Source: an optimization exercise on an open RTL-to-GDS flow (aim: small area). Production flows keep margins and buffers that such runs may drop. At most, simulation tests tie the RTL to the original design; equivalence was not proved. Not every run is shown, and edits may drop behaviour that the tests do not exercise. Only the layout flow was run in runs 2 to 4; the RTL was not checked for function there. No driver is modelled on the clock port, so clocking that relies on it looks cheaper here than on a real chip.

$ cat design/flow/config.mk
export PLATFORM = sky130hd
export DESIGN_NAME = pokey_advanced
export DESIGN_NICKNAME = pokey_advanced
export VERILOG_FILES = /design/flow/design.v
export SDC_FILE = /design/flow/constraint.sdc
export NUM_CORES = 4
export LEC_CHECK = 0
export CAP_MARGIN = 20
export CORE_MARGIN = 2
export CORE_UTILIZATION = 40
export SLEW_MARGIN = 20
$ cat design/flow/design.v
module pokey_advanced (
    input clk,               
    input enable_179mhz,     
    input reset_n,           
    input [3:0] addr,        
    input [7:0] din,         
    input we,                
    output reg audio_pwm     
);
    reg [7:0] audf [0:3];  
    reg [7:0] audc [0:3];  
    reg [7:0] audctl;      
    reg [3:0]  poly4;
    reg [4:0]  poly5;
    reg [16:0] poly17; 
    reg [15:0] counter [0:3]; 
    reg [3:0]  chan_out;    
    reg [4:0] count_64k;    
    reg [6:0] count_15k;    
    reg tick_64khz;
    reg tick_15khz;
    always @(posedge clk) begin
        tick_64khz <= 0;
        tick_15khz <= 0;
        if (!reset_n) begin
            count_64k <= 0;
            count_15k <= 0;
        end else if (enable_179mhz) begin
            if (count_64k == 27) begin  
                count_64k <= 0;
                tick_64khz <= 1;
            end else begin
                count_64k <= count_64k + 1;
            end
            if (count_15k == 113) begin  
                count_15k <= 0;
                tick_15khz <= 1;
            end else begin
                count_15k <= count_15k + 1;
            end
        end
    end
    always @(posedge clk) begin
        if (!reset_n) begin
            audctl <= 0;
            audc[0]<=0; audc[1]<=0; audc[2]<=0; audc[3]<=0;
            audf[0]<=0; audf[1]<=0; audf[2]<=0; audf[3]<=0;
        end else if (we) begin
            case (addr)
                0: audf[0] <= din;
                1: audc[0] <= din;
                2: audf[1] <= din;
                3: audc[1] <= din;
                4: audf[2] <= din;
                5: audc[2] <= din;
                6: audf[3] <= din;
                7: audc[3] <= din;
                8: audctl <= din;
            endcase
        end
    end
    wire p4_next = !(poly4[3] ^ poly4[2]);
    wire p5_next = !(poly5[4] ^ poly5[2]);
    wire p17_next = !(poly17[16] ^ poly17[4]);
    always @(posedge clk) begin
        if (!reset_n) begin
            poly4 <= 4'b1011;
            poly5 <= 5'b10101;
            poly17 <= 17'b10101010101010101;
        end else if (enable_179mhz) begin
            poly4 <= {poly4[2:0], p4_next};
            poly5 <= {poly5[3:0], p5_next};
            poly17 <= {poly17[15:0], p17_next};
        end
    end
    wire link_12 = audctl[4];
    wire link_34 = audctl[3];
    wire use_15khz = audctl[0];  
    integer i;
    reg channel_tick;  
    always @(posedge clk) begin
        if (!reset_n) begin
            counter[0] <= 0; counter[1] <= 0; counter[2] <= 0; counter[3] <= 0;
            chan_out <= 0;
        end else
        for (i=0; i<4; i=i+1) begin
            channel_tick = (use_15khz) ? tick_15khz : tick_64khz;
            if (i == 0 && audctl[6]) channel_tick = enable_179mhz;
            if (i == 2 && audctl[5]) channel_tick = enable_179mhz;
            if (channel_tick) begin
                if (!((i==1 && link_12) || (i==3 && link_34))) begin
                    if (counter[i] == 0) begin
                        if (i==0 && link_12) 
                            counter[i] <= {audf[1], audf[0]}; 
                        else if (i==2 && link_34) 
                            counter[i] <= {audf[3], audf[2]}; 
                        else 
                            counter[i] <= audf[i];
                        case (audc[i][7:5])
                            3'b000: chan_out[i] <= poly17[16] && poly5[4];  
                            3'b001: chan_out[i] <= poly5[4];                
                            3'b010: chan_out[i] <= poly17[16] && poly5[4]; 
                            3'b011: chan_out[i] <= poly5[4];               
                            3'b100: chan_out[i] <= poly17[16];              
                            3'b101: chan_out[i] <= ~chan_out[i];            
                            3'b110: chan_out[i] <= poly17[16];             
                            3'b111: chan_out[i] <= ~chan_out[i];            
                        endcase
                    end else begin
                        counter[i] <= counter[i] - 1;
                    end
                end
            end
        end
    end
    reg [5:0] mixed_audio; 
    integer k;
    always @(*) begin
        mixed_audio = 0;
        for (k=0; k<4; k=k+1) begin
            if (chan_out[k]) begin
                mixed_audio = mixed_audio + audc[k][3:0];
            end
        end
    end
    reg [5:0] pwm_counter;
    always @(posedge clk) begin
        if (!reset_n) begin
            pwm_counter <= 0;
            audio_pwm <= 0;
        end else begin
            pwm_counter <= pwm_counter + 1;
            audio_pwm <= (pwm_counter < mixed_audio);
        end
    end
endmodule
$ cat design/flow/constraint.sdc
create_clock -name core_clock -period 6.0 [get_ports {clk}]
set_input_delay 1.2000 -clock core_clock [delete_from_list [all_inputs] [get_ports {clk}]]
set_output_delay 1.2000 -clock core_clock [all_outputs]
set_load 0.01 [all_outputs]
$ cat design/flow/run.sh
#!/bin/bash
# synth_recipe.tcl (not shown) runs the flow's synth.tcl, then flattens the netlist and writes it again
# the make line also repeats each setting of config.mk as NAME=value (left out here)
make -C /OpenROAD-flow-scripts/flow DESIGN_CONFIG=/design/flow/config.mk WORK_HOME=/design/flow/orfs CLKGATE_MAP_FILE= SYNTH_SCRIPT=/design/flow/synth_recipe.tcl finish
==> flow_summary.yaml, run 1 <==
synthesis:
  synthMuxAreaShare: 0.114
  yosysUniqueCellTypes: 68
  synth_top_area_frac: 0.404
  synth_edf_count: 0
  yosysTopAreaCell: "dfxtp_1"
  synth_compound_area_frac: 0.124
  yosys_warnings: 4
  yosysSeqAreaShare: 0.404
  synth_xor_area_frac: 0.0391
  async_flop_share: 0
  synth_area_leaders: "dfxtp_1, mux2i_1, nor2_1"
  syn_area_per_cell_um2: 8.71
  ys_seq_elements: 172
  synthAdderAreaFrac: 0.0494
  synth_simple_gate_area_frac: 0.233
  ys.flop_type: "dfxtp_1"
  synth_common_cells: "dfxtp_1, nor2_1, mux2i_1, nand2_1, o21ai_0"
  synth_top_family_by_area: "simple AND/OR/NAND/NOR gates"
  syn-instance-count: 978
  synth_nets: 1025
  synth_area_um2: 8520
  yosysMostFrequentCell: "dfxtp_1"
drt:
  wl_per_cell_um: 15.5
  first_iter_violations: 337
  drtAntennaViolNets: 0
  drc: 0
  wl_mm: 19.3
  num_vias: 6766
  first_pass_iters: 5
  post_drt_via_cell_ratio: 5.42
sta:
  finalCritPeriodShare: 0.849
  setup_viol: 0
  rsz0062_at_grt: "no"
  slew_violations: 0
  fmax_mhz: 196
  worstMarginPinSlew_ns: 0.932
  relSlewSlack: 0.379
  period_needed_ns: 5.09
  finalSetupTns_ns: 0
  hold_viol: 0
  clock_skew_ns: 0.0121
setup_path:
  r2r_slack_ns: 0.91
  worstRegToRegCells: 22
  r2r_start: "chan_out[0]"
  critPathLaunchType: "flop"
  arrival_ns: 5.44
  worstSetupEndpointType: "flop"
  critPathKind: "reg -> reg"
  cp_max_fo: 7
  worstPathRequired_ns: 6.35
  r2r_end: "audio_pwm"
cells_and_area:
  nets: 1007
  drive_gt1_frac: 0.0658
  utilization: 0.449
  num_antenna_cells: 0
die:
  io_pins: 17
  rows: 53
  chipWidth_um: 150
  die_h_um: 150
  die-area_um2: 22500
  core_area_um2: 21000
  initial_core_util: 0.406
cts:
  cts_tree: "yes"
  clockRootBuffer: "clkbuf_16"
  cts.sinks: 172
  h-tree-depth: 4
  cts_resized: 0
  clk_latency_ns: 0.43
  cts_hold_buf: 0
  cts_setup_buffers: 0
  numCtsBuffers: 17
  clk_pin_slew_ns: 0.07
  clock_path_buffers: 2
grt:
  gr-total-overflow: 0
  grt_pass1_wl_mm: 32.4
  grt_pass1_vias: 6328
  grt_max_degree: 57
  track_usage: 0.180
  antenna_found_initial: 0
min_path:
  hold_path_depth: 2
  hp-class: "reg -> reg"
  min-delay-start: "poly17[15]"
  min_to: "poly17[16]"
place:
  pre_cts_slack_ns: 0.956
  routabilityCongestion: 0.820
  hpwl_mm: 13.2
  numPortBuffers: 16
status:
  status: "timing/DRC/antenna clean"
run:
  max_cap_violations: 0
-- run 1: worst max-delay path by stage --
stage,start,endpoint,slack (ns),cells past startpoint
2_1_floorplan,chan_out[0],audio_pwm,1.53,22
4_1_cts,chan_out[0],audio_pwm,0.89,22
6_report,chan_out[0],audio_pwm,0.91,22
3_5_place_dp,chan_out[0],audio_pwm,0.96,22
5_1_grt,chan_out[0],audio_pwm,0.33,22
3_3_place_gp,chan_out[0],audio_pwm,1.14,22
-- run 1: flip-flops by register name, summed over array words and instances (netlist names), 4 cells and up --
name,flops
audc,24
counter,64
poly17,17
chan_out,4
poly5,5
pwm_counter,6
audctl,5
count_15k,7
count_64k,5
audf,32
-- run 1: final cells by class --
cell class / instances / area (um2)
well taps: 275 / 344
flip-flops and latches: 172 / 3440
fillers: 2076 / 11500
clock inverters: 14 / 144
multi-input cells: 725 / 4750
clock buffers: 18 / 439
inverters: 21 / 80.1
repair buffers: 23 / 203
-- run 1: layer usage --
layer | wire [um] | vias up | track usage
met2 | 9070 | 82 | 0.294
met3 | 599 | 10 | 0.0354
met5 | 0 | - | 0
met4 | 169 | 0 | 0.0429
li1 | - | 3469 | -
met1 | 9500 | 3205 | 0.244
-- run 1: placed cells by master (no fill, tap or decap), types with 18 or more instances in the layout --
cell	count
ha_1	28
nand3_1	31
mux2i_1	90
a21oi_1	40
o21ai_0	49
xnor2_1	20
nor3_1	33
inv_1	20
nand2_1	76
xor2_1	18
nor2_1	138
dfxtp_1	172
-- run 1: through the flow --
step | instances | cell area, um2 | hold slack [ns]
after floorplan | 978 | 8520 | 0.429
after global placement | 1216 | 8820 | 0.450
after detailed placement | 1216 | 8820 | 0.458
after CTS | 1248 | 9410 | 0.472
after global routing | 1248 | 9410 | 0.489
final | 1248 | 9410 | 0.471
-- run 1: kinds of logic (layout without fill, tap and decap cells) --
| group | after synthesis | after routing |
|---|---|---|
| simple gates | 390 | 390 |
| flops | 172 | 172 |
| fa+ha+maj | 32 | 32 |
| xor+xnor | 38 | 38 |
| buf+inv | 81 | 76 |
| mux | 96 | 96 |
| compound gates | 169 | 169 |
-- run 1: critical path: stages (launching register included) --
cell	delay [ns]
dfxtp_1	0.43
and2_1	0.18
ha_1	0.16
inv_1	0.05
fa_1	0.38
nor2b_1	0.16
nand3b_1	0.16
xor2_1	0.24
ha_1	0.32
a21oi_1	0.20
and3_1	0.18
nor2_1	0.05
mux2_2	0.27
ha_1	0.33
and3_1	0.20
a221oi_1	0.41
nor2b_1	0.09
o31a_1	0.11
a311oi_1	0.30
ha_1	0.31
a211oi_1	0.27
nand2_1	0.09
o21ai_0	0.13
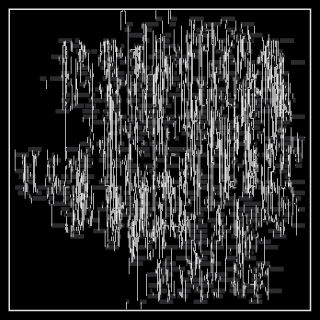
run_1/met2.png
Scale: 2 px per um. Cells faint in the background.
wire length on this layer: 9,070 um
main direction: vertical
nets with wire on the layer: 786
longest straight run: 59.3 um

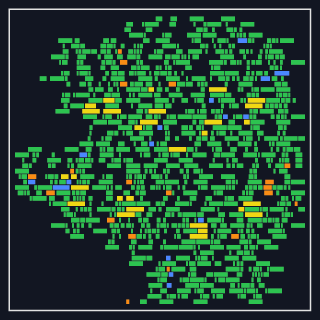
run_1/drive_strength.png
Scale: 2 px per um.
[drive 1 or less] green | cells: 909 | share: 93% | most used: dfxtp_1
[drive 3 to 4] blue | cells: 16 | share: 1.6% | most used: buf_4
[drive 6 and up] yellow | cells: 29 | share: 3.0% | most used: clkbuf_16
[drive 2] orange | cells: 19 | share: 2.0% | most used: mux2_2
setup ws final: 0.909 ns
post-route design area: 9410 um2
synthesis-to-layout area growth: 10.4%
Buffers excl. clock: 23

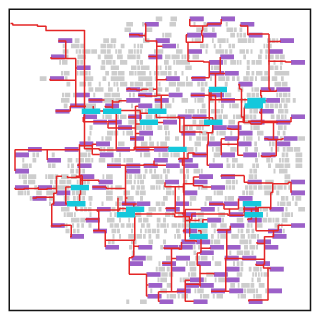
run_1/clock_map.png
Scale: 2 px per um.
[clock wires] red | length: 2,170 um
[flip-flops] purple | count: 172
[cells driving clock nets] cyan | count: 17
routed clock nets: 18

--- run 2 (changed files replaced; the others as in run 1) ---
removed: design/flow/run.sh
==> design/flow/design.v <==
module pokey_advanced (
    input clk,               
    input enable_179mhz,     
    input reset_n,           
    input [3:0] addr,
    input [7:0] din,
    input we,
    output reg audio_pwm
);
    reg [7:0] naudf0, naudf1, naudf2, naudf3;    
    reg [3:0] vol0, vol1, vol2, vol3;
    reg [1:0] dist0, dist1, dist2, dist3;    
    reg       use_15khz, link_34, link_12, fast3, fast1;
    wire [7:0] wd  = din & {8{reset_n}};
    wire [7:0] wdn = ~wd;
    wire [8:0] sel;
    assign sel[0] = ~reset_n | (we & addr == 4'd0);
    assign sel[1] = ~reset_n | (we & addr == 4'd1);
    assign sel[2] = ~reset_n | (we & addr == 4'd2);
    assign sel[3] = ~reset_n | (we & addr == 4'd3);
    assign sel[4] = ~reset_n | (we & addr == 4'd4);
    assign sel[5] = ~reset_n | (we & addr == 4'd5);
    assign sel[6] = ~reset_n | (we & addr == 4'd6);
    assign sel[7] = ~reset_n | (we & addr == 4'd7);
    assign sel[8] = ~reset_n | (we & addr == 4'd8);
    always @(posedge clk) begin
        if (sel[0]) naudf0 <= wdn;
        if (sel[1]) {dist0, vol0} <= {wd[7], wd[5], wd[3:0]};
        if (sel[2]) naudf1 <= wdn;
        if (sel[3]) {dist1, vol1} <= {wd[7], wd[5], wd[3:0]};
        if (sel[4]) naudf2 <= wdn;
        if (sel[5]) {dist2, vol2} <= {wd[7], wd[5], wd[3:0]};
        if (sel[6]) naudf3 <= wdn;
        if (sel[7]) {dist3, vol3} <= {wd[7], wd[5], wd[3:0]};
        if (sel[8]) {fast1, fast3, link_12, link_34, use_15khz} <= {wd[6], wd[5], wd[4], wd[3], wd[0]};
    end
    reg       pb;
    reg [3:0] pa;    
    reg [5:0] pc;    
    reg       en_d;  
    always @(posedge clk) begin
        en_d <= enable_179mhz & reset_n;
        if (!reset_n) begin
            pb <= 1'b0;
            pa <= 4'd0;
            pc <= 6'd0;
        end else if (enable_179mhz) begin
            pb <= ~pb;
            if (pb) begin
                pa <= (pa == 4'd13) ? 4'd0 : pa + 4'd1;
                pc <= (pc == 6'd56) ? 6'd0 : pc + 6'd1;
            end
        end
    end
    wire tick_64khz = en_d & ~pb & (pa == 4'd0);
    wire tick_15khz = en_d & ~pb & (pc == 6'd0);
    reg [4:0]  poly5;
    reg [16:0] poly17;
    always @(posedge clk) begin
        if (!reset_n) begin
            poly5  <= 5'b10101;
            poly17 <= 17'b10101010101010101;
        end else if (enable_179mhz) begin
            poly5  <= {poly5[3:0],  ~(poly5[4] ^ poly5[2])};
            poly17 <= {poly17[15:0], ~(poly17[16] ^ poly17[4])};
        end
    end
    wire p5 = poly5[4];
    wire p17 = poly17[16];
    wire base_tick = use_15khz ? tick_15khz : tick_64khz;
    wire t0 = fast1 ? enable_179mhz : base_tick;
    wire t1 = base_tick & ~link_12;
    wire t2 = fast3 ? enable_179mhz : base_tick;
    wire t3 = base_tick & ~link_34;
    reg [15:0] nc0, nc2;
    reg [7:0]  nc1, nc3;
    reg [3:0]  chan_out;
    wire [16:0] b0, b2;
    wire [8:0]  b1, b3;
    assign b0[0] = t0;
    assign b1[0] = t1;
    assign b2[0] = t2;
    assign b3[0] = t3;
    genvar g;
    generate
        for (g = 0; g < 16; g = g + 1) begin : bw
            assign b0[g+1] = b0[g] & nc0[g];
            assign b2[g+1] = b2[g] & nc2[g];
        end
        for (g = 0; g < 8; g = g + 1) begin : bn
            assign b1[g+1] = b1[g] & nc1[g];
            assign b3[g+1] = b3[g] & nc3[g];
        end
    endgenerate
    wire ld0 = b0[16];
    wire ld1 = b1[8];
    wire ld2 = b2[16];
    wire ld3 = b3[8];
    wire [15:0] nload0 = {naudf1 | {8{~link_12}}, naudf0};
    wire [15:0] nload2 = {naudf3 | {8{~link_34}}, naudf2};
    always @(posedge clk) begin
        nc0 <= (nc0 ^ b0[15:0]) | (nload0 & {16{ld0}}) | {16{~reset_n}};
        nc1 <= (nc1 ^ b1[7:0])  | (naudf1 & {8{ld1}})  | {8{~reset_n}};
        nc2 <= (nc2 ^ b2[15:0]) | (nload2 & {16{ld2}}) | {16{~reset_n}};
        nc3 <= (nc3 ^ b3[7:0])  | (naudf3 & {8{ld3}})  | {8{~reset_n}};
    end
    function nxt(input [1:0] d, input o, input a17, input a5);
        nxt = (d == 2'b11) ? ~o : ((d[0] | a17) & (d[1] | a5));
    endfunction
    always @(posedge clk) begin
        if (!reset_n) chan_out <= 4'd0;
        else begin
            if (ld0) chan_out[0] <= nxt(dist0, chan_out[0], p17, p5);
            if (ld1) chan_out[1] <= nxt(dist1, chan_out[1], p17, p5);
            if (ld2) chan_out[2] <= nxt(dist2, chan_out[2], p17, p5);
            if (ld3) chan_out[3] <= nxt(dist3, chan_out[3], p17, p5);
        end
    end
    wire [3:0] m0 = vol0 & {4{chan_out[0]}};
    wire [3:0] m1 = vol1 & {4{chan_out[1]}};
    wire [3:0] m2 = vol2 & {4{chan_out[2]}};
    wire [3:0] m3 = vol3 & {4{chan_out[3]}};
    reg  [5:0] pwm_counter;
    wire [5:0] q = ~pwm_counter;
    wire [6:0] tot = m0 + m1 + m2 + m3 + {1'b0, q};
    always @(posedge clk) begin
        if (!reset_n) begin
            pwm_counter <= 6'd0;
            audio_pwm <= 1'b0;
        end else begin
            pwm_counter <= pwm_counter + 6'd1;
            audio_pwm <= tot[6];
        end
    end
endmodule
==> design/flow/flow/run.sh <==
#!/bin/bash
# Standard ORFS layout, with smaller clock-tree buffers, no dummy clock loads,
# and the smallest buffer on each port.
set -euo pipefail
export CTS_ARGS="-sink_clustering_enable -repair_clock_nets -dont_use_dummy_load -buf_list sky130_fd_sc_hd__clkbuf_1 sky130_fd_sc_hd__clkbuf_2 sky130_fd_sc_hd__clkbuf_4 sky130_fd_sc_hd__clkbuf_8"
export BUFFER_PORTS_ARGS="-buffer_cell sky130_fd_sc_hd__buf_1"
bash standard.sh > flow_make.log 2>&1
==> design/flow/standard.sh <==
#!/bin/bash
# synth_recipe.tcl (not shown) runs the flow's synth.tcl, then flattens the netlist and writes it again
# the make line also repeats each setting of config.mk as NAME=value (left out here)
make -C /OpenROAD-flow-scripts/flow DESIGN_CONFIG=/design/flow/config.mk WORK_HOME=/design/flow/orfs CLKGATE_MAP_FILE= SYNTH_SCRIPT=/design/flow/synth_recipe.tcl "${@:-finish}"
==> design/flow/config.mk <==
export PLATFORM = sky130hd
export DESIGN_NAME = pokey_advanced
export DESIGN_NICKNAME = pokey_advanced
export VERILOG_FILES = /design/flow/design.v
export SDC_FILE = /design/flow/constraint.sdc
export NUM_CORES = 4
export LEC_CHECK = 0
export ABC_AREA = 1
export CAP_MARGIN = 20
export CORE_MARGIN = 2
export CORE_UTILIZATION = 40
export SLEW_MARGIN = 20
==> run 2 against run 1 <==
The run now fails in clock tree synthesis; area after synthesis is 25% lower; synthesized cell count is 36% lower.
==> flow_summary.yaml, run 2 <==
synthesis:
  yosysSeqAreaShare: 0.578
  async_flop_share: 0
  synth_nets: 710
  synth_common_cells: "nand2_1, dfxtp_1, edfxtp_1, ha_1, inv_1"
  yosys_warnings: 1
  yosysMostFrequentCell: "nand2_1"
  yosysUniqueCellTypes: 25
  syn-instance-count: 623
  synth_edf_count: 61
  syn_area_per_cell_um2: 10.3
  synth_area_leaders: "dfxtp_1, edfxtp_1, ha_1"
  yosysTopAreaCell: "dfxtp_1"
  ys_seq_elements: 154
  synth_top_area_frac: 0.291
  synth_area_um2: 6390
  ys.flop_type: "dfxtp_1"
status:
  error: "[ERROR STA-0564] clock_tree_synthesis positional arguments not supported."
  status: "did not finish"
  haltStage: "clock tree synthesis"
place:
  numPortBuffers: 16
  routabilityCongestion: 0.789
  hpwl_mm: 8.28
  place_area_um2: 6690
die:
  io_pins: 17
  initial_core_util: 0.406
  chipWidth_um: 130
  die_h_um: 130
  rows: 46
==> run 2: through the flow <==
step | instances | utilization | worst slack [ns] | hold slack [ns]
floorplan | 623 | - | 1.27 | 0.416
global placement | 840 | 0.424 | 1.05 | 0.417
detailed placement | 840 | 0.424 | 1.01 | 0.428
==> run 2: kinds of logic after synthesis <==
group,Yosys count,synth area share
xor+xnor,1,0.00137
buf+inv,78,0.0464
simple gates,209,0.133
compound gates,110,0.0908
flops,154,0.578
fa+ha+maj,71,0.151
==> run 2: worst max-delay path by stage <==
stage	to	slack, ns	cells past startpoint
after detailed placement	nc2[5]	1.01	21
after global placement	nc2[0]	1.05	21
after floorplan	nc0[0]	1.27	22
==> run 3: changes to the inputs <==
==> design/flow/flow/run.sh (replaced) <==
#!/bin/bash
# Standard ORFS layout, with smaller clock-tree buffers, no dummy clock loads,
# and the smallest buffer on each port.
set -euo pipefail
export CTS_ARGS="-sink_clustering_enable -repair_clock_nets -dont_use_dummy_load -buf_list {sky130_fd_sc_hd__clkbuf_4 sky130_fd_sc_hd__clkbuf_8}"
export BUFFER_PORTS_ARGS="-buffer_cell sky130_fd_sc_hd__buf_1"
bash standard.sh > flow_make.log 2>&1
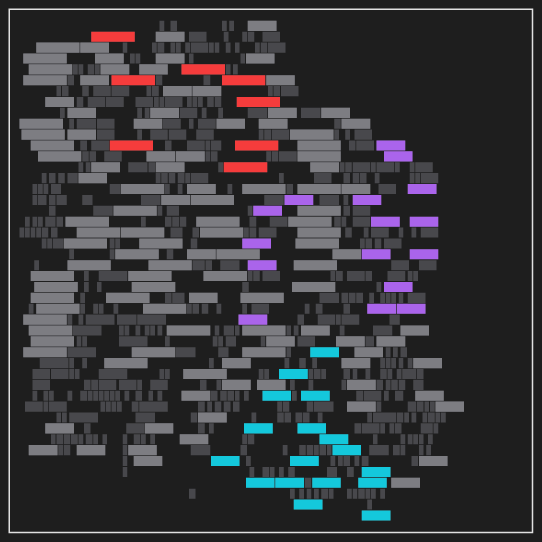
run_3/registers.png
Scale: 4 px per um. Other sequential cells in the stronger gray, the rest of the logic in the fainter gray.
[poly17] cyan | flops: 17 | where: bottom center
[nc2] purple | flops: 16
[naudf1] red | flops: 8 | where: top center
not colored: 113
fin util: 0.439
Seq/total area: 0.534
Sequential Area: 3690 um2

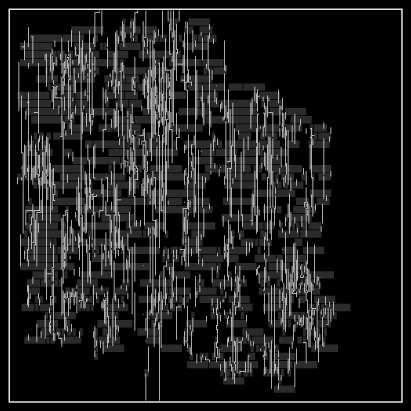
run_3/met2.png
Scale: 3 px per um. Cells faint in the background.
share of all routed wire: 48%
main direction: vertical
wire length on this layer: 5,650 um
met2 usage: 0.242
vias: 4,180

==> run 3 against run 2 <==
The run now finishes clean; synthesized cell count stayed put; area after synthesis stayed put.
==> flow_summary.yaml, run 3 <==
status:
  status: "timing/DRC/antenna clean"
die:
  core_area_um2: 15800
  rows: 46
  die-area_um2: 17000
  io_pins: 17
  chipWidth_um: 130
  die_h_um: 130
  initial_core_util: 0.406
cts:
  h-tree-depth: 4
  clockRootBuffer: "clkbuf_8"
  cts_hold_buf: 0
  cts_resized: 0
  cts_tree: "yes"
  clk_pin_slew_ns: 0.06
  numCtsBuffers: 17
  clk_latency_ns: 0.46
  clock_path_buffers: 2
  cts.sinks: 154
  cts_setup_buffers: 0
sta:
  slew_violations: 0
  fmax_mhz: 221
  finalSetupTns_ns: 0
  relSlewSlack: 0.274
  setup_viol: 0
  period_needed_ns: 4.52
  hold_viol: 0
  clock_skew_ns: 0.0409
  worstMarginPinSlew_ns: 1.08
  finalCritPeriodShare: 0.754
  rsz0062_at_grt: "no"
  setup_ws_ns: 1.48
cells_and_area:
  syn2layout_area_growth_pct: 8.26
  fillers: 1518
  top_regs: "poly17: 17 flops, nc0: 16 flops, nc2: 16 flops"
  largest_reg_flops: 17
  top_register: "poly17"
  num_antenna_cells: 0
  fin_area_um2: 6920
  final_cell_mix: "nand2_1, dfxtp_1, ha_1, edfxtp_1, inv_1"
  multi_input_area_um2: 2400
  drive_gt1_frac: 0.0437
  nets: 730
  layout_commonest_cell: "nand2_1"
grt:
  use_met3: 0.0403
  grt_pass1_wl_mm: 19.3
  grt_max_degree: 41
  grt_pass1_vias: 3910
  busiest_layer: "met2"
  gr-total-overflow: 0
  track_usage: 0.151
  use_met1: 0.195
  antenna_found_initial: 0
setup_path:
  worstSetupEndpointType: "flop"
  critPathKind: "in -> reg"
  critPathLaunchType: "input port"
  r2r_end: "chan_out[0]"
  arrival_ns: 4.82
  worstRegToRegCells: 24
  r2r_start: "pc[0]"
  worstPathRequired_ns: 6.29
  cp_max_fo: 8
  r2r_slack_ns: 1.49
drt:
  drc: 0
  first_iter_violations: 298
  wl_per_cell_um: 13.7
  wl_mm: 11.7
  drtAntennaViolNets: 0
  post_drt_via_cell_ratio: 4.88
  first_pass_iters: 4
run:
  max_cap_violations: 0
synthesis:
  synth_edf_count: 61
  yosysTopAreaCell: "dfxtp_1"
  synth_top_area_frac: 0.291
  syn-instance-count: 623
  yosysSeqAreaShare: 0.578
  ys_seq_elements: 154
  synth_area_um2: 6390
  async_flop_share: 0
  yosysUniqueCellTypes: 25
  ys.flop_type: "dfxtp_1"
  synth_area_leaders: "dfxtp_1, edfxtp_1, ha_1"
  synth_common_cells: "nand2_1, dfxtp_1, edfxtp_1, ha_1, inv_1"
  yosys_warnings: 1
  synth_nets: 710
  yosysMostFrequentCell: "nand2_1"
  syn_area_per_cell_um2: 10.3
place:
  routabilityCongestion: 0.789
  pre_cts_slack_ns: 1.01
  place_area_um2: 6690
  hpwl_mm: 8.28
  numPortBuffers: 16
min_path:
  hp-class: "reg -> reg"
  min_to: "nc2[5]"
  min-delay-start: "naudf2[5]"
  hold_path_depth: 2
run 3: cell counts after synthesis:
No cell type changed its count.
run 3: cell type report:
type,instances,area share
multi-input cells,391,0.347
flip-flops and latches,154,0.534
clock buffers,17,0.0338
inverters,57,0.0309
repair buffers,22,0.0154
well taps,216,0.0390
run 3: cell families after synthesis:
| logic type | count (synthesis) | share of synthesized area |
|---|---|---|
| AOI/OAI and AO/OA | 110 | 0.0908 |
| xor gates and xnor gates | 1 | 0.00137 |
| adders and majority gates | 71 | 0.151 |
| and+or+nand+nor | 209 | 0.133 |
| buffers and inverters | 78 | 0.0464 |
| DFF | 154 | 0.578 |
run 3: worst max path at each step:
stage	to	start	slack, ns
6_report	nc2[7]	enable_179mhz	1.48
5_1_grt	nc2[7]	pc[0]	1.13
4_1_cts	nc2[5]	pc[0]	1.42
3_5_place_dp	nc2[5]	enable_179mhz	1.01
3_3_place_gp	nc2[0]	enable_179mhz	1.05
2_1_floorplan	nc0[0]	enable_179mhz	1.27
run 3: metrics by stage:
step	hold WS [ns]	instances	utilization
after floorplan	0.416	623	-
after global placement	0.417	840	0.424
after detailed placement	0.428	840	0.424
after CTS	0.450	857	0.439
after global routing	0.473	857	0.439
final	0.447	857	0.439
run 3: metal layers:
metal,share of wire,wire length [um],vias up
li1,-,-,2111
met1,0.46,5410,1992
met5,0,0,-
met2,0.48,5650,56
met4,0.019,225,0
met3,0.036,424,21
run 3: worst max-delay path, stage by stage:
cell	delay [ns]
buf_1	0.15
nand2_1	0.10
nand2_1	0.06
ha_1	0.18
ha_1	0.18
ha_1	0.18
ha_1	0.19
ha_1	0.19
ha_1	0.18
ha_1	0.18
ha_1	0.18
ha_1	0.18
ha_1	0.18
ha_1	0.18
ha_1	0.18
ha_1	0.18
ha_1	0.18
ha_1	0.21
ha_1	0.31
a21oi_1	0.19
nand2_1	0.06
==> run 4: changes to the inputs <==
==> design/flow/run.sh (new file) <==
#!/bin/bash
# synth_recipe.tcl (not shown) runs the flow's synth.tcl, then flattens the netlist and writes it again
# the make line also repeats each setting of config.mk as NAME=value (left out here)
make -C /OpenROAD-flow-scripts/flow DESIGN_CONFIG=/design/flow/config.mk WORK_HOME=/design/flow/orfs CLKGATE_MAP_FILE= SYNTH_SCRIPT=/design/flow/synth_recipe.tcl finish
removed: design/flow/flow/run.sh
removed: design/flow/standard.sh
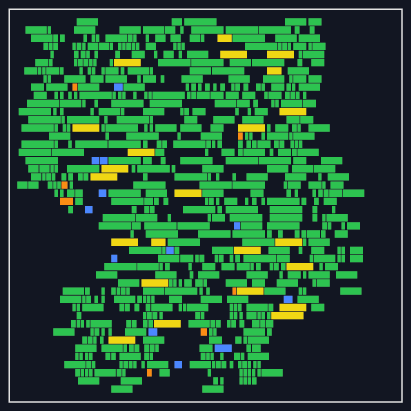
run_4/drive_strength.png
Scale: 3 px per um.
[drive 6 and up] yellow | cells: 23 | share: 3.5% | most used: clkbuf_16
[drive 3 to 4] blue | cells: 12 | share: 1.8% | most used: buf_4
[drive 1 or less] green | cells: 614 | share: 94% | most used: nand2_1
[drive 2] orange | cells: 7 | share: 1.1% | most used: clkinv_2

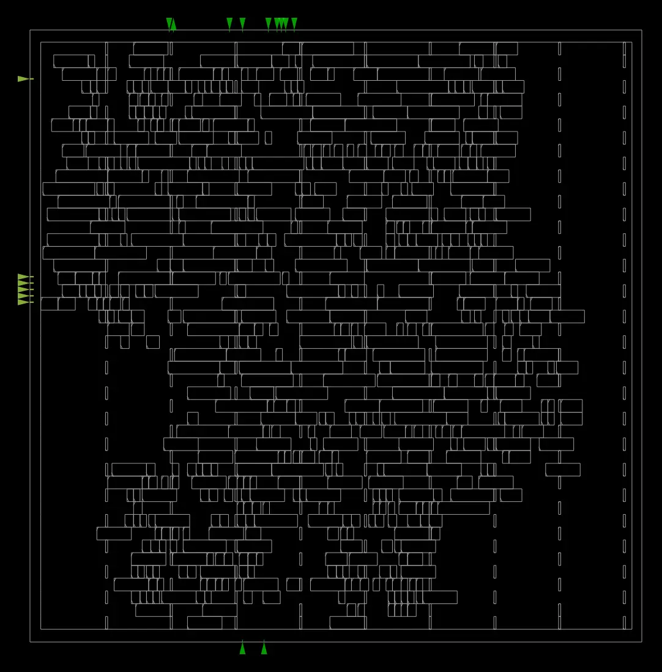
run_4/final_placement.png
Tapcells: 216
core footprint: 15,800 um2
final cell count without fillers: 872

==> run 4 against run 3 <==
Critical path depth stayed put; wire length is 1.8% lower; die area did not move; core utilization up 3.0 points; synthesized cell count unchanged; critical endpoint is now chan_out[2].
==> flow_summary.yaml, run 4 <==
status:
  status: "timing/DRC/antenna clean"
grt:
  grt_pass1_vias: 3929
  use_met1: 0.184
  grt_pass1_wl_mm: 18.8
  use_met3: 0.0407
  use_met2: 0.241
cells_and_area:
  syn2layout_area_growth_pct: 15.6
  final_cell_mix: "nand2_1, dfxtp_1, ha_1, edfxtp_1, inv_1"
  fillers: 1493
  top_register: "poly17"
  largest_reg_flops: 17
  top_regs: "poly17: 17 flops, nc0: 16 flops, nc2: 16 flops"
  fin_area_um2: 7390
  utilization: 0.469
  num_antenna_cells: 0
sta:
  period_needed_ns: 4.78
  hold_viol: 0
  relSlewSlack: 0.305
  rsz0062_at_grt: "no"
  finalCritPeriodShare: 0.797
  fmax_mhz: 209
  clock_skew_ns: 0.00520
  setup_ws_ns: 1.22
  whs_ns: 0.437
die:
  die-area_um2: 17000
  chipWidth_um: 130
  initial_core_util: 0.406
  rows: 46
  io_pins: 17
  die_h_um: 130
cts:
  cts.sinks: 154
  cts_tree: "yes"
  cts_hold_buf: 0
  numCtsBuffers: 17
  clockRootBuffer: "clkbuf_16"
  cts_setup_buffers: 0
synthesis:
  yosysMostFrequentCell: "nand2_1"
  synth_area_leaders: "dfxtp_1, edfxtp_1, ha_1"
  synth_nets: 710
  yosysUniqueCellTypes: 25
  synth_top_area_frac: 0.291
  yosysSeqAreaShare: 0.578
  yosys_warnings: 1
drt:
  post_drt_via_cell_ratio: 4.75
  num_vias: 4139
  drc: 0
  drtAntennaViolNets: 0
  first_iter_violations: 173
  first_pass_iters: 6
setup_path:
  worstPathRequired_ns: 6.30
  critPathLaunchType: "input port"
  arrival_ns: 5.08
  worstSetupEndpointType: "flop"
  critPathKind: "in -> reg"
  r2r_slack_ns: 1.58
  startpoint: "enable_179mhz"
  cp_max_fo: 10
min_path:
  hp-class: "reg -> reg"
place:
  place_area_um2: 6780
  hpwl_mm: 8.35
  numPortBuffers: 16
  pre_cts_slack_ns: 0.715
  routabilityCongestion: 0.776
  dp_cells: 840
[run 4: cell counts after synthesis]
Identical to the previous run, type by type.
[run 4: area by class of cell]
type / instances / area [um2] / share of cell area
flip-flops and latches: 154 / 3690 / 0.500
clock inverters: 8 / 78.8 / 0.0107
well taps: 216 / 270 / 0.0366
multi-input cells: 391 / 2410 / 0.326
inverters: 57 / 214 / 0.0289
clock buffers: 24 / 524 / 0.0709
repair buffers: 22 / 200 / 0.0271
[run 4: cells by family (layout without fill, tap and decap cells)]
group	after synthesis	after routing	share of synthesized area
xor+xnor	1	1	0.00137
fa+ha+maj	71	71	0.151
flops	154	154	0.578
compound gates	110	110	0.0908
buf+inv	78	111	0.0464
simple gates	209	209	0.133
[run 4: worst max-delay path by stage]
stage	end	slack (ns)	cells past startpoint
5_1_grt	nc0[4]	0.95	21
4_1_cts	nc0[6]	1.17	21
2_1_floorplan	nc0[0]	1.27	22
3_5_place_dp	nc0[6]	0.72	21
3_3_place_gp	nc0[4]	0.77	21
6_report	chan_out[2]	1.22	21
[run 4: worst max-delay path, cell delays in order]
cell	delay (ns)
clkdlybuf4s50_1	0.46
nand2_1	0.08
nand2_1	0.05
ha_1	0.18
ha_1	0.19
ha_1	0.18
ha_1	0.18
ha_1	0.18
ha_1	0.18
ha_1	0.18
ha_1	0.19
ha_1	0.18
ha_1	0.18
ha_1	0.18
ha_1	0.18
ha_1	0.18
ha_1	0.18
ha_1	0.21
ha_1	0.30
o21ai_0	0.19
a21oi_1	0.05
[run 4: layer usage]
layer | part of all wire | vias up
li1 | - | 2135
met1 | 0.46 | 1942
met2 | 0.49 | 48
met3 | 0.039 | 14
met4 | 0.012 | 0
met5 | 0 | -
==> run 5: changes to the inputs <==
--- a/design/flow/design.v
+++ b/design/flow/design.v
@@ -117,18 +117,38 @@
         end
     end
-    wire [3:0] m0 = vol0 & {4{chan_out[0]}};
-    wire [3:0] m1 = vol1 & {4{chan_out[1]}};
-    wire [3:0] m2 = vol2 & {4{chan_out[2]}};
-    wire [3:0] m3 = vol3 & {4{chan_out[3]}};
-    reg  [5:0] pwm_counter;
-    wire [5:0] q = ~pwm_counter;
-    wire [6:0] tot = m0 + m1 + m2 + m3 + {1'b0, q};
+    wire [3:0] a = ~(vol0 & {4{chan_out[0]}});
+    wire [3:0] b = ~(vol1 & {4{chan_out[1]}});
+    wire [3:0] d = ~(vol2 & {4{chan_out[2]}});
+    wire [3:0] e = ~(vol3 & {4{chan_out[3]}});
+    reg  [5:0] p;    
+    function [1:0] fa(input x, input y, input z);    
+        fa = {(x & y) | (x & z) | (y & z), x ^ y ^ z};
+    endfunction
+    function maj(input x, input y, input z);
+        maj = (x & y) | (x & z) | (y & z);
+    endfunction
+    wire [1:0] f00 = fa(a[0], b[0], d[0]);
+    wire       c01 = maj(f00[0], e[0], p[0]);
+    wire [1:0] f10 = fa(a[1], b[1], d[1]);
+    wire [1:0] f11 = fa(e[1], p[1], f00[1]);
+    wire       c12 = maj(f10[0], f11[0], c01);
+    wire [1:0] f20 = fa(a[2], b[2], d[2]);
+    wire [1:0] f21 = fa(e[2], p[2], f10[1]);
+    wire [1:0] f22 = fa(f20[0], f21[0], f11[1]);
+    wire       c23 = f22[0] | c12;                   
+    wire [1:0] f30 = fa(a[3], b[3], d[3]);
+    wire [1:0] f31 = fa(e[3], p[3], f20[1]);
+    wire [1:0] f32 = fa(f21[1], f22[1], c23);
+    wire       c33 = maj(f30[0], f31[0], f32[0]);
+    wire [1:0] f40 = fa(p[4], f30[1], f31[1]);
+    wire       c41 = maj(f40[0], f32[1], c33);
+    wire       c50 = maj(p[5], f40[1], c41);
     always @(posedge clk) begin
         if (!reset_n) begin
-            pwm_counter <= 6'd0;
+            p <= 6'd0;
             audio_pwm <= 1'b0;
         end else begin
-            pwm_counter <= pwm_counter + 6'd1;
-            audio_pwm <= tot[6];
+            p <= p + 6'd1;
+            audio_pwm <= ~c50;
         end
     end
==> design/flow/flow/run.sh (new file) <==
#!/bin/bash
# Standard ORFS layout, with smaller clock-tree buffers, no dummy clock loads,
# and the smallest buffer on each port.
set -euo pipefail
export CTS_ARGS="-sink_clustering_enable -repair_clock_nets -dont_use_dummy_load -buf_list {sky130_fd_sc_hd__clkbuf_4} -sink_clustering_size 20 -sink_clustering_max_diameter 300"
export BUFFER_PORTS_ARGS="-buffer_cell sky130_fd_sc_hd__buf_1"
bash standard.sh > flow_make.log 2>&1
==> design/flow/standard.sh (new file) <==
#!/bin/bash
# synth_recipe.tcl (not shown) runs the flow's synth.tcl, then flattens the netlist and writes it again
# the make line also repeats each setting of config.mk as NAME=value (left out here)
make -C /OpenROAD-flow-scripts/flow DESIGN_CONFIG=/design/flow/config.mk WORK_HOME=/design/flow/orfs CLKGATE_MAP_FILE= SYNTH_SCRIPT=/design/flow/synth_recipe.tcl "${@:-finish}"
removed: design/flow/run.sh
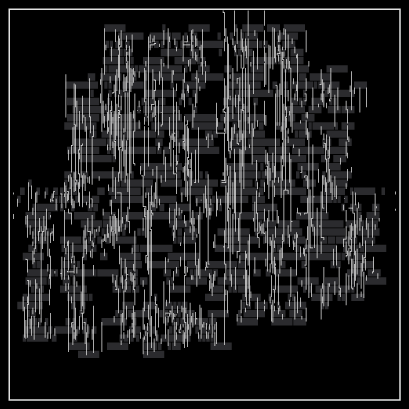
run_5/met2.png
Scale: 3 px per um. Cells faint in the background.
wire length on this layer: 5,400 um
main direction: vertical
nets with wire on the layer: 572
share of all routed wire: 47%
vias: 4,115
final WL: 11.5 mm
met2 usage: 0.243

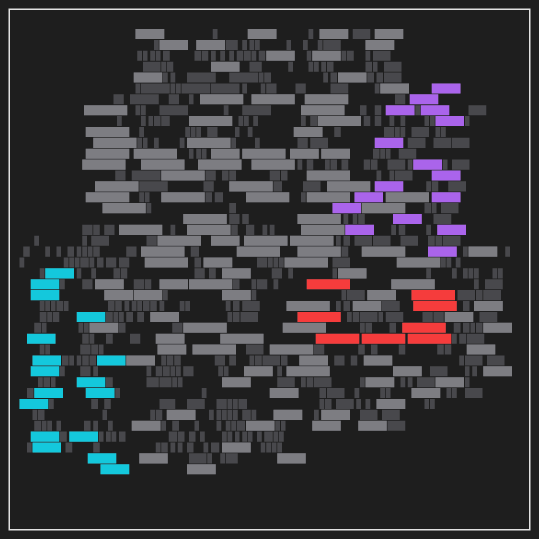
run_5/registers.png
Scale: 4 px per um. Other sequential cells in the stronger gray, the rest of the logic in the fainter gray.
[naudf1] red | flops: 8 | where: middle right
[poly17] cyan | flops: 17
[nc2] purple | flops: 16
not colored: 113

==> run 5 against run 4 <==
Via count is 0.58% lower; clock-buffer cell count decreased by 7; maximum frequency grew 5.1%; critical path depth rose by 4; synthesized cell count shrank 0.96%; first-iteration DRC count grew 43%; non-clock buffer count unchanged; wire length barely moved; worst hold slack improved by 0.016 ns.
==> flow_summary.yaml, run 5 <==
status:
  status: "timing/DRC/antenna clean"
sta:
  slew_violations: 0
  finalSetupTns_ns: 0
  period_needed_ns: 4.55
  relSlewSlack: 0.292
  fmax_mhz: 220
  setup_viol: 0
  clock_skew_ns: 0.0276
  hold_viol: 0
  worstMarginPinSlew_ns: 1.05
  rsz0062_at_grt: "no"
  finalCritPeriodShare: 0.758
drt:
  drc: 0
  first_pass_iters: 4
  wl_per_cell_um: 13.6
  drtAntennaViolNets: 0
  post_drt_via_cell_ratio: 4.86
  first_iter_violations: 248
cells_and_area:
  top_register: "poly17"
  top_regs: "poly17: 17 flops, nc0: 16 flops, nc2: 16 flops"
  largest_reg_flops: 17
  drive_gt1_frac: 0.0568
  fin_cells: 846
  layout_commonest_cell: "nand2_1"
  fillers: 1493
  nets: 715
  final_cell_mix: "nand2_1, dfxtp_1, edfxtp_1"
  syn2layout_area_growth_pct: 6.55
synthesis:
  yosysSeqAreaShare: 0.584
  yosysUniqueCellTypes: 31
  synth_edf_count: 61
  yosysTopAreaCell: "dfxtp_1"
  synth_area_um2: 6330
  syn_area_per_cell_um2: 10.3
  yosysMostFrequentCell: "nand2_1"
  syn-instance-count: 617
  ys_seq_elements: 154
  synth_common_cells: "nand2_1, dfxtp_1, edfxtp_1, nor2_1, ha_1"
  synth_top_area_frac: 0.294
  synth_nets: 696
  async_flop_share: 0
  synth_area_leaders: "dfxtp_1, edfxtp_1, ha_1"
  yosys_warnings: 1
  ys.flop_type: "dfxtp_1"
setup_path:
  critPathLaunchType: "flop"
  crit_cells: 25
  path_buf_inv: 1
  crit_path_end: "chan_out[0]"
  path_delay_family: "adder cells"
  cp_common_cell: "ha_1"
  r2r_end: "chan_out[0]"
  worstRegToRegCells: 25
  startpoint: "pc[0]"
  r2r_slack_ns: 1.45
  cp_max_fo: 10
  r2r_start: "pc[0]"
  worstSetupEndpointType: "flop"
  critPathKind: "reg -> reg"
  crit_slowest_cell: "dfxtp_1"
  worstPathRequired_ns: 6.38
  arrival_ns: 4.93
  cp_slowest_stage_delay_ns: 0.39
cts:
  numCtsBuffers: 17
  clockRootBuffer: "clkbuf_4"
  h-tree-depth: 4
  cts_resized: 0
  cts_hold_buf: 0
  cts_setup_buffers: 0
  cts.sinks: 154
  clk_latency_ns: 0.51
  clk_pin_slew_ns: 0.11
  cts_tree: "yes"
  clock_path_buffers: 2
die:
  die-area_um2: 16800
  initial_core_util: 0.413
  io_pins: 17
  die_h_um: 130
  chipWidth_um: 130
  rows: 45
  core_area_um2: 15300
grt:
  grt_pass1_wl_mm: 19.5
  gr-total-overflow: 0
  track_usage: 0.152
  grt_pass1_vias: 4087
  antenna_found_initial: 1
  grt_max_degree: 33
place:
  dp_cells: 828
  routabilityCongestion: 0.767
  numPortBuffers: 16
  hpwl_mm: 8.20
run:
  max_cap_violations: 0
min_path:
  hp-class: "reg -> reg"
## run 5: cell types whose count changed after synthesis, sizes merged, moves of 3 or more
cell | previous run | this run
buf | 4 | 11
nor3 | 7 | 3
clkbuf | 17 | 11
nor2 | 54 | 61
or2 | 1 | 4
inv | 56 | 51
a21oi | 54 | 51
ha | 61 | 53
o221ai | 4 | 0
o211ai | 0 | 5
## run 5: logic make-up (layout without fill, tap and decap cells)
family          after synthesis  in the layout  synth area share
xor+xnor                      3              3           0.00415
fa+ha+maj                    63             63             0.136
buf+inv                      73             90            0.0447
compound gates              110            110            0.0925
simple gates                214            214             0.138
flops                       154            154             0.584
other cells                   0              1                 0
## run 5: through the flow
step / setup WS (ns) / util / area [um2] / hold WS [ns]
floorplan: 1.26 / - / 6330 / 0.416
finish: 1.45 / 0.440 / 6740 / 0.452
CTS: 1.41 / 0.440 / 6730 / 0.455
detailed placement: 1.07 / 0.431 / 6610 / 0.432
global route: 1.09 / 0.440 / 6740 / 0.480
global placement: 1.14 / 0.431 / 6610 / 0.422
## run 5: worst min path at each step
stage          cells past startpoint       from     end
6_report                           2  naudf2[7]  nc2[7]
4_1_cts                            2  naudf2[7]  nc2[7]
3_3_place_gp                       2  naudf0[3]  nc0[3]
3_5_place_dp                       2  naudf0[2]  nc0[2]
2_1_floorplan                      2  naudf0[0]  nc0[0]
5_1_grt                            2  naudf2[5]  nc2[5]
## run 5: area by class of cell
class,instances,area (um2),share of cell area
antenna,1,2.50,0.000371
clock buffer,17,128,0.0189
sequential,154,3690,0.548
timing repair buffer,22,106,0.0158
multi-input combinational,390,2360,0.349
tap,211,264,0.0392
inverter,51,191,0.0284
## run 5: per-layer routing
metal / GRT usage / part of all wire / routed length [um] / up-vias
met1: 0.198 / 0.48 / 5560 / 1954
met5: 0 / 0 / 0 / -
met3: 0.0480 / 0.035 / 408 / 8
met4: 0.0506 / 0.012 / 133 / 0
li1: - / - / - / 2097
met2: 0.243 / 0.47 / 5400 / 56
## run 5: worst reg2reg max path, stage by stage, from the launching register on
cell,delay [ns]
dfxtp_1,0.39
inv_1,0.08
ha_1,0.21
nand2_1,0.06
nand3b_1,0.10
nand2_1,0.10
nand3b_1,0.10
nand2_1,0.05
ha_1,0.19
ha_1,0.18
ha_1,0.18
ha_1,0.18
ha_1,0.18
ha_1,0.18
ha_1,0.18
ha_1,0.18
ha_1,0.18
ha_1,0.18
ha_1,0.18
ha_1,0.18
ha_1,0.18
ha_1,0.19
ha_1,0.20
ha_1,0.32
o21ai_0,0.21
a21oi_1,0.06
==> run 6: changes to the inputs <==
==> design/flow/flow/run.sh (replaced) <==
#!/bin/bash
# Standard ORFS layout, with smaller clock-tree buffers, no dummy clock loads,
# and the smallest buffer on each port.
set -euo pipefail
export CTS_ARGS="-sink_clustering_enable -repair_clock_nets -dont_use_dummy_load -buf_list {sky130_fd_sc_hd__clkbuf_8} -sink_clustering_size 40 -sink_clustering_max_diameter 300"
export BUFFER_PORTS_ARGS="-buffer_cell sky130_fd_sc_hd__buf_1"
bash standard.sh > flow_make.log 2>&1
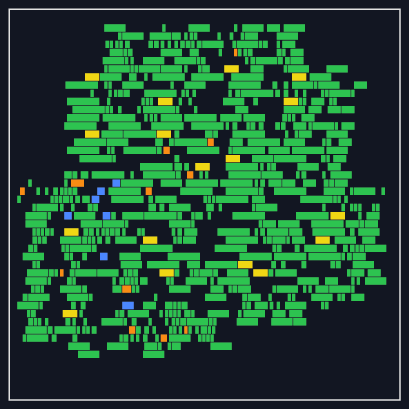
run_6/drive_strength.png
Scale: 3 px per um.
[drive 6 and up] yellow | cells: 17 | share: 2.7% | most used: clkbuf_8
[drive 2] orange | cells: 12 | share: 1.9% | most used: or2_2
[drive 1 or less] green | cells: 598 | share: 94% | most used: nand2_1
[drive 3 to 4] blue | cells: 7 | share: 1.1% | most used: buf_4

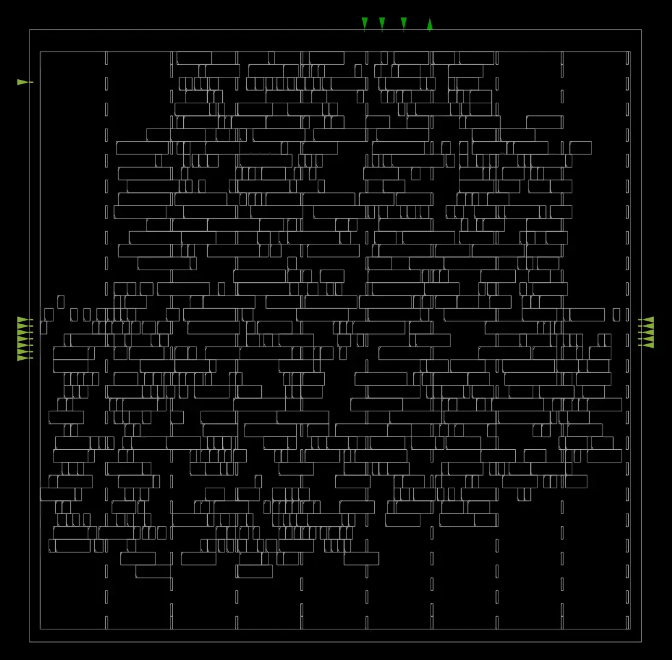
run_6/final_placement.png
Tapcells: 211
Seq/total area: 0.540
row cnt: 45

==> run 6 against run 5 <==
Non-clock buffer count unchanged; synthesized cell count unchanged; register-to-register slack better by 0.02 ns; highest routed layer unchanged; clock skew decreased by 0.011 ns; worst setup slack better by 0.018 ns.
==> flow_summary.yaml, run 6 <==
status:
  status: "timing/DRC/antenna clean"
place:
  hpwl_mm: 8.20
  pre_cts_slack_ns: 1.07
  routabilityCongestion: 0.767
  numPortBuffers: 16
cts:
  clk_latency_ns: 0.44
  cts.sinks: 154
  cts_resized: 0
  clockRootBuffer: "clkbuf_8"
  h-tree-depth: 4
  cts_tree: "yes"
  cts_setup_buffers: 0
  cts_hold_buf: 0
  numCtsBuffers: 17
  clock_path_buffers: 2
  clk_pin_slew_ns: 0.07
drt:
  wl_mm: 11.6
  num_vias: 4132
  drtAntennaViolNets: 0
  drc: 0
  post_drt_via_cell_ratio: 4.89
  first_pass_iters: 7
  first_iter_violations: 267
  wl_per_cell_um: 13.7
setup_path:
  arrival_ns: 4.83
  critPathLaunchType: "flop"
  r2r_slack_ns: 1.47
  worstPathRequired_ns: 6.30
  worstSetupEndpointType: "flop"
  cp_max_fo: 10
  critPathKind: "reg -> reg"
  worstRegToRegCells: 25
sta:
  finalCritPeriodShare: 0.755
  finalSetupTns_ns: 0
  setup_ws_ns: 1.47
  fmax_mhz: 221
  slew_violations: 0
  hold_viol: 0
  relSlewSlack: 0.294
  period_needed_ns: 4.53
  setup_viol: 0
  rsz0062_at_grt: "no"
  worstMarginPinSlew_ns: 1.05
  clock_skew_ns: 0.0165
synthesis:
  syn_area_per_cell_um2: 10.3
  yosysUniqueCellTypes: 31
  syn-instance-count: 617
  yosysTopAreaCell: "dfxtp_1"
  synth_nets: 696
  ys.flop_type: "dfxtp_1"
  yosys_warnings: 1
  synth_edf_count: 61
  synth_common_cells: "nand2_1, dfxtp_1, edfxtp_1, nor2_1, ha_1"
  yosysMostFrequentCell: "nand2_1"
  async_flop_share: 0
  synth_area_um2: 6330
  synth_area_leaders: "dfxtp_1, edfxtp_1, ha_1"
  synth_top_area_frac: 0.294
  yosysSeqAreaShare: 0.584
  ys_seq_elements: 154
cells_and_area:
  multi_input_area_um2: 2360
  utilization: 0.447
  top_regs: "poly17: 17 flops, nc0: 16 flops, nc2: 16 flops"
  largest_reg_flops: 17
  num_antenna_cells: 0
  seq_area_um2: 3690
  syn2layout_area_growth_pct: 8.19
  final_cell_mix: "nand2_1, dfxtp_1, edfxtp_1"
  fillers: 1481
  layout_commonest_cell: "nand2_1"
  drive_gt1_frac: 0.0568
  nets: 715
  top_register: "poly17"
grt:
  grt_max_degree: 33
  antenna_found_initial: 0
  grt_pass1_wl_mm: 19.5
  gr-total-overflow: 0
  grt_pass1_vias: 4115
  track_usage: 0.152
min_path:
  hp-class: "reg -> reg"
  hold_path_depth: 2
die:
  chipWidth_um: 130
  initial_core_util: 0.413
  core_area_um2: 15300
  die-area_um2: 16800
  die_h_um: 130
  io_pins: 17
run:
  max_cap_violations: 0
-- run 6: final cells by class --
type	count	share of cell area
Tap cell	211	0.0386
Sequential cell	154	0.540
Inverter	51	0.0280
Multi-Input combinational cell	390	0.344
Timing Repair Buffer	22	0.0155
Clock buffer	17	0.0342
-- run 6: cells by family after synthesis --
| kind of cell | share of synthesized area |
|---|---|
| adders and majority gates | 0.136 |
| buffers and inverters | 0.0447 |
| xor gates and xnor gates | 0.00415 |
| DFF | 0.584 |
| AOI/OAI and AO/OA | 0.0925 |
| and+or+nand+nor | 0.138 |
-- run 6: routing by layer --
| metal | global-route usage | part of all wire | vias to the layer above |
|---|---|---|---|
| met3 | 0.0480 | 0.041 | 11 |
| met2 | 0.244 | 0.47 | 61 |
| met1 | 0.196 | 0.48 | 1968 |
| li1 | - | - | 2092 |
| met5 | 0 | 0 | - |
| met4 | 0.0538 | 0.011 | 0 |
-- run 6: stage by stage --
step                      cell area (um2)  hold WS (ns)  instances
after detailed placement             6610         0.432        828
after global routing                 6850         0.471        845
after floorplan                      6330         0.416        617
after CTS                            6840         0.448        845
final                                6850         0.445        845
after global placement               6610         0.422        828
-- run 6: worst max-delay path, stage by stage (launching register included) --
cell      delay, ns
dfxtp_1        0.38
inv_1          0.08
ha_1           0.21
nand2_1        0.06
nand3b_1       0.10
nand2_1        0.10
nand3b_1       0.10
nand2_1        0.05
ha_1           0.19
ha_1           0.18
ha_1           0.18
ha_1           0.18
ha_1           0.18
ha_1           0.18
ha_1           0.18
ha_1           0.18
ha_1           0.18
ha_1           0.17
ha_1           0.18
ha_1           0.18
ha_1           0.18
ha_1           0.18
ha_1           0.20
ha_1           0.32
o21ai_0        0.21
a21oi_1        0.06
-- run 6: path summary, 6_finish.rpt --
path / from / end
worst min-delay path: naudf2[7] / nc2[7]
worst max-delay path: pc[0] / chan_out[0]
worst min register to register: naudf2[7] / nc2[7]
worst max register to register: pc[0] / chan_out[0]
==> run 7: changes to the inputs <==
==> design/flow/flow/run.sh (replaced) <==
#!/bin/bash
# Standard ORFS synthesis, then the combinational logic between the
# registers re-mapped by ABC for area (registers kept as they are), then the
# standard ORFS layout with smaller clock-tree buffers, no dummy clock loads,
# and the smallest buffer on each port.
set -euo pipefail
export CTS_ARGS="-sink_clustering_enable -repair_clock_nets -dont_use_dummy_load -buf_list {sky130_fd_sc_hd__clkbuf_4}"
export BUFFER_PORTS_ARGS="-buffer_cell sky130_fd_sc_hd__buf_1"
R=orfs/results/$FLOW_PLATFORM/pokey_advanced/base
bash standard.sh synth > synth_make.log 2>&1
cp $R/1_2_yosys.v $R/1_2_yosys_std.v
export RESYN_IN=$R/1_2_yosys_std.v RESYN_OUT=$R/1_2_yosys.v
export RESYN_LIB=$FLOW_HOME/platforms/sky130hd/lib/sky130_fd_sc_hd__tt_025C_1v80.lib
export RESYN_ABC=$PWD/flow/area.abc
yosys -c flow/resyn.tcl > resyn.log 2>&1
rm -f $R/1_synth.odb $R/1_synth.sdc
bash standard.sh > flow_make.log 2>&1
==> design/flow/flow/area.abc (new file) <==
strash
dch -f
amap
topo
==> design/flow/flow/resyn.tcl (new file) <==
# Re-map the combinational cells of the standard synthesis for area.
# The flip-flops stay the same instances (names and cell types).
yosys -import
set lib $::env(RESYN_LIB)
read_liberty -ignore_miss_func $lib
read_verilog $::env(RESYN_IN)
hierarchy -top pokey_advanced
# keep every sequential cell as it is
set seq [list]
foreach m [split [string trim [tee -q -s result.string select -list-mod =sky130_fd_sc_hd__*]] "\n"] {
  if {[regexp {__(df|edf|sdf|dl|sedf)} $m]} { lappend seq $m }
}
foreach m $seq { blackbox $m }
flatten
hierarchy -top pokey_advanced
set dont_use [list]
foreach c {sky130_fd_sc_hd__probe_p_8 sky130_fd_sc_hd__probec_p_8 sky130_fd_sc_hd__lpflow_*} {
  lappend dont_use -dont_use $c
}
opt -purge
abc -liberty $lib -script $::env(RESYN_ABC) {*}$dont_use
read_liberty -lib -ignore_redef $lib
opt_clean -purge
setundef -zero
splitnets
opt_clean -purge
hilomap -singleton -hicell sky130_fd_sc_hd__conb_1 HI -locell sky130_fd_sc_hd__conb_1 LO
insbuf -buf sky130_fd_sc_hd__buf_4 A X
yosys rename -hide w:*.*
opt_clean -purge
tee -o resyn_stat.txt stat -liberty $lib
check -assert
write_verilog -noattr -nohex -nodec $::env(RESYN_OUT)
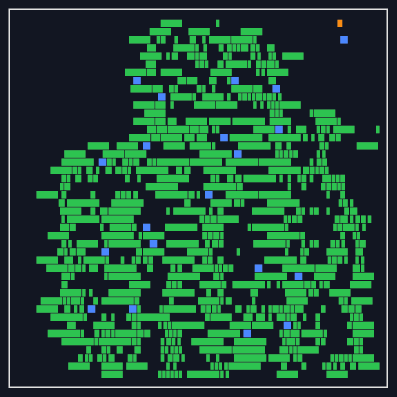
run_7/drive_strength.png
Scale: 3 px per um.
[drive 1 or less] green | cells: 612 | share: 97% | most used: nor2_1
[drive 3 to 4] blue | cells: 20 | share: 3.2% | most used: clkbuf_4
[drive 2] orange | cells: 1 | share: 0.16% | most used: clkbuf_2

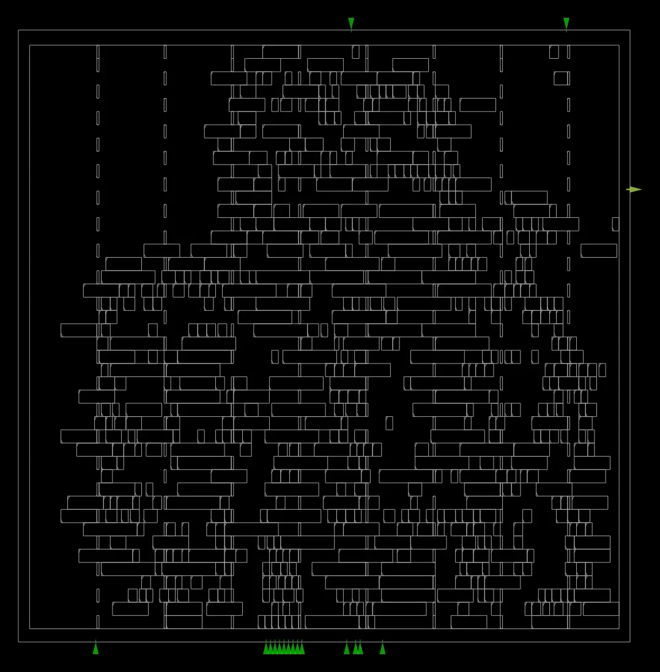
run_7/final_placement.png
row cnt: 44
core footprint: 14,500 um2
Tapcells: 184
sequential cells: 154
Seq/total area: 0.582

==> run 7 against run 6 <==
Synthesized cell count decreased by 3.2%; critical path depth decreased by 8; still clean; core utilization decreased by 0.83 points; first-iteration DRC count increased by 4.5%; global-route usage increased by 1.5 points; clock skew increased by 0.023 ns; sequential cell count unchanged.
==> flow_summary.yaml, run 7 <==
setup_path:
  r2r_slack_ns: 2.00
  cp_max_fo: 10
  r2r_end: "nc2[2]"
  worstPathRequired_ns: 6.46
  worstSetupEndpointType: "flop"
  critPathKind: "reg -> reg"
  arrival_ns: 4.46
  r2r_start: "use_15khz"
  worstRegToRegCells: 17
  critPathLaunchType: "flop"
sta:
  hold_viol: 0
  period_needed_ns: 4.00
  setup_ws_ns: 2.00
  setup_viol: 0
  clock_skew_ns: 0.0395
  worstMarginPinSlew_ns: 0.798
  finalCritPeriodShare: 0.667
  relSlewSlack: 0.466
  rsz0062_at_grt: "no"
  fmax_mhz: 250
  finalSetupTns_ns: 0
  slew_violations: 0
die:
  die-area_um2: 15800
  chipWidth_um: 126
  io_pins: 17
  initial_core_util: 0.408
  die_h_um: 126
cts:
  cts_tree: "yes"
  cts_hold_buf: 0
  clockRootBuffer: "clkbuf_4"
  clock_path_buffers: 2
  cts.sinks: 154
  cts_setup_buffers: 0
  clk_pin_slew_ns: 0.11
  h-tree-depth: 4
  clk_latency_ns: 0.54
  numCtsBuffers: 17
  cts_resized: 0
cells_and_area:
  fillers: 1379
  top_register: "poly17"
  largest_reg_flops: 17
  drive_gt1_frac: 0.0332
  final_cell_mix: "nor2_1, dfxtp_1, o21ai_0"
  top_regs: "poly17: 17 flops, nc0: 16 flops, nc2: 16 flops"
  fin_area_um2: 6350
  layout_commonest_cell: "nor2_1"
  fin_cells: 818
  syn2layout_area_growth_pct: 7.52
  nets: 651
run:
  max_cap_violations: 0
min_path:
  min-delay-start: "poly5[3]"
  min_to: "poly5[4]"
  hp-class: "reg -> reg"
  hold_path_depth: 2
place:
  hpwl_mm: 8.52
  dp_cells: 800
  pre_cts_slack_ns: 1.56
  numPortBuffers: 16
  place_area_um2: 6220
  routabilityCongestion: 0.791
grt:
  antenna_found_initial: 1
  grt_pass1_wl_mm: 20.8
  grt_pass1_vias: 4287
  gr-total-overflow: 0
  grt_max_degree: 52
  track_usage: 0.167
synthesis:
  synth_nets: 613
  syn-instance-count: 597
  yosys_warnings: 1
  syn_area_per_cell_um2: 9.89
  synth_area_um2: 5910
drt:
  num_vias: 4385
  post_drt_via_cell_ratio: 5.36
  wl_per_cell_um: 15.1
  wl_mm: 12.4
  first_iter_violations: 279
  first_pass_iters: 5
  drtAntennaViolNets: 0
  drc: 0
status:
  status: "timing/DRC/antenna clean"
## run 7: how the worst max path moves through the flow
stage / startpoint / cells after the start / to
after CTS: use_15khz / 17 / nc0[7]
after detailed placement: enable_179mhz / 15 / nc0[7]
after floorplan: enable_179mhz / 14 / chan_out[0]
after global placement: enable_179mhz / 15 / nc0[3]
after global routing: use_15khz / 17 / nc0[3]
final: use_15khz / 17 / nc2[2]
## run 7: cell type report
cell class              instances  area [um2]  share of cell area
diodes                          1        2.50            0.000394
multi-input cells             409        2090               0.328
flip-flops and latches        154        3690               0.582
well taps                     184         230              0.0362
inverters                      34         128              0.0201
repair buffers                 19        83.8              0.0132
clock buffers                  17         128              0.0201
## run 7: critical path, stage by stage (launching register included)
cell      delay, ns
edfxtp_1       0.42
nor4_1         0.27
a41oi_1        0.07
nor2_1         0.53
nor2_1         0.10
a21oi_1        0.22
and2_0         0.21
and3_1         0.21
and3_1         0.20
and3_1         0.21
and3_1         0.21
and3_1         0.20
and3_1         0.22
and3_1         0.21
nand2_1        0.22
clkinv_1       0.24
a21oi_1        0.10
o21ai_0        0.10
## run 7: per-stage QoR
stage / hold WS (ns) / util
2_1_floorplan: 0.410 / -
3_3_place_gp: 0.426 / 0.430
3_5_place_dp: 0.433 / 0.430
4_1_cts: 0.451 / 0.438
5_1_grt: 0.466 / 0.439
6_report: 0.446 / 0.439
## run 7: per-layer routing
metal / up-vias / track usage / part of all wire
met2: 81 / 0.278 / 0.48
met4: 0 / 0.0758 / 0.024
met1: 2056 / 0.209 / 0.46
li1: 2226 / - / -
met5: - / 0 / 0
met3: 22 / 0.0359 / 0.034
==> run 8: changes to the inputs <==
--- a/design/flow/flow/run.sh
+++ b/design/flow/flow/run.sh
@@ -5,5 +5,5 @@
 # and the smallest buffer on each port.
 set -euo pipefail
-export CTS_ARGS="-sink_clustering_enable -repair_clock_nets -dont_use_dummy_load -buf_list {sky130_fd_sc_hd__clkbuf_4}"
+export CTS_ARGS="-sink_clustering_enable -repair_clock_nets -dont_use_dummy_load $(cat flow/cts_args.txt)"
 export BUFFER_PORTS_ARGS="-buffer_cell sky130_fd_sc_hd__buf_1"
 R=orfs/results/$FLOW_PLATFORM/pokey_advanced/base
==> design/flow/flow/cts_args.txt (new file) <==
-buf_list {sky130_fd_sc_hd__clkbuf_4} -sink_clustering_size 8
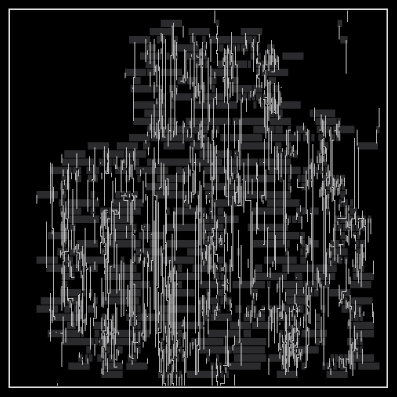
run_8/met2.png
Scale: 3 px per um. Cells faint in the background.
share of all routed wire: 48%
wire length on this layer: 5,940 um
nets with wire on the layer: 547
vias: 4,385
met2 usage: 0.278
final WL: 12.4 mm

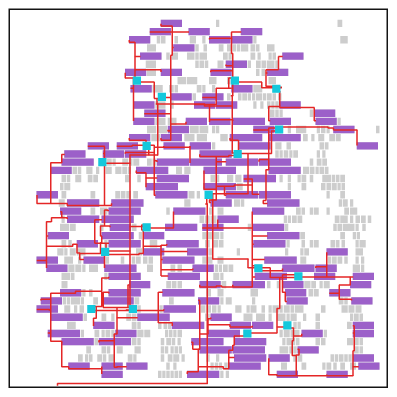
run_8/clock_map.png
Scale: 3 px per um.
[flip-flops] purple | count: 154
[clock wires] red | length: 1,700 um
[cells driving clock nets] cyan | count: 17
routed clock nets: 18
Clock Skew: 0.0395 ns
clk latency of the worst-skew pair: 0.54 ns

==> run 8 against run 7 <==
Register-to-register slack barely moved; worst hold slack stayed put; via count did not move.
==> flow_summary.yaml, run 8 <==
status:
  status: "timing/DRC/antenna clean"
setup_path:
  critPathLaunchType: "flop"
  r2r_start: "use_15khz"
  r2r_end: "nc2[2]"
  cp_slowest_stage_delay_ns: 0.53
  worstSetupEndpointType: "flop"
  crit_slowest_cell: "nor2_1"
  path_buf_inv: 1
  worstPathRequired_ns: 6.46
  critPathKind: "reg -> reg"
  arrival_ns: 4.46
  cp_common_cell: "and3_1"
  cp_max_fo: 10
  path_delay_family: "simple AND/OR/NAND/NOR gates"
die:
  die-area_um2: 15800
  chipWidth_um: 126
  core_area_um2: 14500
  io_pins: 17
  die_h_um: 126
  initial_core_util: 0.408
cts:
  cts.sinks: 154
  cts_setup_buffers: 0
  clock_path_buffers: 2
  clk_pin_slew_ns: 0.11
  cts_tree: "yes"
  h-tree-depth: 4
  cts_hold_buf: 0
sta:
  fmax_mhz: 250
  rsz0062_at_grt: "no"
  setup_viol: 0
  whs_ns: 0.446
  worstMarginPinSlew_ns: 0.798
  period_needed_ns: 4.00
  relSlewSlack: 0.466
  finalCritPeriodShare: 0.667
  slew_violations: 0
  finalSetupTns_ns: 0
cells_and_area:
  nets: 651
  final_cell_mix: "nor2_1, dfxtp_1, o21ai_0"
  largest_reg_flops: 17
  top_register: "poly17"
  drive_gt1_frac: 0.0332
  fin_cells: 818
  fillers: 1379
  layout_commonest_cell: "nor2_1"
  top_regs: "poly17: 17 flops, nc0: 16 flops, nc2: 16 flops"
  syn2layout_area_growth_pct: 7.52
synthesis:
  syn_area_per_cell_um2: 9.89
  synth_nets: 613
  synth_area_um2: 5910
  yosys_warnings: 1
  syn-instance-count: 597
grt:
  gr-total-overflow: 0
  track_usage: 0.167
  grt_pass1_wl_mm: 20.8
  grt_max_degree: 52
  antenna_found_initial: 1
  grt_pass1_vias: 4287
drt:
  first_pass_iters: 5
  post_drt_via_cell_ratio: 5.36
  drtAntennaViolNets: 0
  first_iter_violations: 279
  drc: 0
  wl_per_cell_um: 15.1
min_path:
  hp-class: "reg -> reg"
  min-delay-start: "poly5[3]"
  hold_path_depth: 2
place:
  routabilityCongestion: 0.791
  numPortBuffers: 16
  hpwl_mm: 8.52
run:
  max_cap_violations: 0
[run 8: routing by layer]
metal / share of wire / vias up / track usage / routed length (um)
met5: 0 / - / 0 / 0
met4: 0.024 / 0 / 0.0758 / 295
met3: 0.034 / 22 / 0.0359 / 421
met2: 0.48 / 81 / 0.278 / 5940
met1: 0.46 / 2056 / 0.209 / 5710
li1: - / 2226 / - / -
[run 8: worst max-delay path by stage]
stage | slack (ns) | end | start | cells after the start
floorplan | 2.29 | chan_out[0] | enable_179mhz | 14
global placement | 1.71 | nc0[3] | enable_179mhz | 15
finish | 2.00 | nc2[2] | use_15khz | 17
global route | 1.48 | nc0[3] | use_15khz | 17
detailed placement | 1.56 | nc0[7] | enable_179mhz | 15
CTS | 1.99 | nc0[7] | use_15khz | 17
[run 8: worst register-to-register path, cell delays in order (launching register included)]
cell and delay [ns]:
edfxtp_1 0.42, nor4_1 0.27, a41oi_1 0.07, nor2_1 0.53, nor2_1 0.10, a21oi_1 0.22
and2_0 0.21, and3_1 0.21, and3_1 0.20, and3_1 0.21, and3_1 0.21, and3_1 0.20
and3_1 0.22, and3_1 0.21, nand2_1 0.22, clkinv_1 0.24, a21oi_1 0.10, o21ai_0 0.10
[run 8: cell type report]
type,count,area (um2),area share
clock buffer,17,128,0.0201
multi-input combinational,409,2090,0.328
tap,184,230,0.0362
sequential,154,3690,0.582
timing repair buffer,19,83.8,0.0132
inverter,34,128,0.0201
antenna,1,2.50,0.000394
[run 8: metrics by stage]
step | util | setup slack, ns | cell area, um2
6_report | 0.439 | 2.00 | 6350
5_1_grt | 0.439 | 1.48 | 6350
3_5_place_dp | 0.430 | 1.56 | 6220
4_1_cts | 0.438 | 1.99 | 6350
3_3_place_gp | 0.430 | 1.71 | 6220
2_1_floorplan | - | 2.29 | 5910
==> run 9: changes to the inputs <==
==> design/flow/flow/cts_args.txt (replaced) <==
-buf_list {sky130_fd_sc_hd__clkbuf_4} -sink_buffer_max_cap_derate 0.5
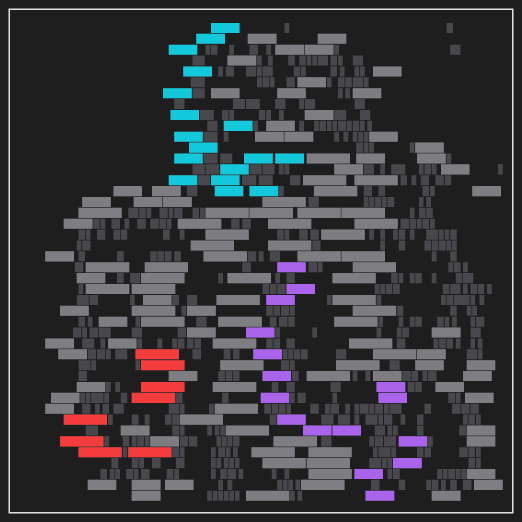
run_9/registers.png
Scale: 4 px per um. Other sequential cells in the stronger gray, the rest of the logic in the fainter gray.
[nc2] purple | flops: 16 | where: bottom center
[poly17] cyan | flops: 17
[naudf1] red | flops: 8 | where: lower left
not colored: 113
fin util: 0.439

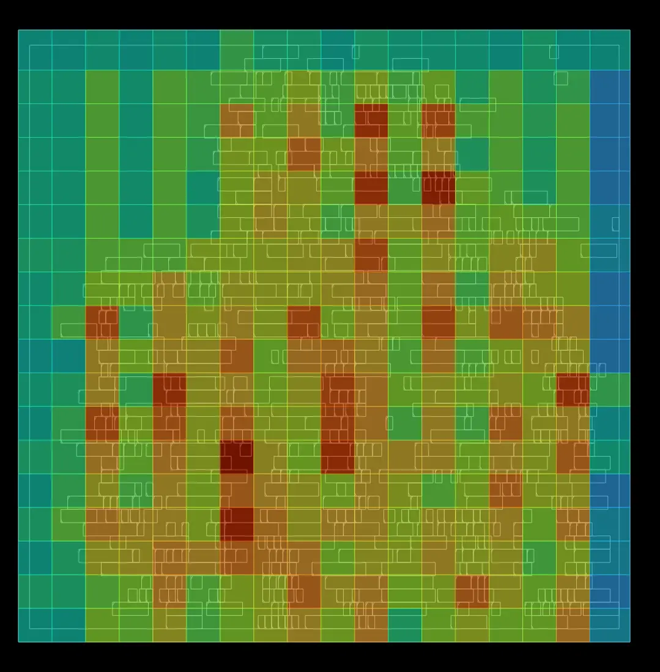
run_9/final_congestion.png
GR Util All Layers: 0.167
M3 GR Usage: 0.0359
busiest grt layer: met2
wire per inst: 15.1 um

==> run 9 against run 8 <==
Final cell count unchanged; core utilization unchanged; design area unchanged; non-clock buffer count unchanged; clock skew unchanged; maximum frequency unchanged; critical path type unchanged.
==> flow_summary.yaml, run 9 <==
synthesis:
  syn_area_per_cell_um2: 9.89
  synth_area_um2: 5910
  synth_nets: 613
  syn-instance-count: 597
  yosys_warnings: 1
cts:
  cts.sinks: 154
  clock_path_buffers: 2
  clk_pin_slew_ns: 0.11
  clockRootBuffer: "clkbuf_4"
  h-tree-depth: 4
  numCtsBuffers: 17
  cts_resized: 0
  cts_hold_buf: 0
  cts_tree: "yes"
  clk_latency_ns: 0.54
  cts_setup_buffers: 0
die:
  io_pins: 17
  core_area_um2: 14500
  die-area_um2: 15800
  initial_core_util: 0.408
  chipWidth_um: 126
  rows: 44
  die_h_um: 126
drt:
  wl_mm: 12.4
  drc: 0
  first_pass_iters: 5
  first_iter_violations: 279
  drtAntennaViolNets: 0
  num_vias: 4385
  post_drt_via_cell_ratio: 5.36
run:
  max_cap_violations: 0
min_path:
  hold_path_depth: 2
  min_to: "poly5[4]"
  min-delay-start: "poly5[3]"
  hp-class: "reg -> reg"
setup_path:
  crit_path_cell_trace: "nor4_1, a41oi_1, nor2_1, nor2_1, a21oi_1, and2_0, and3_1, and3_1, and3_1, and3_1, and3_1, and3_1, and3_1, nand2_1, clkinv_1, a21oi_1, o21ai_0"
  critPathLaunchType: "flop"
  cp_common_cell: "and3_1"
  worstPathRequired_ns: 6.46
  r2r_start: "use_15khz"
  crit_slowest_cell: "nor2_1"
  r2r_slack_ns: 2.00
  cp_slowest_stage_delay_ns: 0.53
  r2r_end: "nc2[2]"
  critPathKind: "reg -> reg"
  cp_max_fo: 10
  worstRegToRegCells: 17
  arrival_ns: 4.46
  worstSetupEndpointType: "flop"
cells_and_area:
  largest_reg_flops: 17
  layout_commonest_cell: "nor2_1"
  top_register: "poly17"
  final_cell_mix: "nor2_1, dfxtp_1, o21ai_0"
  seq_area_um2: 3690
  drive_gt1_frac: 0.0332
  syn2layout_area_growth_pct: 7.52
  fillers: 1379
  multi_input_area_um2: 2090
  nets: 651
  top_regs: "poly17: 17 flops, nc0: 16 flops, nc2: 16 flops"
sta:
  finalSetupTns_ns: 0
  rsz0062_at_grt: "no"
  worstMarginPinSlew_ns: 0.798
  period_needed_ns: 4.00
  clock_skew_ns: 0.0395
  slew_violations: 0
  hold_viol: 0
  finalCritPeriodShare: 0.667
  setup_viol: 0
  fmax_mhz: 250
  relSlewSlack: 0.466
place:
  routabilityCongestion: 0.791
  numPortBuffers: 16
  hpwl_mm: 8.52
status:
  status: "timing/DRC/antenna clean"
grt:
  grt_pass1_vias: 4287
  grt_max_degree: 52
  antenna_found_initial: 1
  gr-total-overflow: 0
  grt_pass1_wl_mm: 20.8
## run 9: cell counts in the layout (fill, tap and decap cells not counted)
Identical to the previous run, type by type.
## run 9: how the worst max path moves through the flow
stage	start	endpoint	slack [ns]	depth (start not counted)
after floorplan	enable_179mhz	chan_out[0]	2.29	14
after global placement	enable_179mhz	nc0[3]	1.71	15
after detailed placement	enable_179mhz	nc0[7]	1.56	15
after CTS	use_15khz	nc0[7]	1.99	17
after global routing	use_15khz	nc0[3]	1.48	17
final	use_15khz	nc2[2]	2.00	17
## run 9: per-layer routing
metal | vias up | share of wire | track usage
met3 | 22 | 0.034 | 0.0359
li1 | 2226 | - | -
met4 | 0 | 0.024 | 0.0758
met2 | 81 | 0.48 | 0.278
met5 | - | 0 | 0
met1 | 2056 | 0.46 | 0.209
## run 9: area by class of cell
type                    instances  area share
diodes                          1    0.000394
clock buffers                  17      0.0201
inverters                      34      0.0201
multi-input cells             409       0.328
flip-flops and latches        154       0.582
well taps                     184      0.0362
repair buffers                 19      0.0132
## run 9: through the flow
step | instance area (um2) | util | cells | hold slack, ns | setup WS (ns)
after global placement | 6220 | 0.430 | 800 | 0.426 | 1.71
final | 6350 | 0.439 | 818 | 0.446 | 2.00
after CTS | 6350 | 0.438 | 817 | 0.451 | 1.99
after detailed placement | 6220 | 0.430 | 800 | 0.433 | 1.56
after floorplan | 5910 | - | 597 | 0.410 | 2.29
after global routing | 6350 | 0.439 | 818 | 0.466 | 1.48
## run 9: worst max-delay path, delay by kind of cell, from the launching register on
| kind | cells | cell delay (ns) |
|---|---|---|
| DFF | 1 | 0.42 |
| AOI/OAI and AO/OA | 4 | 0.49 |
| and+or+nand+nor | 12 | 2.79 |
| buffers and inverters | 1 | 0.24 |
==> run 10: changes to the inputs <==
==> design/flow/flow/cts_args.txt (replaced) <==
-buf_list {sky130_fd_sc_hd__clkbuf_4 sky130_fd_sc_hd__clkbuf_8}
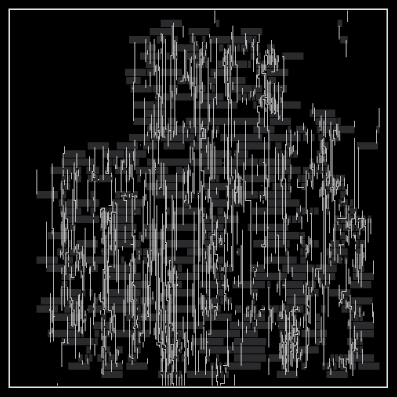
run_10/met2.png
Scale: 3 px per um. Cells faint in the background.
main direction: vertical
share of all routed wire: 48%
nets with wire on the layer: 548
wire length on this layer: 5,980 um
longest straight run: 47.6 um
vias: 4,379
met2 usage: 0.280
final WL: 12.4 mm

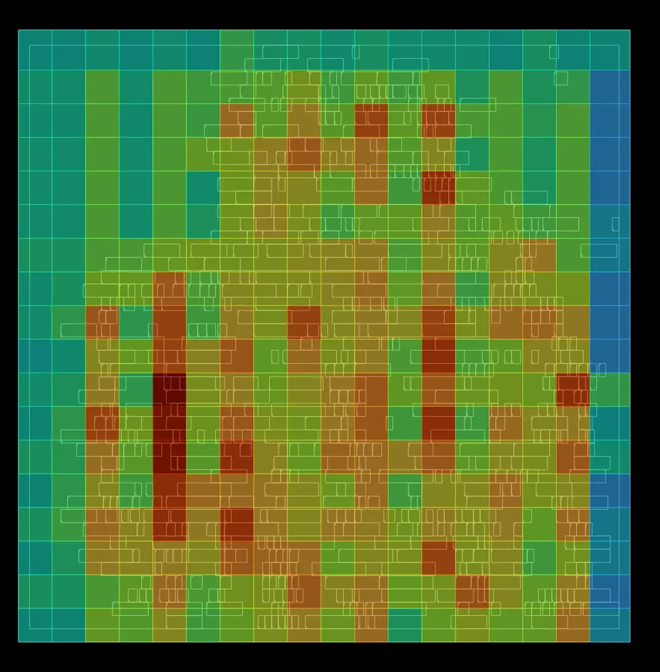
run_10/final_congestion.png
met1 usage: 0.210
GR Util All Layers: 0.168

==> run 10 against run 9 <==
Via count shrank 0.14%; sequential share of layout area decreased by 0.94 points; clock-buffer cell count unchanged; maximum frequency is 1.2% lower; global-route usage increased by 0.055 points; worst hold slack worse by 0.0013 ns; wire length grew 0.14%; first-iteration DRC count grew 19%; largest cell class unchanged.
==> flow_summary.yaml, run 10 <==
status:
  status: "timing/DRC/antenna clean"
die:
  io_pins: 17
  rows: 44
  initial_core_util: 0.408
  die_h_um: 126
  core_area_um2: 14500
  chipWidth_um: 126
  die-area_um2: 15800
cells_and_area:
  drive_gt1_frac: 0.0332
  fillers: 1355
  top_regs: "poly17: 17 flops, nc0: 16 flops, nc2: 16 flops"
  top_register: "poly17"
  nets: 651
  syn2layout_area_growth_pct: 9.28
  layout_commonest_cell: "nor2_1"
  largest_reg_flops: 17
  num_antenna_cells: 0
  final_cell_mix: "nor2_1, dfxtp_1, o21ai_0"
setup_path:
  worstRegToRegCells: 17
  r2r_end: "nc2[2]"
  cp_max_fo: 14
  r2r_slack_ns: 1.99
  arrival_ns: 4.41
  worstSetupEndpointType: "flop"
  critPathLaunchType: "input port"
  r2r_start: "use_15khz"
  worstPathRequired_ns: 6.37
  critPathKind: "in -> reg"
min_path:
  hp-class: "reg -> reg"
  min-delay-start: "p[0]"
  hold_path_depth: 1
  min_to: "p[0]"
place:
  hpwl_mm: 8.52
  numPortBuffers: 16
  routabilityCongestion: 0.791
drt:
  post_drt_via_cell_ratio: 5.36
  wl_per_cell_um: 15.2
  drtAntennaViolNets: 0
  first_iter_violations: 332
  first_pass_iters: 4
  drc: 0
synthesis:
  syn-instance-count: 597
  yosys_warnings: 1
  syn_area_per_cell_um2: 9.89
  synth_nets: 613
  synth_area_um2: 5910
sta:
  fmax_mhz: 247
  clock_skew_ns: 0.0285
  slew_violations: 0
  finalSetupTns_ns: 0
  finalCritPeriodShare: 0.674
  hold_viol: 0
  period_needed_ns: 4.05
  whs_ns: 0.444
  rsz0062_at_grt: "no"
  relSlewSlack: 0.466
  setup_viol: 0
  worstMarginPinSlew_ns: 0.798
cts:
  cts_hold_buf: 0
  clockRootBuffer: "clkbuf_8"
  h-tree-depth: 4
  cts_setup_buffers: 0
  cts_tree: "yes"
  numCtsBuffers: 17
  clock_path_buffers: 2
  cts.sinks: 154
  clk_latency_ns: 0.45
  cts_resized: 0
  clk_pin_slew_ns: 0.07
grt:
  grt_pass1_wl_mm: 20.8
  antenna_found_initial: 0
  grt_pass1_vias: 4262
  grt_max_degree: 52
  gr-total-overflow: 0
run:
  max_cap_violations: 0
run 10: cell types whose count changed in the layout (fill, tap and decap cells not counted):
cell / previous run / this run
clkbuf_4: 17 / 0
clkbuf_8: 0 / 17
diode_2: 1 / 0
run 10: through the flow:
| stage | utilization | instances | area (um2) | setup slack, ns |
|---|---|---|---|---|
| final | 0.446 | 817 | 6450 | 1.95 |
| after global routing | 0.446 | 817 | 6450 | 1.50 |
| after floorplan | - | 597 | 5910 | 2.29 |
| after CTS | 0.446 | 817 | 6450 | 1.99 |
| after global placement | 0.430 | 800 | 6220 | 1.71 |
| after detailed placement | 0.430 | 800 | 6220 | 1.56 |
run 10: per-layer routing:
metal	GRT usage	routed length, um
met5	0	0
met4	0.0660	268
met3	0.0398	485
met2	0.280	5980
met1	0.210	5640
run 10: worst max path at each step:
stage | start | to | slack [ns] | depth (start not counted)
2_1_floorplan | enable_179mhz | chan_out[0] | 2.29 | 14
3_3_place_gp | enable_179mhz | nc0[3] | 1.71 | 15
3_5_place_dp | enable_179mhz | nc0[7] | 1.56 | 15
4_1_cts | enable_179mhz | nc0[7] | 1.99 | 15
5_1_grt | use_15khz | nc0[3] | 1.50 | 17
6_report | enable_179mhz | nc2[2] | 1.95 | 15
run 10: critical path, stage by stage:
cell and delay, ns:
buf_1 0.16, clkinv_1 0.38, a21oi_1 0.34, and2_0 0.21, and3_1 0.21, and3_1 0.20, and3_1 0.20, and3_1 0.20
and3_1 0.20, and3_1 0.22, and3_1 0.21, nand2_1 0.22, clkinv_1 0.24, a21oi_1 0.10, o21ai_0 0.10
run 10: area by class of cell:
| type | count | area, um2 | area share |
|---|---|---|---|
| clock buffer | 17 | 234 | 0.0362 |
| inverter | 34 | 128 | 0.0198 |
| multi-input combinational | 409 | 2090 | 0.323 |
| sequential | 154 | 3690 | 0.572 |
| tap | 184 | 230 | 0.0357 |
| timing repair buffer | 19 | 83.8 | 0.0130 |
==> run 11: changes to the inputs <==
==> design/flow/flow/run.sh (replaced) <==
#!/bin/bash
# Standard ORFS synthesis, then the combinational logic between the
# registers re-mapped by ABC for area (registers and full adders kept as they
# are), then the standard ORFS layout with clkbuf_4 clock buffers (upsized
# after CTS where a leaf's slew is high), no dummy clock loads, and the
# smallest buffer on each port.
set -euo pipefail
export CTS_ARGS="-sink_clustering_enable -repair_clock_nets -dont_use_dummy_load -buf_list {sky130_fd_sc_hd__clkbuf_4}"
export POST_CTS_TCL=$PWD/flow/post_cts.tcl
export CLK_LEAF_SLEW=0.105
export BUFFER_PORTS_ARGS="-buffer_cell sky130_fd_sc_hd__buf_1"
R=orfs/results/$FLOW_PLATFORM/pokey_advanced/base
bash standard.sh synth > synth_make.log 2>&1
cp $R/1_2_yosys.v $R/1_2_yosys_std.v
export RESYN_IN=$R/1_2_yosys_std.v RESYN_OUT=$R/1_2_yosys.v
export RESYN_LIB=$FLOW_HOME/platforms/sky130hd/lib/sky130_fd_sc_hd__tt_025C_1v80.lib
export RESYN_ABC=$PWD/flow/area.abc
yosys -c flow/resyn.tcl > resyn.log 2>&1
rm -f $R/1_synth.odb $R/1_synth.sdc
bash standard.sh > flow_make.log 2>&1
==> design/flow/flow/area.abc (replaced) <==
strash
dch -f
amap
mfs3 -a
topo
==> design/flow/flow/post_cts.tcl (new file) <==
# Clock-tree touch-up after CTS: a leaf clock buffer whose output slew is high
# gets the next stronger clock buffer, so every flip-flop clock pin stays well
# inside the slew limit.
proc clk_slew {name} { return [get_property [get_pins $name/X] slew_max] }
estimate_parasitics -placement
set changed 0
foreach inst [get_cells clkbuf_*] {
  set name [get_name $inst]
  if {[llength [get_pins -quiet $name/X]] == 0} { continue }
  set s [clk_slew $name]
  if {$s > $::env(CLK_LEAF_SLEW) && [get_property $inst ref_name] == "sky130_fd_sc_hd__clkbuf_4"} {
    puts "clock buffer $name slew $s -> clkbuf_8"
    replace_cell $inst sky130_fd_sc_hd__clkbuf_8
    incr changed
  }
}
if {$changed} {
  detailed_placement
  check_placement -verbose
  estimate_parasitics -placement
}
foreach inst [get_cells clkbuf_*] {
  set name [get_name $inst]
  puts "clock buffer $name [get_property $inst ref_name] slew [clk_slew $name]"
}
--- a/design/flow/flow/resyn.tcl
+++ b/design/flow/flow/resyn.tcl
@@ -9,5 +9,5 @@
 set seq [list]
 foreach m [split [string trim [tee -q -s result.string select -list-mod =sky130_fd_sc_hd__*]] "\n"] {
-  if {[regexp {__(df|edf|sdf|dl|sedf)} $m]} { lappend seq $m }
+  if {[regexp {__(df|edf|sdf|dl|sedf|fa_)} $m]} { lappend seq $m }
 }
 foreach m $seq { blackbox $m }
removed: design/flow/flow/cts_args.txt
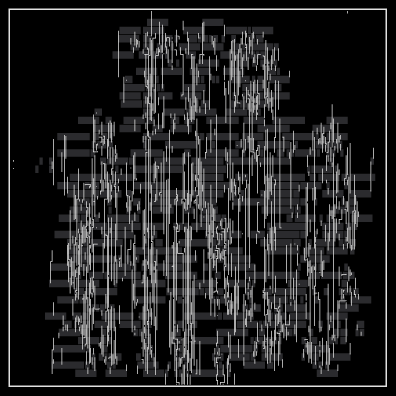
run_11/met2.png
Scale: 3 px per um. Cells faint in the background.
longest straight run: 61.5 um
wire length on this layer: 5,880 um

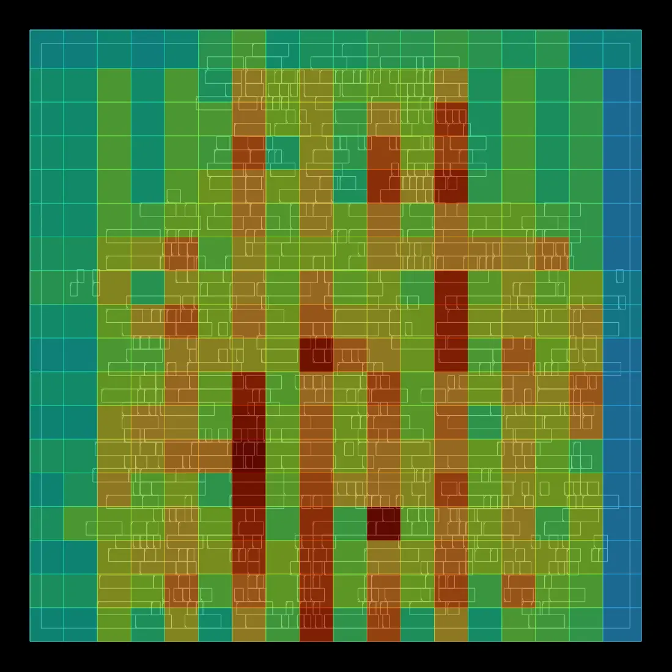
run_11/final_congestion.png
met2 usage: 0.266
M3 GR Usage: 0.0389
fin util: 0.443

==> run 11 against run 10 <==
Highest routed layer unchanged; worst hold slack got worse by 0.0087 ns; core utilization decreased by 0.32 points; synthesized cell count decreased by 8.9%; register-to-register slack got worse by 0.15 ns; design area decreased by 1.1%; largest cell class unchanged; area after synthesis decreased by 0.57%.
==> flow_summary.yaml, run 11 <==
place:
  numPortBuffers: 16
  dp_cells: 748
  routabilityCongestion: 0.793
  place_area_um2: 6190
  hpwl_mm: 8.21
min_path:
  hp-class: "reg -> reg"
  min-delay-start: "naudf2[5]"
  hold_path_depth: 2
  min_to: "nc2[5]"
grt:
  gr-total-overflow: 0
  grt_max_degree: 50
  track_usage: 0.161
  grt_pass1_wl_mm: 19.8
  grt_pass1_vias: 3986
  antenna_found_initial: 0
sta:
  slew_violations: 0
  clock_skew_ns: 0.0322
  setup_viol: 0
  worstMarginPinSlew_ns: 1.06
  finalSetupTns_ns: 0
  period_needed_ns: 4.16
  relSlewSlack: 0.284
  rsz0062_at_grt: "no"
  hold_viol: 0
  fmax_mhz: 240
  finalCritPeriodShare: 0.694
drt:
  post_drt_via_cell_ratio: 5.45
  first_pass_iters: 4
  topRoutingLayerUsed: "met4"
  first_iter_violations: 220
  wl_mm: 12.1
  num_vias: 4173
  wl_per_cell_um: 15.8
  drtAntennaViolNets: 0
  drc: 0
  dr_wl_met2_mm: 5.88
  wirelength_met1_mm: 5.63
  wl_met3_um: 374
setup_path:
  critPathLaunchType: "flop"
  crit_path_cell_trace: "or2_0, nor3_1, a32oi_1, nor2_1, nor2_1, a21oi_1, and2_0, and3_1, and3_1, and3_1, and3_1, and3_1, and3_1, and3_1, nand2_1, clkinv_1, a21oi_1, o21ai_0"
  r2r_end: "nc2[2]"
  worstRegToRegCells: 18
  arrival_ns: 4.51
  critPathKind: "reg -> reg"
  crit_slowest_cell: "nor2_1"
  worstSetupEndpointType: "flop"
  cp_common_cell: "and3_1"
  cp_max_fo: 10
  r2r_start: "pc[0]"
  cp_slowest_stage_delay_ns: 0.53
  worstPathRequired_ns: 6.35
  r2r_slack_ns: 1.84
cells_and_area:
  num_antenna_cells: 0
  layout_commonest_cell: "dfxtp_1"
  fin_area_um2: 6380
  top_register: "poly17"
  largest_reg_flops: 17
  drive_gt1_frac: 0.0379
  syn2layout_area_growth_pct: 8.71
  final_cell_mix: "dfxtp_1, nor2_1, edfxtp_1"
  nets: 609
  top_regs: "poly17: 17 flops, nc0: 16 flops, nc2: 16 flops"
  fin_cells: 765
cts:
  clk_latency_ns: 0.44
  clk_pin_slew_ns: 0.10
  cts.sinks: 154
  cts_tree: "yes"
die:
  chipWidth_um: 125
  io_pins: 17
  core_area_um2: 14400
  initial_core_util: 0.407
  rows: 44
  die-area_um2: 15700
  die_h_um: 125
status:
  status: "timing/DRC/antenna clean"
synthesis:
  syn_area_per_cell_um2: 10.8
  synth_nets: 570
  syn-instance-count: 544
  yosys_warnings: 1
  synth_area_um2: 5870
run:
  max_cap_violations: 0
[run 11: changes by cell type in the layout (fill, tap and decap cells not counted), sizes merged, moves of 3 or more]
cell	before	now
nand2	62	32
o21ai	74	48
nor2	109	92
fa	0	10
a21oi	43	36
and2	11	16
nand2b	0	4
nor3	7	10
[run 11: cell type report]
type | count | area, um2
clock buffer | 17 | 190
multi-input combinational | 356 | 2050
fill | 1368 | 8040
tap | 184 | 230
sequential | 154 | 3690
inverter | 34 | 128
timing repair buffer | 20 | 91.3
[run 11: how the worst max path moves through the flow]
| stage | startpoint | endpoint | slack (ns) |
|---|---|---|---|
| floorplan | enable_179mhz | nc0[0] | 2.28 |
| global route | pc[0] | nc2[3] | 1.45 |
| global placement | enable_179mhz | nc0[4] | 1.64 |
| finish | pc[0] | nc2[2] | 1.84 |
| detailed placement | enable_179mhz | nc0[7] | 1.55 |
[run 11: critical path: cells and delay by family (launching register included)]
family	cells	cell delay, ns
AO/OA/AOI/OAI	4	0.59
buffers and inverters	1	0.24
flip-flops	1	0.32
AND/OR/NAND/NOR	13	2.95
[run 11: routing by layer]
layer | up-vias | track usage
li1 | 2049 | -
met1 | 2025 | 0.203
met4 | 0 | 0.0712
met5 | - | 0
met2 | 79 | 0.266
met3 | 20 | 0.0389
[run 11: stage by stage]
step	hold WS (ns)	worst slack, ns	util
after floorplan	0.419	2.28	-
after global placement	0.431	1.64	0.429
after detailed placement	0.435	1.55	0.429
after global routing	0.445	1.45	0.443
final	0.436	1.84	0.443
==> run 12: changes to the inputs <==
--- a/design/flow/flow/run.sh
+++ b/design/flow/flow/run.sh
@@ -8,5 +8,5 @@
 export CTS_ARGS="-sink_clustering_enable -repair_clock_nets -dont_use_dummy_load -buf_list {sky130_fd_sc_hd__clkbuf_4}"
 export POST_CTS_TCL=$PWD/flow/post_cts.tcl
-export CLK_LEAF_SLEW=0.105
+export CLK_LEAF_SLEW=0.112
 export BUFFER_PORTS_ARGS="-buffer_cell sky130_fd_sc_hd__buf_1"
 R=orfs/results/$FLOW_PLATFORM/pokey_advanced/base
--- a/design/flow/flow/resyn.tcl
+++ b/design/flow/flow/resyn.tcl
@@ -6,5 +6,5 @@
 read_verilog $::env(RESYN_IN)
 hierarchy -top pokey_advanced
-# keep every sequential cell as it is
+# keep every sequential cell and full adder as it is
 set seq [list]
 foreach m [split [string trim [tee -q -s result.string select -list-mod =sky130_fd_sc_hd__*]] "\n"] {
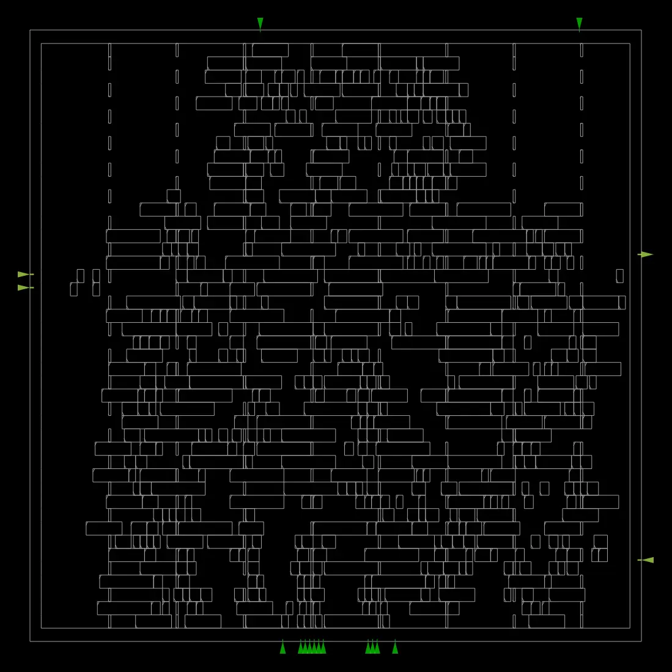
run_12/final_placement.png
final cell count without fillers: 765
fin util: 0.441
fill cell count: 1,370
Seq/total area: 0.581
core footprint: 14,400 um2

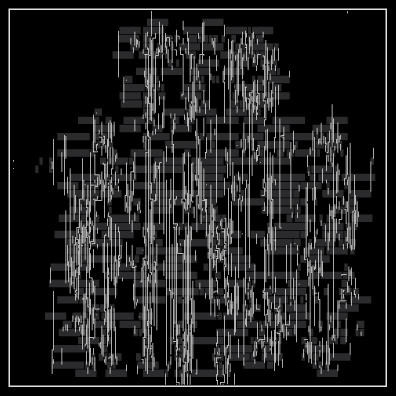
run_12/met2.png
Scale: 3 px per um. Cells faint in the background.
share of all routed wire: 48%
longest straight run: 61.9 um
main direction: vertical
nets with wire on the layer: 510
wire length on this layer: 5,850 um

==> run 12 against run 11 <==
Still clean on timing, DRC and antenna; die area did not move; first-iteration DRC count is 6.4% higher; critical path depth unchanged; sequential cell count did not move; largest cell class unchanged.
==> flow_summary.yaml, run 12 <==
status:
  status: "timing/DRC/antenna clean"
sta:
  clock_skew_ns: 0.0381
  setup_viol: 0
  finalSetupTns_ns: 0
  slew_violations: 0
  finalCritPeriodShare: 0.701
  fmax_mhz: 238
  worstMarginPinSlew_ns: 1.11
  period_needed_ns: 4.21
  hold_viol: 0
  rsz0062_at_grt: "no"
  relSlewSlack: 0.250
cts:
  clk_pin_slew_ns: 0.10
  clk_latency_ns: 0.44
  cts_tree: "yes"
  cts.sinks: 154
grt:
  track_usage: 0.161
  grt_pass1_wl_mm: 19.7
  grt_pass1_vias: 3996
  grt_max_degree: 50
  gr-total-overflow: 0
  antenna_found_initial: 0
die:
  die_h_um: 125
  rows: 44
  io_pins: 17
  die-area_um2: 15700
  initial_core_util: 0.407
  chipWidth_um: 125
cells_and_area:
  layout_commonest_cell: "dfxtp_1"
  multi_input_area_um2: 2050
  num_antenna_cells: 0
  top_regs: "poly17: 17 flops, nc0: 16 flops, nc2: 16 flops"
  largest_reg_flops: 17
  nets: 609
  syn2layout_area_growth_pct: 8.29
  top_register: "poly17"
  seq_area_um2: 3690
  fin_area_um2: 6360
  final_cell_mix: "dfxtp_1, nor2_1, edfxtp_1"
  drive_gt1_frac: 0.0379
synthesis:
  synth_nets: 570
  synth_area_um2: 5870
  syn_area_per_cell_um2: 10.8
  syn-instance-count: 544
  yosys_warnings: 1
setup_path:
  crit_path_cell_trace: "or2_0, nor3_1, a32oi_1, nor2_1, nor2_1, a21oi_1, and2_0, and3_1, and3_1, and3_1, and3_1, and3_1, and3_1, and3_1, nand2_1, clkinv_1, a21oi_1, o21ai_0"
  cp_slowest_stage_delay_ns: 0.53
  cp_max_fo: 10
  worstSetupEndpointType: "flop"
  worstPathRequired_ns: 6.33
  cp_common_cell: "and3_1"
  crit_slowest_cell: "nor2_1"
  r2r_end: "nc2[2]"
  r2r_slack_ns: 1.79
  worstRegToRegCells: 18
  critPathKind: "reg -> reg"
  arrival_ns: 4.54
  r2r_start: "pc[0]"
  critPathLaunchType: "flop"
min_path:
  min_to: "nc2[5]"
  min-delay-start: "naudf2[5]"
  hold_path_depth: 2
  hp-class: "reg -> reg"
place:
  numPortBuffers: 16
  routabilityCongestion: 0.793
  hpwl_mm: 8.21
  place_area_um2: 6190
drt:
  num_vias: 4131
  first_pass_iters: 4
  drc: 0
  drtAntennaViolNets: 0
  wl_mm: 12.1
  first_iter_violations: 234
  wl_per_cell_um: 15.8
  post_drt_via_cell_ratio: 5.40
run:
  max_cap_violations: 0
[run 12: critical path: cells and delay by family (launching register included)]
family	cells	cell delay [ns]
flops	1	0.33
compound gates	4	0.60
simple gates	13	2.95
buf+inv	1	0.24
[run 12: through the flow]
step / worst slack, ns / cells / utilization / hold WS, ns
finish: 1.79 / 765 / 0.441 / 0.434
floorplan: 2.28 / 544 / - / 0.419
global placement: 1.64 / 748 / 0.429 / 0.431
global route: 1.40 / 765 / 0.441 / 0.445
detailed placement: 1.55 / 748 / 0.429 / 0.435
[run 12: layout make-up]
class / instances / area share
multi-input cells: 356 / 0.323
clock buffers: 17 / 0.0260
repair buffers: 20 / 0.0144
well taps: 184 / 0.0362
flip-flops and latches: 154 / 0.581
inverters: 34 / 0.0201
[run 12: worst max path at each step]
| stage | start | slack [ns] | cells past startpoint | end |
|---|---|---|---|---|
| 2_1_floorplan | enable_179mhz | 2.28 | 14 | nc0[0] |
| 3_3_place_gp | enable_179mhz | 1.64 | 15 | nc0[4] |
| 3_5_place_dp | enable_179mhz | 1.55 | 15 | nc0[7] |
| 5_1_grt | pc[0] | 1.40 | 18 | nc2[3] |
| 6_report | pc[0] | 1.79 | 18 | nc2[2] |
[run 12: per-layer routing]
layer | wire (um) | GRT usage
met1 | 5560 | 0.203
met2 | 5850 | 0.266
met3 | 447 | 0.0389
met4 | 228 | 0.0693
met5 | 0 | 0
==> run 13: changes to the inputs <==
--- a/design/flow/flow/run.sh
+++ b/design/flow/flow/run.sh
@@ -8,5 +8,5 @@
 export CTS_ARGS="-sink_clustering_enable -repair_clock_nets -dont_use_dummy_load -buf_list {sky130_fd_sc_hd__clkbuf_4}"
 export POST_CTS_TCL=$PWD/flow/post_cts.tcl
-export CLK_LEAF_SLEW=0.112
+export CLK_LEAF_SLEW=0.105
 export BUFFER_PORTS_ARGS="-buffer_cell sky130_fd_sc_hd__buf_1"
 R=orfs/results/$FLOW_PLATFORM/pokey_advanced/base
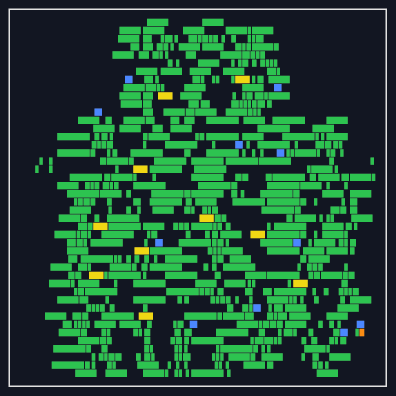
run_13/drive_strength.png
Scale: 3 px per um.
[drive 3 to 4] blue | cells: 11 | share: 1.9% | most used: clkbuf_4
[drive 2] orange | cells: 1 | share: 0.17% | most used: clkbuf_2
[drive 6 and up] yellow | cells: 10 | share: 1.7% | most used: clkbuf_8
[drive 1 or less] green | cells: 559 | share: 96% | most used: dfxtp_1
Buffers excl. clock: 20
post-route design area: 6380 um2
setup ws final: 1.84 ns
synthesis-to-layout area growth: 8.71%

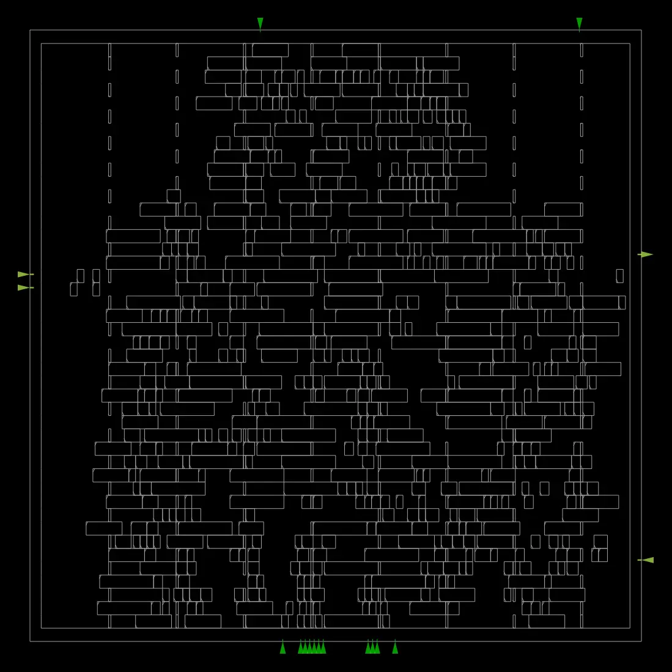
run_13/final_placement.png
Seq/total area: 0.578
fill cell count: 1,368
fin util: 0.443

==> run 13 against run 12 <==
Still clean on timing, DRC and antenna; design area up 0.39%; first-iteration DRC count down 6.0%; maximum frequency up 1.1%; register-to-register slack better by 0.04 ns; clock-buffer cell count unchanged; core utilization up 0.17 points; critical endpoint unchanged.
==> flow_summary.yaml, run 13 <==
status:
  status: "timing/DRC/antenna clean"
setup_path:
  cp_common_cell: "and3_1"
  crit_slowest_cell: "nor2_1"
  r2r_end: "nc2[2]"
  cp_slowest_stage_delay_ns: 0.53
  worstPathRequired_ns: 6.35
  r2r_start: "pc[0]"
  worstRegToRegCells: 18
  r2r_slack_ns: 1.84
  critPathKind: "reg -> reg"
  worstSetupEndpointType: "flop"
  crit_path_cell_trace: "or2_0, nor3_1, a32oi_1, nor2_1, nor2_1, a21oi_1, and2_0, and3_1, and3_1, and3_1, and3_1, and3_1, and3_1, and3_1, nand2_1, clkinv_1, a21oi_1, o21ai_0"
  arrival_ns: 4.51
  critPathLaunchType: "flop"
die:
  core_area_um2: 14400
  die-area_um2: 15700
  initial_core_util: 0.407
  die_h_um: 125
  chipWidth_um: 125
sta:
  slew_violations: 0
  rsz0062_at_grt: "no"
  clock_skew_ns: 0.0322
  relSlewSlack: 0.284
  period_needed_ns: 4.16
  whs_ns: 0.436
  finalSetupTns_ns: 0
  worstMarginPinSlew_ns: 1.06
  hold_viol: 0
  fmax_mhz: 240
  finalCritPeriodShare: 0.694
  setup_viol: 0
place:
  hpwl_mm: 8.21
  routabilityCongestion: 0.793
  numPortBuffers: 16
cells_and_area:
  top_register: "poly17"
  drive_gt1_frac: 0.0379
  top_regs: "poly17: 17 flops, nc0: 16 flops, nc2: 16 flops"
  nets: 609
  num_antenna_cells: 0
  final_cell_mix: "dfxtp_1, nor2_1, edfxtp_1"
  layout_commonest_cell: "dfxtp_1"
drt:
  num_vias: 4173
  wl_per_cell_um: 15.8
  wl_mm: 12.1
  drtAntennaViolNets: 0
  post_drt_via_cell_ratio: 5.45
  first_pass_iters: 4
  first_iter_violations: 220
cts:
  cts.sinks: 154
  clk_pin_slew_ns: 0.10
  cts_tree: "yes"
grt:
  grt_max_degree: 50
  antenna_found_initial: 0
  gr-total-overflow: 0
  grt_pass1_wl_mm: 19.8
synthesis:
  synth_area_um2: 5870
  synth_nets: 570
  syn-instance-count: 544
  yosys_warnings: 1
run:
  max_cap_violations: 0
min_path:
  min_to: "nc2[5]"
  min-delay-start: "naudf2[5]"
  hold_path_depth: 2
  hp-class: "reg -> reg"
## run 13: cell types whose count changed in the layout (fill, tap and decap cells not counted)
cell / before / now
clkbuf_4: 11 / 7
clkbuf_8: 6 / 10
## run 13: how the worst max path moves through the flow
stage	from	to	slack, ns	cells past startpoint
6_report	pc[0]	nc2[2]	1.84	18
5_1_grt	pc[0]	nc2[3]	1.45	18
3_5_place_dp	enable_179mhz	nc0[7]	1.55	15
3_3_place_gp	enable_179mhz	nc0[4]	1.64	15
2_1_floorplan	enable_179mhz	nc0[0]	2.28	14
## run 13: metrics by stage
step / instance area (um2) / cells
after floorplan: 5870 / 544
after global placement: 6190 / 748
after detailed placement: 6190 / 748
after global routing: 6380 / 765
final: 6380 / 765
## run 13: final cells by class
class                      count  area, um2  share of cell area
sequential                   154       3690               0.578
inverter                      34        128              0.0200
clock buffer                  17        190              0.0298
multi-input combinational    356       2050               0.321
tap                          184        230              0.0361
timing repair buffer          20       91.3              0.0143
## run 13: routing by layer
layer	wire, um	vias up	track usage
met5	0	-	0
met4	235	0	0.0712
met3	374	20	0.0389
met2	5880	79	0.266
met1	5630	2025	0.203
li1	-	2049	-
## run 13: critical path, delay by kind of cell, from the launching register on
family                 cells  cell delay [ns]
and+or+nand+nor           13             2.95
AOI/OAI and AO/OA          4             0.59
DFF                        1             0.32
buffers and inverters      1             0.24
==> run 14: changes to the inputs <==
--- a/design/flow/flow/run.sh
+++ b/design/flow/flow/run.sh
@@ -8,5 +8,5 @@
 export CTS_ARGS="-sink_clustering_enable -repair_clock_nets -dont_use_dummy_load -buf_list {sky130_fd_sc_hd__clkbuf_4}"
 export POST_CTS_TCL=$PWD/flow/post_cts.tcl
-export CLK_LEAF_SLEW=0.105
+export CLK_LEAF_SLEW=0.112
 export BUFFER_PORTS_ARGS="-buffer_cell sky130_fd_sc_hd__buf_1"
 R=orfs/results/$FLOW_PLATFORM/pokey_advanced/base
--- a/design/flow/config.mk
+++ b/design/flow/config.mk
@@ -7,6 +7,6 @@
 export LEC_CHECK = 0
 export ABC_AREA = 1
-export CAP_MARGIN = 20
+export CAP_MARGIN = 10
 export CORE_MARGIN = 2
-export CORE_UTILIZATION = 40
-export SLEW_MARGIN = 20
+export CORE_UTILIZATION = 55
+export SLEW_MARGIN = 10
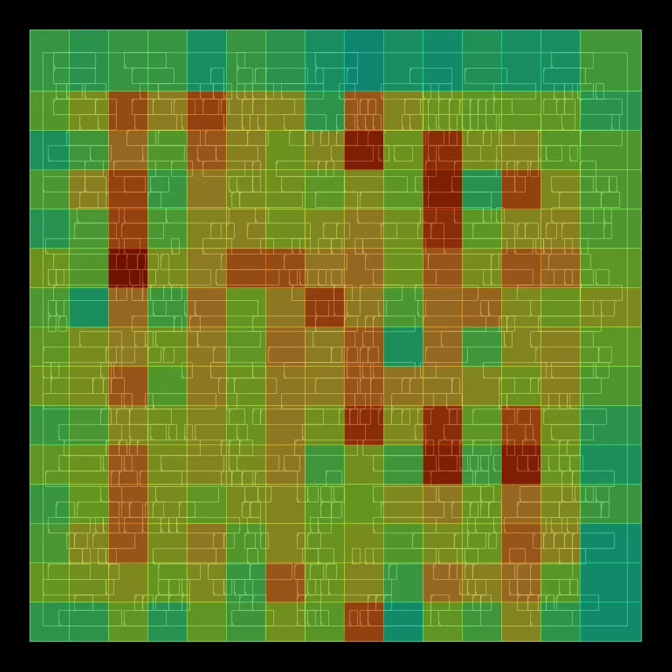
run_14/final_congestion.png
met1 usage: 0.289
GR Util All Layers: 0.218
M3 GR Usage: 0.0611
met2 usage: 0.347

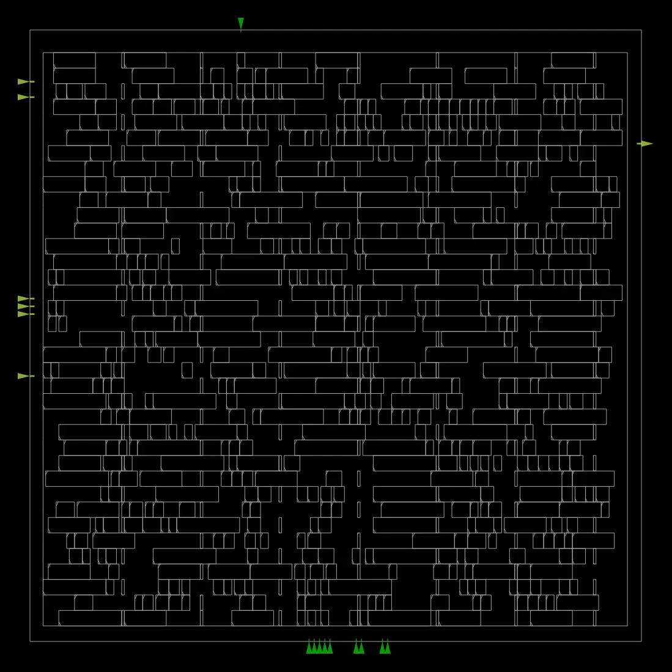
run_14/final_placement.png
core footprint: 10,300 um2
Seq/total area: 0.586
Tapcells: 136

==> run 14 against run 13 <==
Register-to-register slack better by 0.03 ns; critical endpoint is now nc0[0]; sequential share of layout area increased by 0.73 points; critical path depth did not move; wire length shrank 5.0%; area after synthesis unchanged; die area shrank 26%; sequential cell count stayed put; maximum frequency increased by 0.79%.
==> flow_summary.yaml, run 14 <==
setup_path:
  cp_slowest_stage_delay_ns: 0.49
  cp_common_cell: "and3_1"
  worstPathRequired_ns: 6.35
  cp_max_fo: 10
  critPathLaunchType: "flop"
  crit_path_cell_trace: "or2_0, nor3_1, a32oi_1, nor2_1, nor2_1, a21oi_1, and2_0, and3_1, and3_1, and3_1, and3_1, and3_1, and3_1, and3_1, nand2_1, clkinv_1, a21oi_1, o21ai_0"
  critPathKind: "reg -> reg"
  worstSetupEndpointType: "flop"
  crit_slowest_cell: "nor2_1"
  arrival_ns: 4.48
place:
  place_area_um2: 6150
  pre_cts_slack_ns: 1.48
  routabilityCongestion: 0.804
  numPortBuffers: 16
  hpwl_mm: 7.89
cells_and_area:
  fin_area_um2: 6300
  top_register: "poly17"
  largest_reg_flops: 17
  num_antenna_cells: 0
  drive_gt1_frac: 0.0428
  syn2layout_area_growth_pct: 7.35
  fillers: 880
  top_regs: "poly17: 17 flops, nc0: 16 flops, nc2: 16 flops"
  layout_commonest_cell: "dfxtp_1"
  nets: 612
  final_cell_mix: "dfxtp_1, nor2_1, edfxtp_1"
cts:
  cts_tree: "yes"
  cts.sinks: 154
  clk_latency_ns: 0.42
  clk_pin_slew_ns: 0.10
sta:
  hold_viol: 0
  fmax_mhz: 242
  setup_viol: 0
  rsz0062_at_grt: "no"
  slew_violations: 0
  clock_skew_ns: 0.0360
  relSlewSlack: 0.118
  worstMarginPinSlew_ns: 1.31
  period_needed_ns: 4.13
  setup_ws_ns: 1.87
  finalCritPeriodShare: 0.688
  whs_ns: 0.444
  finalSetupTns_ns: 0
synthesis:
  synth_nets: 570
  yosys_warnings: 1
  syn_area_per_cell_um2: 10.8
  syn-instance-count: 544
  synth_area_um2: 5870
grt:
  grt_pass1_wl_mm: 18.9
  antenna_found_initial: 0
  grt_max_degree: 51
  gr-total-overflow: 0
  grt_pass1_vias: 3946
die:
  die_h_um: 107
  initial_core_util: 0.569
  chipWidth_um: 107
  die-area_um2: 11500
  rows: 37
drt:
  wl_per_cell_um: 16.0
  num_vias: 4125
  drc: 0
  post_drt_via_cell_ratio: 5.73
  drtAntennaViolNets: 0
  first_pass_iters: 4
  first_iter_violations: 220
  wl_mm: 11.5
status:
  status: "timing/DRC/antenna clean"
run:
  max_cap_violations: 0
min_path:
  hp-class: "reg -> reg"
## run 14: final timing paths
| kind | start | end | slack [ns] | cells after the start |
|---|---|---|---|---|
| worst max-delay path | pc[0] | nc0[0] | 1.87 | 18 |
| worst min-delay path | poly17[11] | poly17[12] | 0.44 | 1 |
| worst max register to register | pc[0] | nc0[0] | 1.87 | 18 |
| worst min register to register | poly17[11] | poly17[12] | 0.44 | 1 |
## run 14: worst max-delay path: cells and delay by family (launching register included)
kind            cells  cell delay (ns)
simple gates       13             2.89
compound gates      4             0.58
buf+inv             1             0.26
flops               1             0.33
## run 14: final cells by class
type | count | area (um2) | area share
Tap cell | 136 | 170 | 0.0270
Inverter | 34 | 128 | 0.0202
Sequential cell | 154 | 3690 | 0.586
Multi-Input combinational cell | 356 | 2050 | 0.325
Timing Repair Buffer | 23 | 109 | 0.0173
Clock buffer | 17 | 153 | 0.0242
## run 14: metrics by stage
| stage | utilization | std cells |
|---|---|---|
| floorplan | - | 544 |
| global placement | 0.595 | 701 |
| detailed placement | 0.595 | 702 |
| global route | 0.611 | 720 |
| finish | 0.611 | 720 |
## run 14: metal layers
metal / wire (um) / GRT usage / share of wire
met1: 5460 / 0.289 / 0.47
met2: 5410 / 0.347 / 0.47
met3: 512 / 0.0611 / 0.044
met4: 130 / 0.0769 / 0.011
met5: 0 / 0 / 0
==> run 15: changes to the inputs <==
--- a/design/flow/flow/run.sh
+++ b/design/flow/flow/run.sh
@@ -6,5 +6,5 @@
 # smallest buffer on each port.
 set -euo pipefail
-export CTS_ARGS="-sink_clustering_enable -repair_clock_nets -dont_use_dummy_load -buf_list {sky130_fd_sc_hd__clkbuf_4}"
+export CTS_ARGS="-repair_clock_nets -dont_use_dummy_load -buf_list {sky130_fd_sc_hd__clkbuf_8}"
 export POST_CTS_TCL=$PWD/flow/post_cts.tcl
 export CLK_LEAF_SLEW=0.112
--- a/design/flow/config.mk
+++ b/design/flow/config.mk
@@ -7,6 +7,6 @@
 export LEC_CHECK = 0
 export ABC_AREA = 1
-export CAP_MARGIN = 10
+export CAP_MARGIN = 20
 export CORE_MARGIN = 2
-export CORE_UTILIZATION = 55
-export SLEW_MARGIN = 10
+export CORE_UTILIZATION = 40
+export SLEW_MARGIN = 20
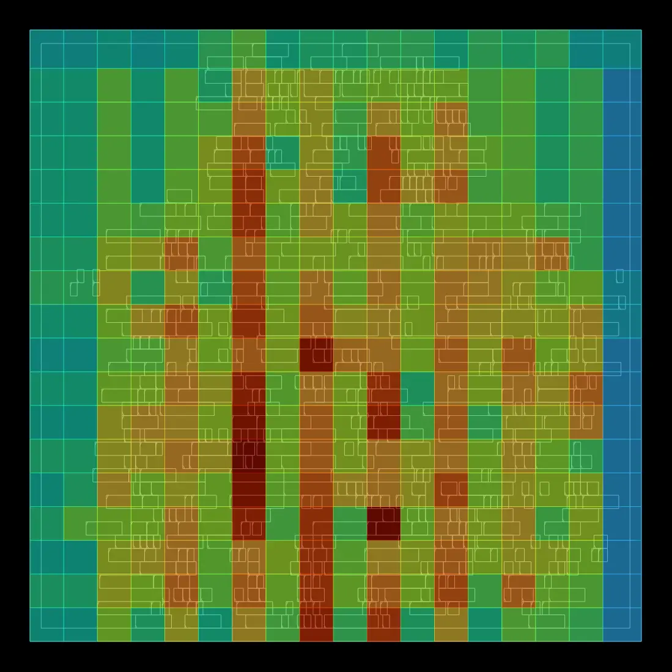
run_15/final_congestion.png
met1 usage: 0.204
met2 usage: 0.264
M3 GR Usage: 0.0389
wire per inst: 15.8 um
GR Util All Layers: 0.161

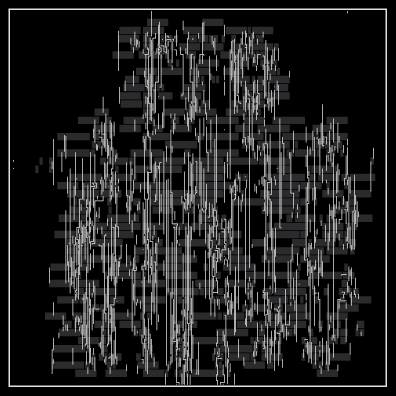
run_15/met2.png
Scale: 3 px per um. Cells faint in the background.
longest straight run: 61.9 um
nets with wire on the layer: 511
wire length on this layer: 5,800 um
share of all routed wire: 48%
main direction: vertical
final WL: 12.1 mm
vias: 4,178

==> run 15 against run 14 <==
Die area increased by 36%; clock skew shrank 0.019 ns; core utilization fell by 17 points; critical endpoint is now nc0[1].
==> flow_summary.yaml, run 15 <==
synthesis:
  syn-instance-count: 544
  synth_area_um2: 5870
  synth_nets: 570
  yosys_warnings: 1
  syn_area_per_cell_um2: 10.8
setup_path:
  worstPathRequired_ns: 6.36
  critPathLaunchType: "flop"
  crit_cells: 18
  arrival_ns: 4.49
  cp_slowest_stage_delay_ns: 0.51
  cp_max_fo: 10
  crit_slowest_cell: "nor2_1"
  path_buf_inv: 1
  crit_path_cell_trace: "or2_0, nor3_1, a32oi_1, nor2_1, nor2_1, a21oi_1, and2_0, and3_1, and3_1, and3_1, and3_1, and3_1, and3_1, and3_1, nand2_1, clkinv_1, a21oi_1, o21ai_0"
  worstSetupEndpointType: "flop"
  critPathKind: "reg -> reg"
  worstRegToRegCells: 18
  path_delay_family: "simple AND/OR/NAND/NOR gates"
  cp_common_cell: "and3_1"
sta:
  fmax_mhz: 242
  setup_viol: 0
  hold_viol: 0
  clock_skew_ns: 0.0172
  finalCritPeriodShare: 0.689
  rsz0062_at_grt: "no"
  period_needed_ns: 4.13
  relSlewSlack: 0.241
  finalSetupTns_ns: 0
  slew_violations: 0
  worstMarginPinSlew_ns: 1.13
  whs_ns: 0.443
grt:
  grt_max_degree: 50
  antenna_found_initial: 0
  gr-total-overflow: 0
  grt_pass1_vias: 3987
  grt_pass1_wl_mm: 19.7
cts:
  clk_latency_ns: 0.44
  clk_pin_slew_ns: 0.07
  cts_tree: "yes"
  cts.sinks: 154
cells_and_area:
  multi_input_area_um2: 2050
  syn2layout_area_growth_pct: 9.46
  largest_reg_flops: 17
  layout_commonest_cell: "dfxtp_1"
  top_register: "poly17"
  seq_area_um2: 3690
  final_cell_mix: "dfxtp_1, nor2_1, edfxtp_1"
  fillers: 1358
  top_regs: "poly17: 17 flops, nc0: 16 flops, nc2: 16 flops"
  utilization: 0.446
  nets: 609
  drive_gt1_frac: 0.0379
  num_antenna_cells: 0
min_path:
  hp-class: "reg -> reg"
  hold_path_depth: 2
die:
  die-area_um2: 15700
  io_pins: 17
  rows: 44
  initial_core_util: 0.407
  chipWidth_um: 125
  die_h_um: 125
  core_area_um2: 14400
place:
  numPortBuffers: 16
  routabilityCongestion: 0.793
  hpwl_mm: 8.21
run:
  max_cap_violations: 0
drt:
  first_iter_violations: 261
  drc: 0
  post_drt_via_cell_ratio: 5.46
  first_pass_iters: 4
  drtAntennaViolNets: 0
status:
  status: "timing/DRC/antenna clean"
-- run 15: worst min-delay path, stage by stage (launching register included) --
cell and delay, ns:
dfxtp_1 0.30, clkinv_1 0.05, a21oi_1 0.05
-- run 15: final cells by class --
class / count / area share
sequential: 154 / 0.575
multi-input combinational: 356 / 0.319
clock buffer: 17 / 0.0364
tap: 184 / 0.0358
inverter: 34 / 0.0199
timing repair buffer: 20 / 0.0142
-- run 15: through the flow --
step	cell area (um2)	cells	setup WS, ns
global route	6430	765	1.46
global placement	6190	748	1.64
detailed placement	6190	748	1.55
finish	6430	765	1.87
floorplan	5870	544	2.28
-- run 15: worst paths after layout --
kind | start | endpoint | slack, ns
setup / recovery | pc[0] | nc0[1] | 1.87
hold / removal | poly5[3] | poly5[4] | 0.44
setup reg to reg | pc[0] | nc0[1] | 1.87
hold reg to reg | poly5[3] | poly5[4] | 0.44
-- run 15: per-layer routing --
| layer | track usage | vias up | wire length, um |
|---|---|---|---|
| li1 | - | 2049 | - |
| met3 | 0.0389 | 19 | 449 |
| met2 | 0.264 | 89 | 5800 |
| met4 | 0.0693 | 0 | 253 |
| met1 | 0.204 | 2021 | 5610 |
| met5 | 0 | - | 0 |

-- separate check: timing with driven ports --
The results above use ideal ports. As a check the final layouts listed here were re-extracted and re-timed, cells and wires unchanged.
Step 1 (the two cells are an assumption about what drives the block):
set clk [get_ports {clk}]
set_driving_cell -lib_cell sky130_fd_sc_hd__clkbuf_16 $clk
set_driving_cell -lib_cell sky130_fd_sc_hd__buf_2 [delete_from_list [all_inputs] $clk]
Step 2 adds t to the input delays and takes it off the output delays; t is the mean of the earliest and latest rising clock arrival at the registers after step 1. Input paths then give back, and output paths get back, about the clock's delay inside the block.
a / b / c = ideal ports / drivers / drivers and shift; a / b = the first two.
| run | t, ns | setup slack, ns | hold slack, ns | clock arrival spread, ns | cell pins on the clock port's net |
|---|---|---|---|---|---|
| run 1 | 0.466 | 0.909 / 0.909 / 0.909 | 0.471 / 0.471 / 0.471 | 0.013 / 0.013 | 1 |
| run 3 | 0.478 | 1.475 / 1.482 / 1.004 | 0.447 / 0.447 / 0.447 | 0.042 / 0.042 | 1 |
| run 4 | 0.456 | 1.219 / 1.236 / 0.781 | 0.437 / 0.437 / 0.437 | 0.006 / 0.005 | 1 |
| run 5 | 0.536 | 1.449 / 1.449 / 1.061 | 0.452 / 0.452 / 0.452 | 0.029 / 0.029 | 1 |
| run 6 | 0.465 | 1.467 / 1.467 / 1.068 | 0.445 / 0.445 / 0.445 | 0.018 / 0.018 | 1 |
| run 7 | 0.556 | 2.001 / 2.001 / 1.539 | 0.446 / 0.446 / 0.446 | 0.041 / 0.041 | 1 |
| run 8 | 0.556 | 2.001 / 2.001 / 1.539 | 0.446 / 0.446 / 0.446 | 0.041 / 0.041 | 1 |
| run 9 | 0.556 | 2.001 / 2.001 / 1.539 | 0.446 / 0.446 / 0.446 | 0.041 / 0.041 | 1 |
| run 10 | 0.474 | 1.953 / 1.967 / 1.493 | 0.444 / 0.444 / 0.444 | 0.029 / 0.029 | 1 |
| run 11 | 0.465 | 1.838 / 1.838 / 1.486 | 0.436 / 0.436 / 0.436 | 0.033 / 0.033 | 1 |
| run 12 | 0.460 | 1.794 / 1.794 / 1.465 | 0.434 / 0.434 / 0.434 | 0.039 / 0.038 | 1 |
| run 13 | 0.465 | 1.838 / 1.838 / 1.486 | 0.436 / 0.436 / 0.436 | 0.033 / 0.033 | 1 |
| run 14 | 0.440 | 1.871 / 1.871 / 1.456 | 0.444 / 0.444 / 0.444 | 0.037 / 0.036 | 1 |
| run 15 | 0.469 | 1.865 / 1.865 / 1.507 | 0.443 / 0.443 / 0.443 | 0.021 / 0.021 | 1 |
After both steps setup and hold are still met in every run listed. The setup slack of run 3, which loses most, moves by +0.007 ns with the drivers and by -0.471 ns with both steps.
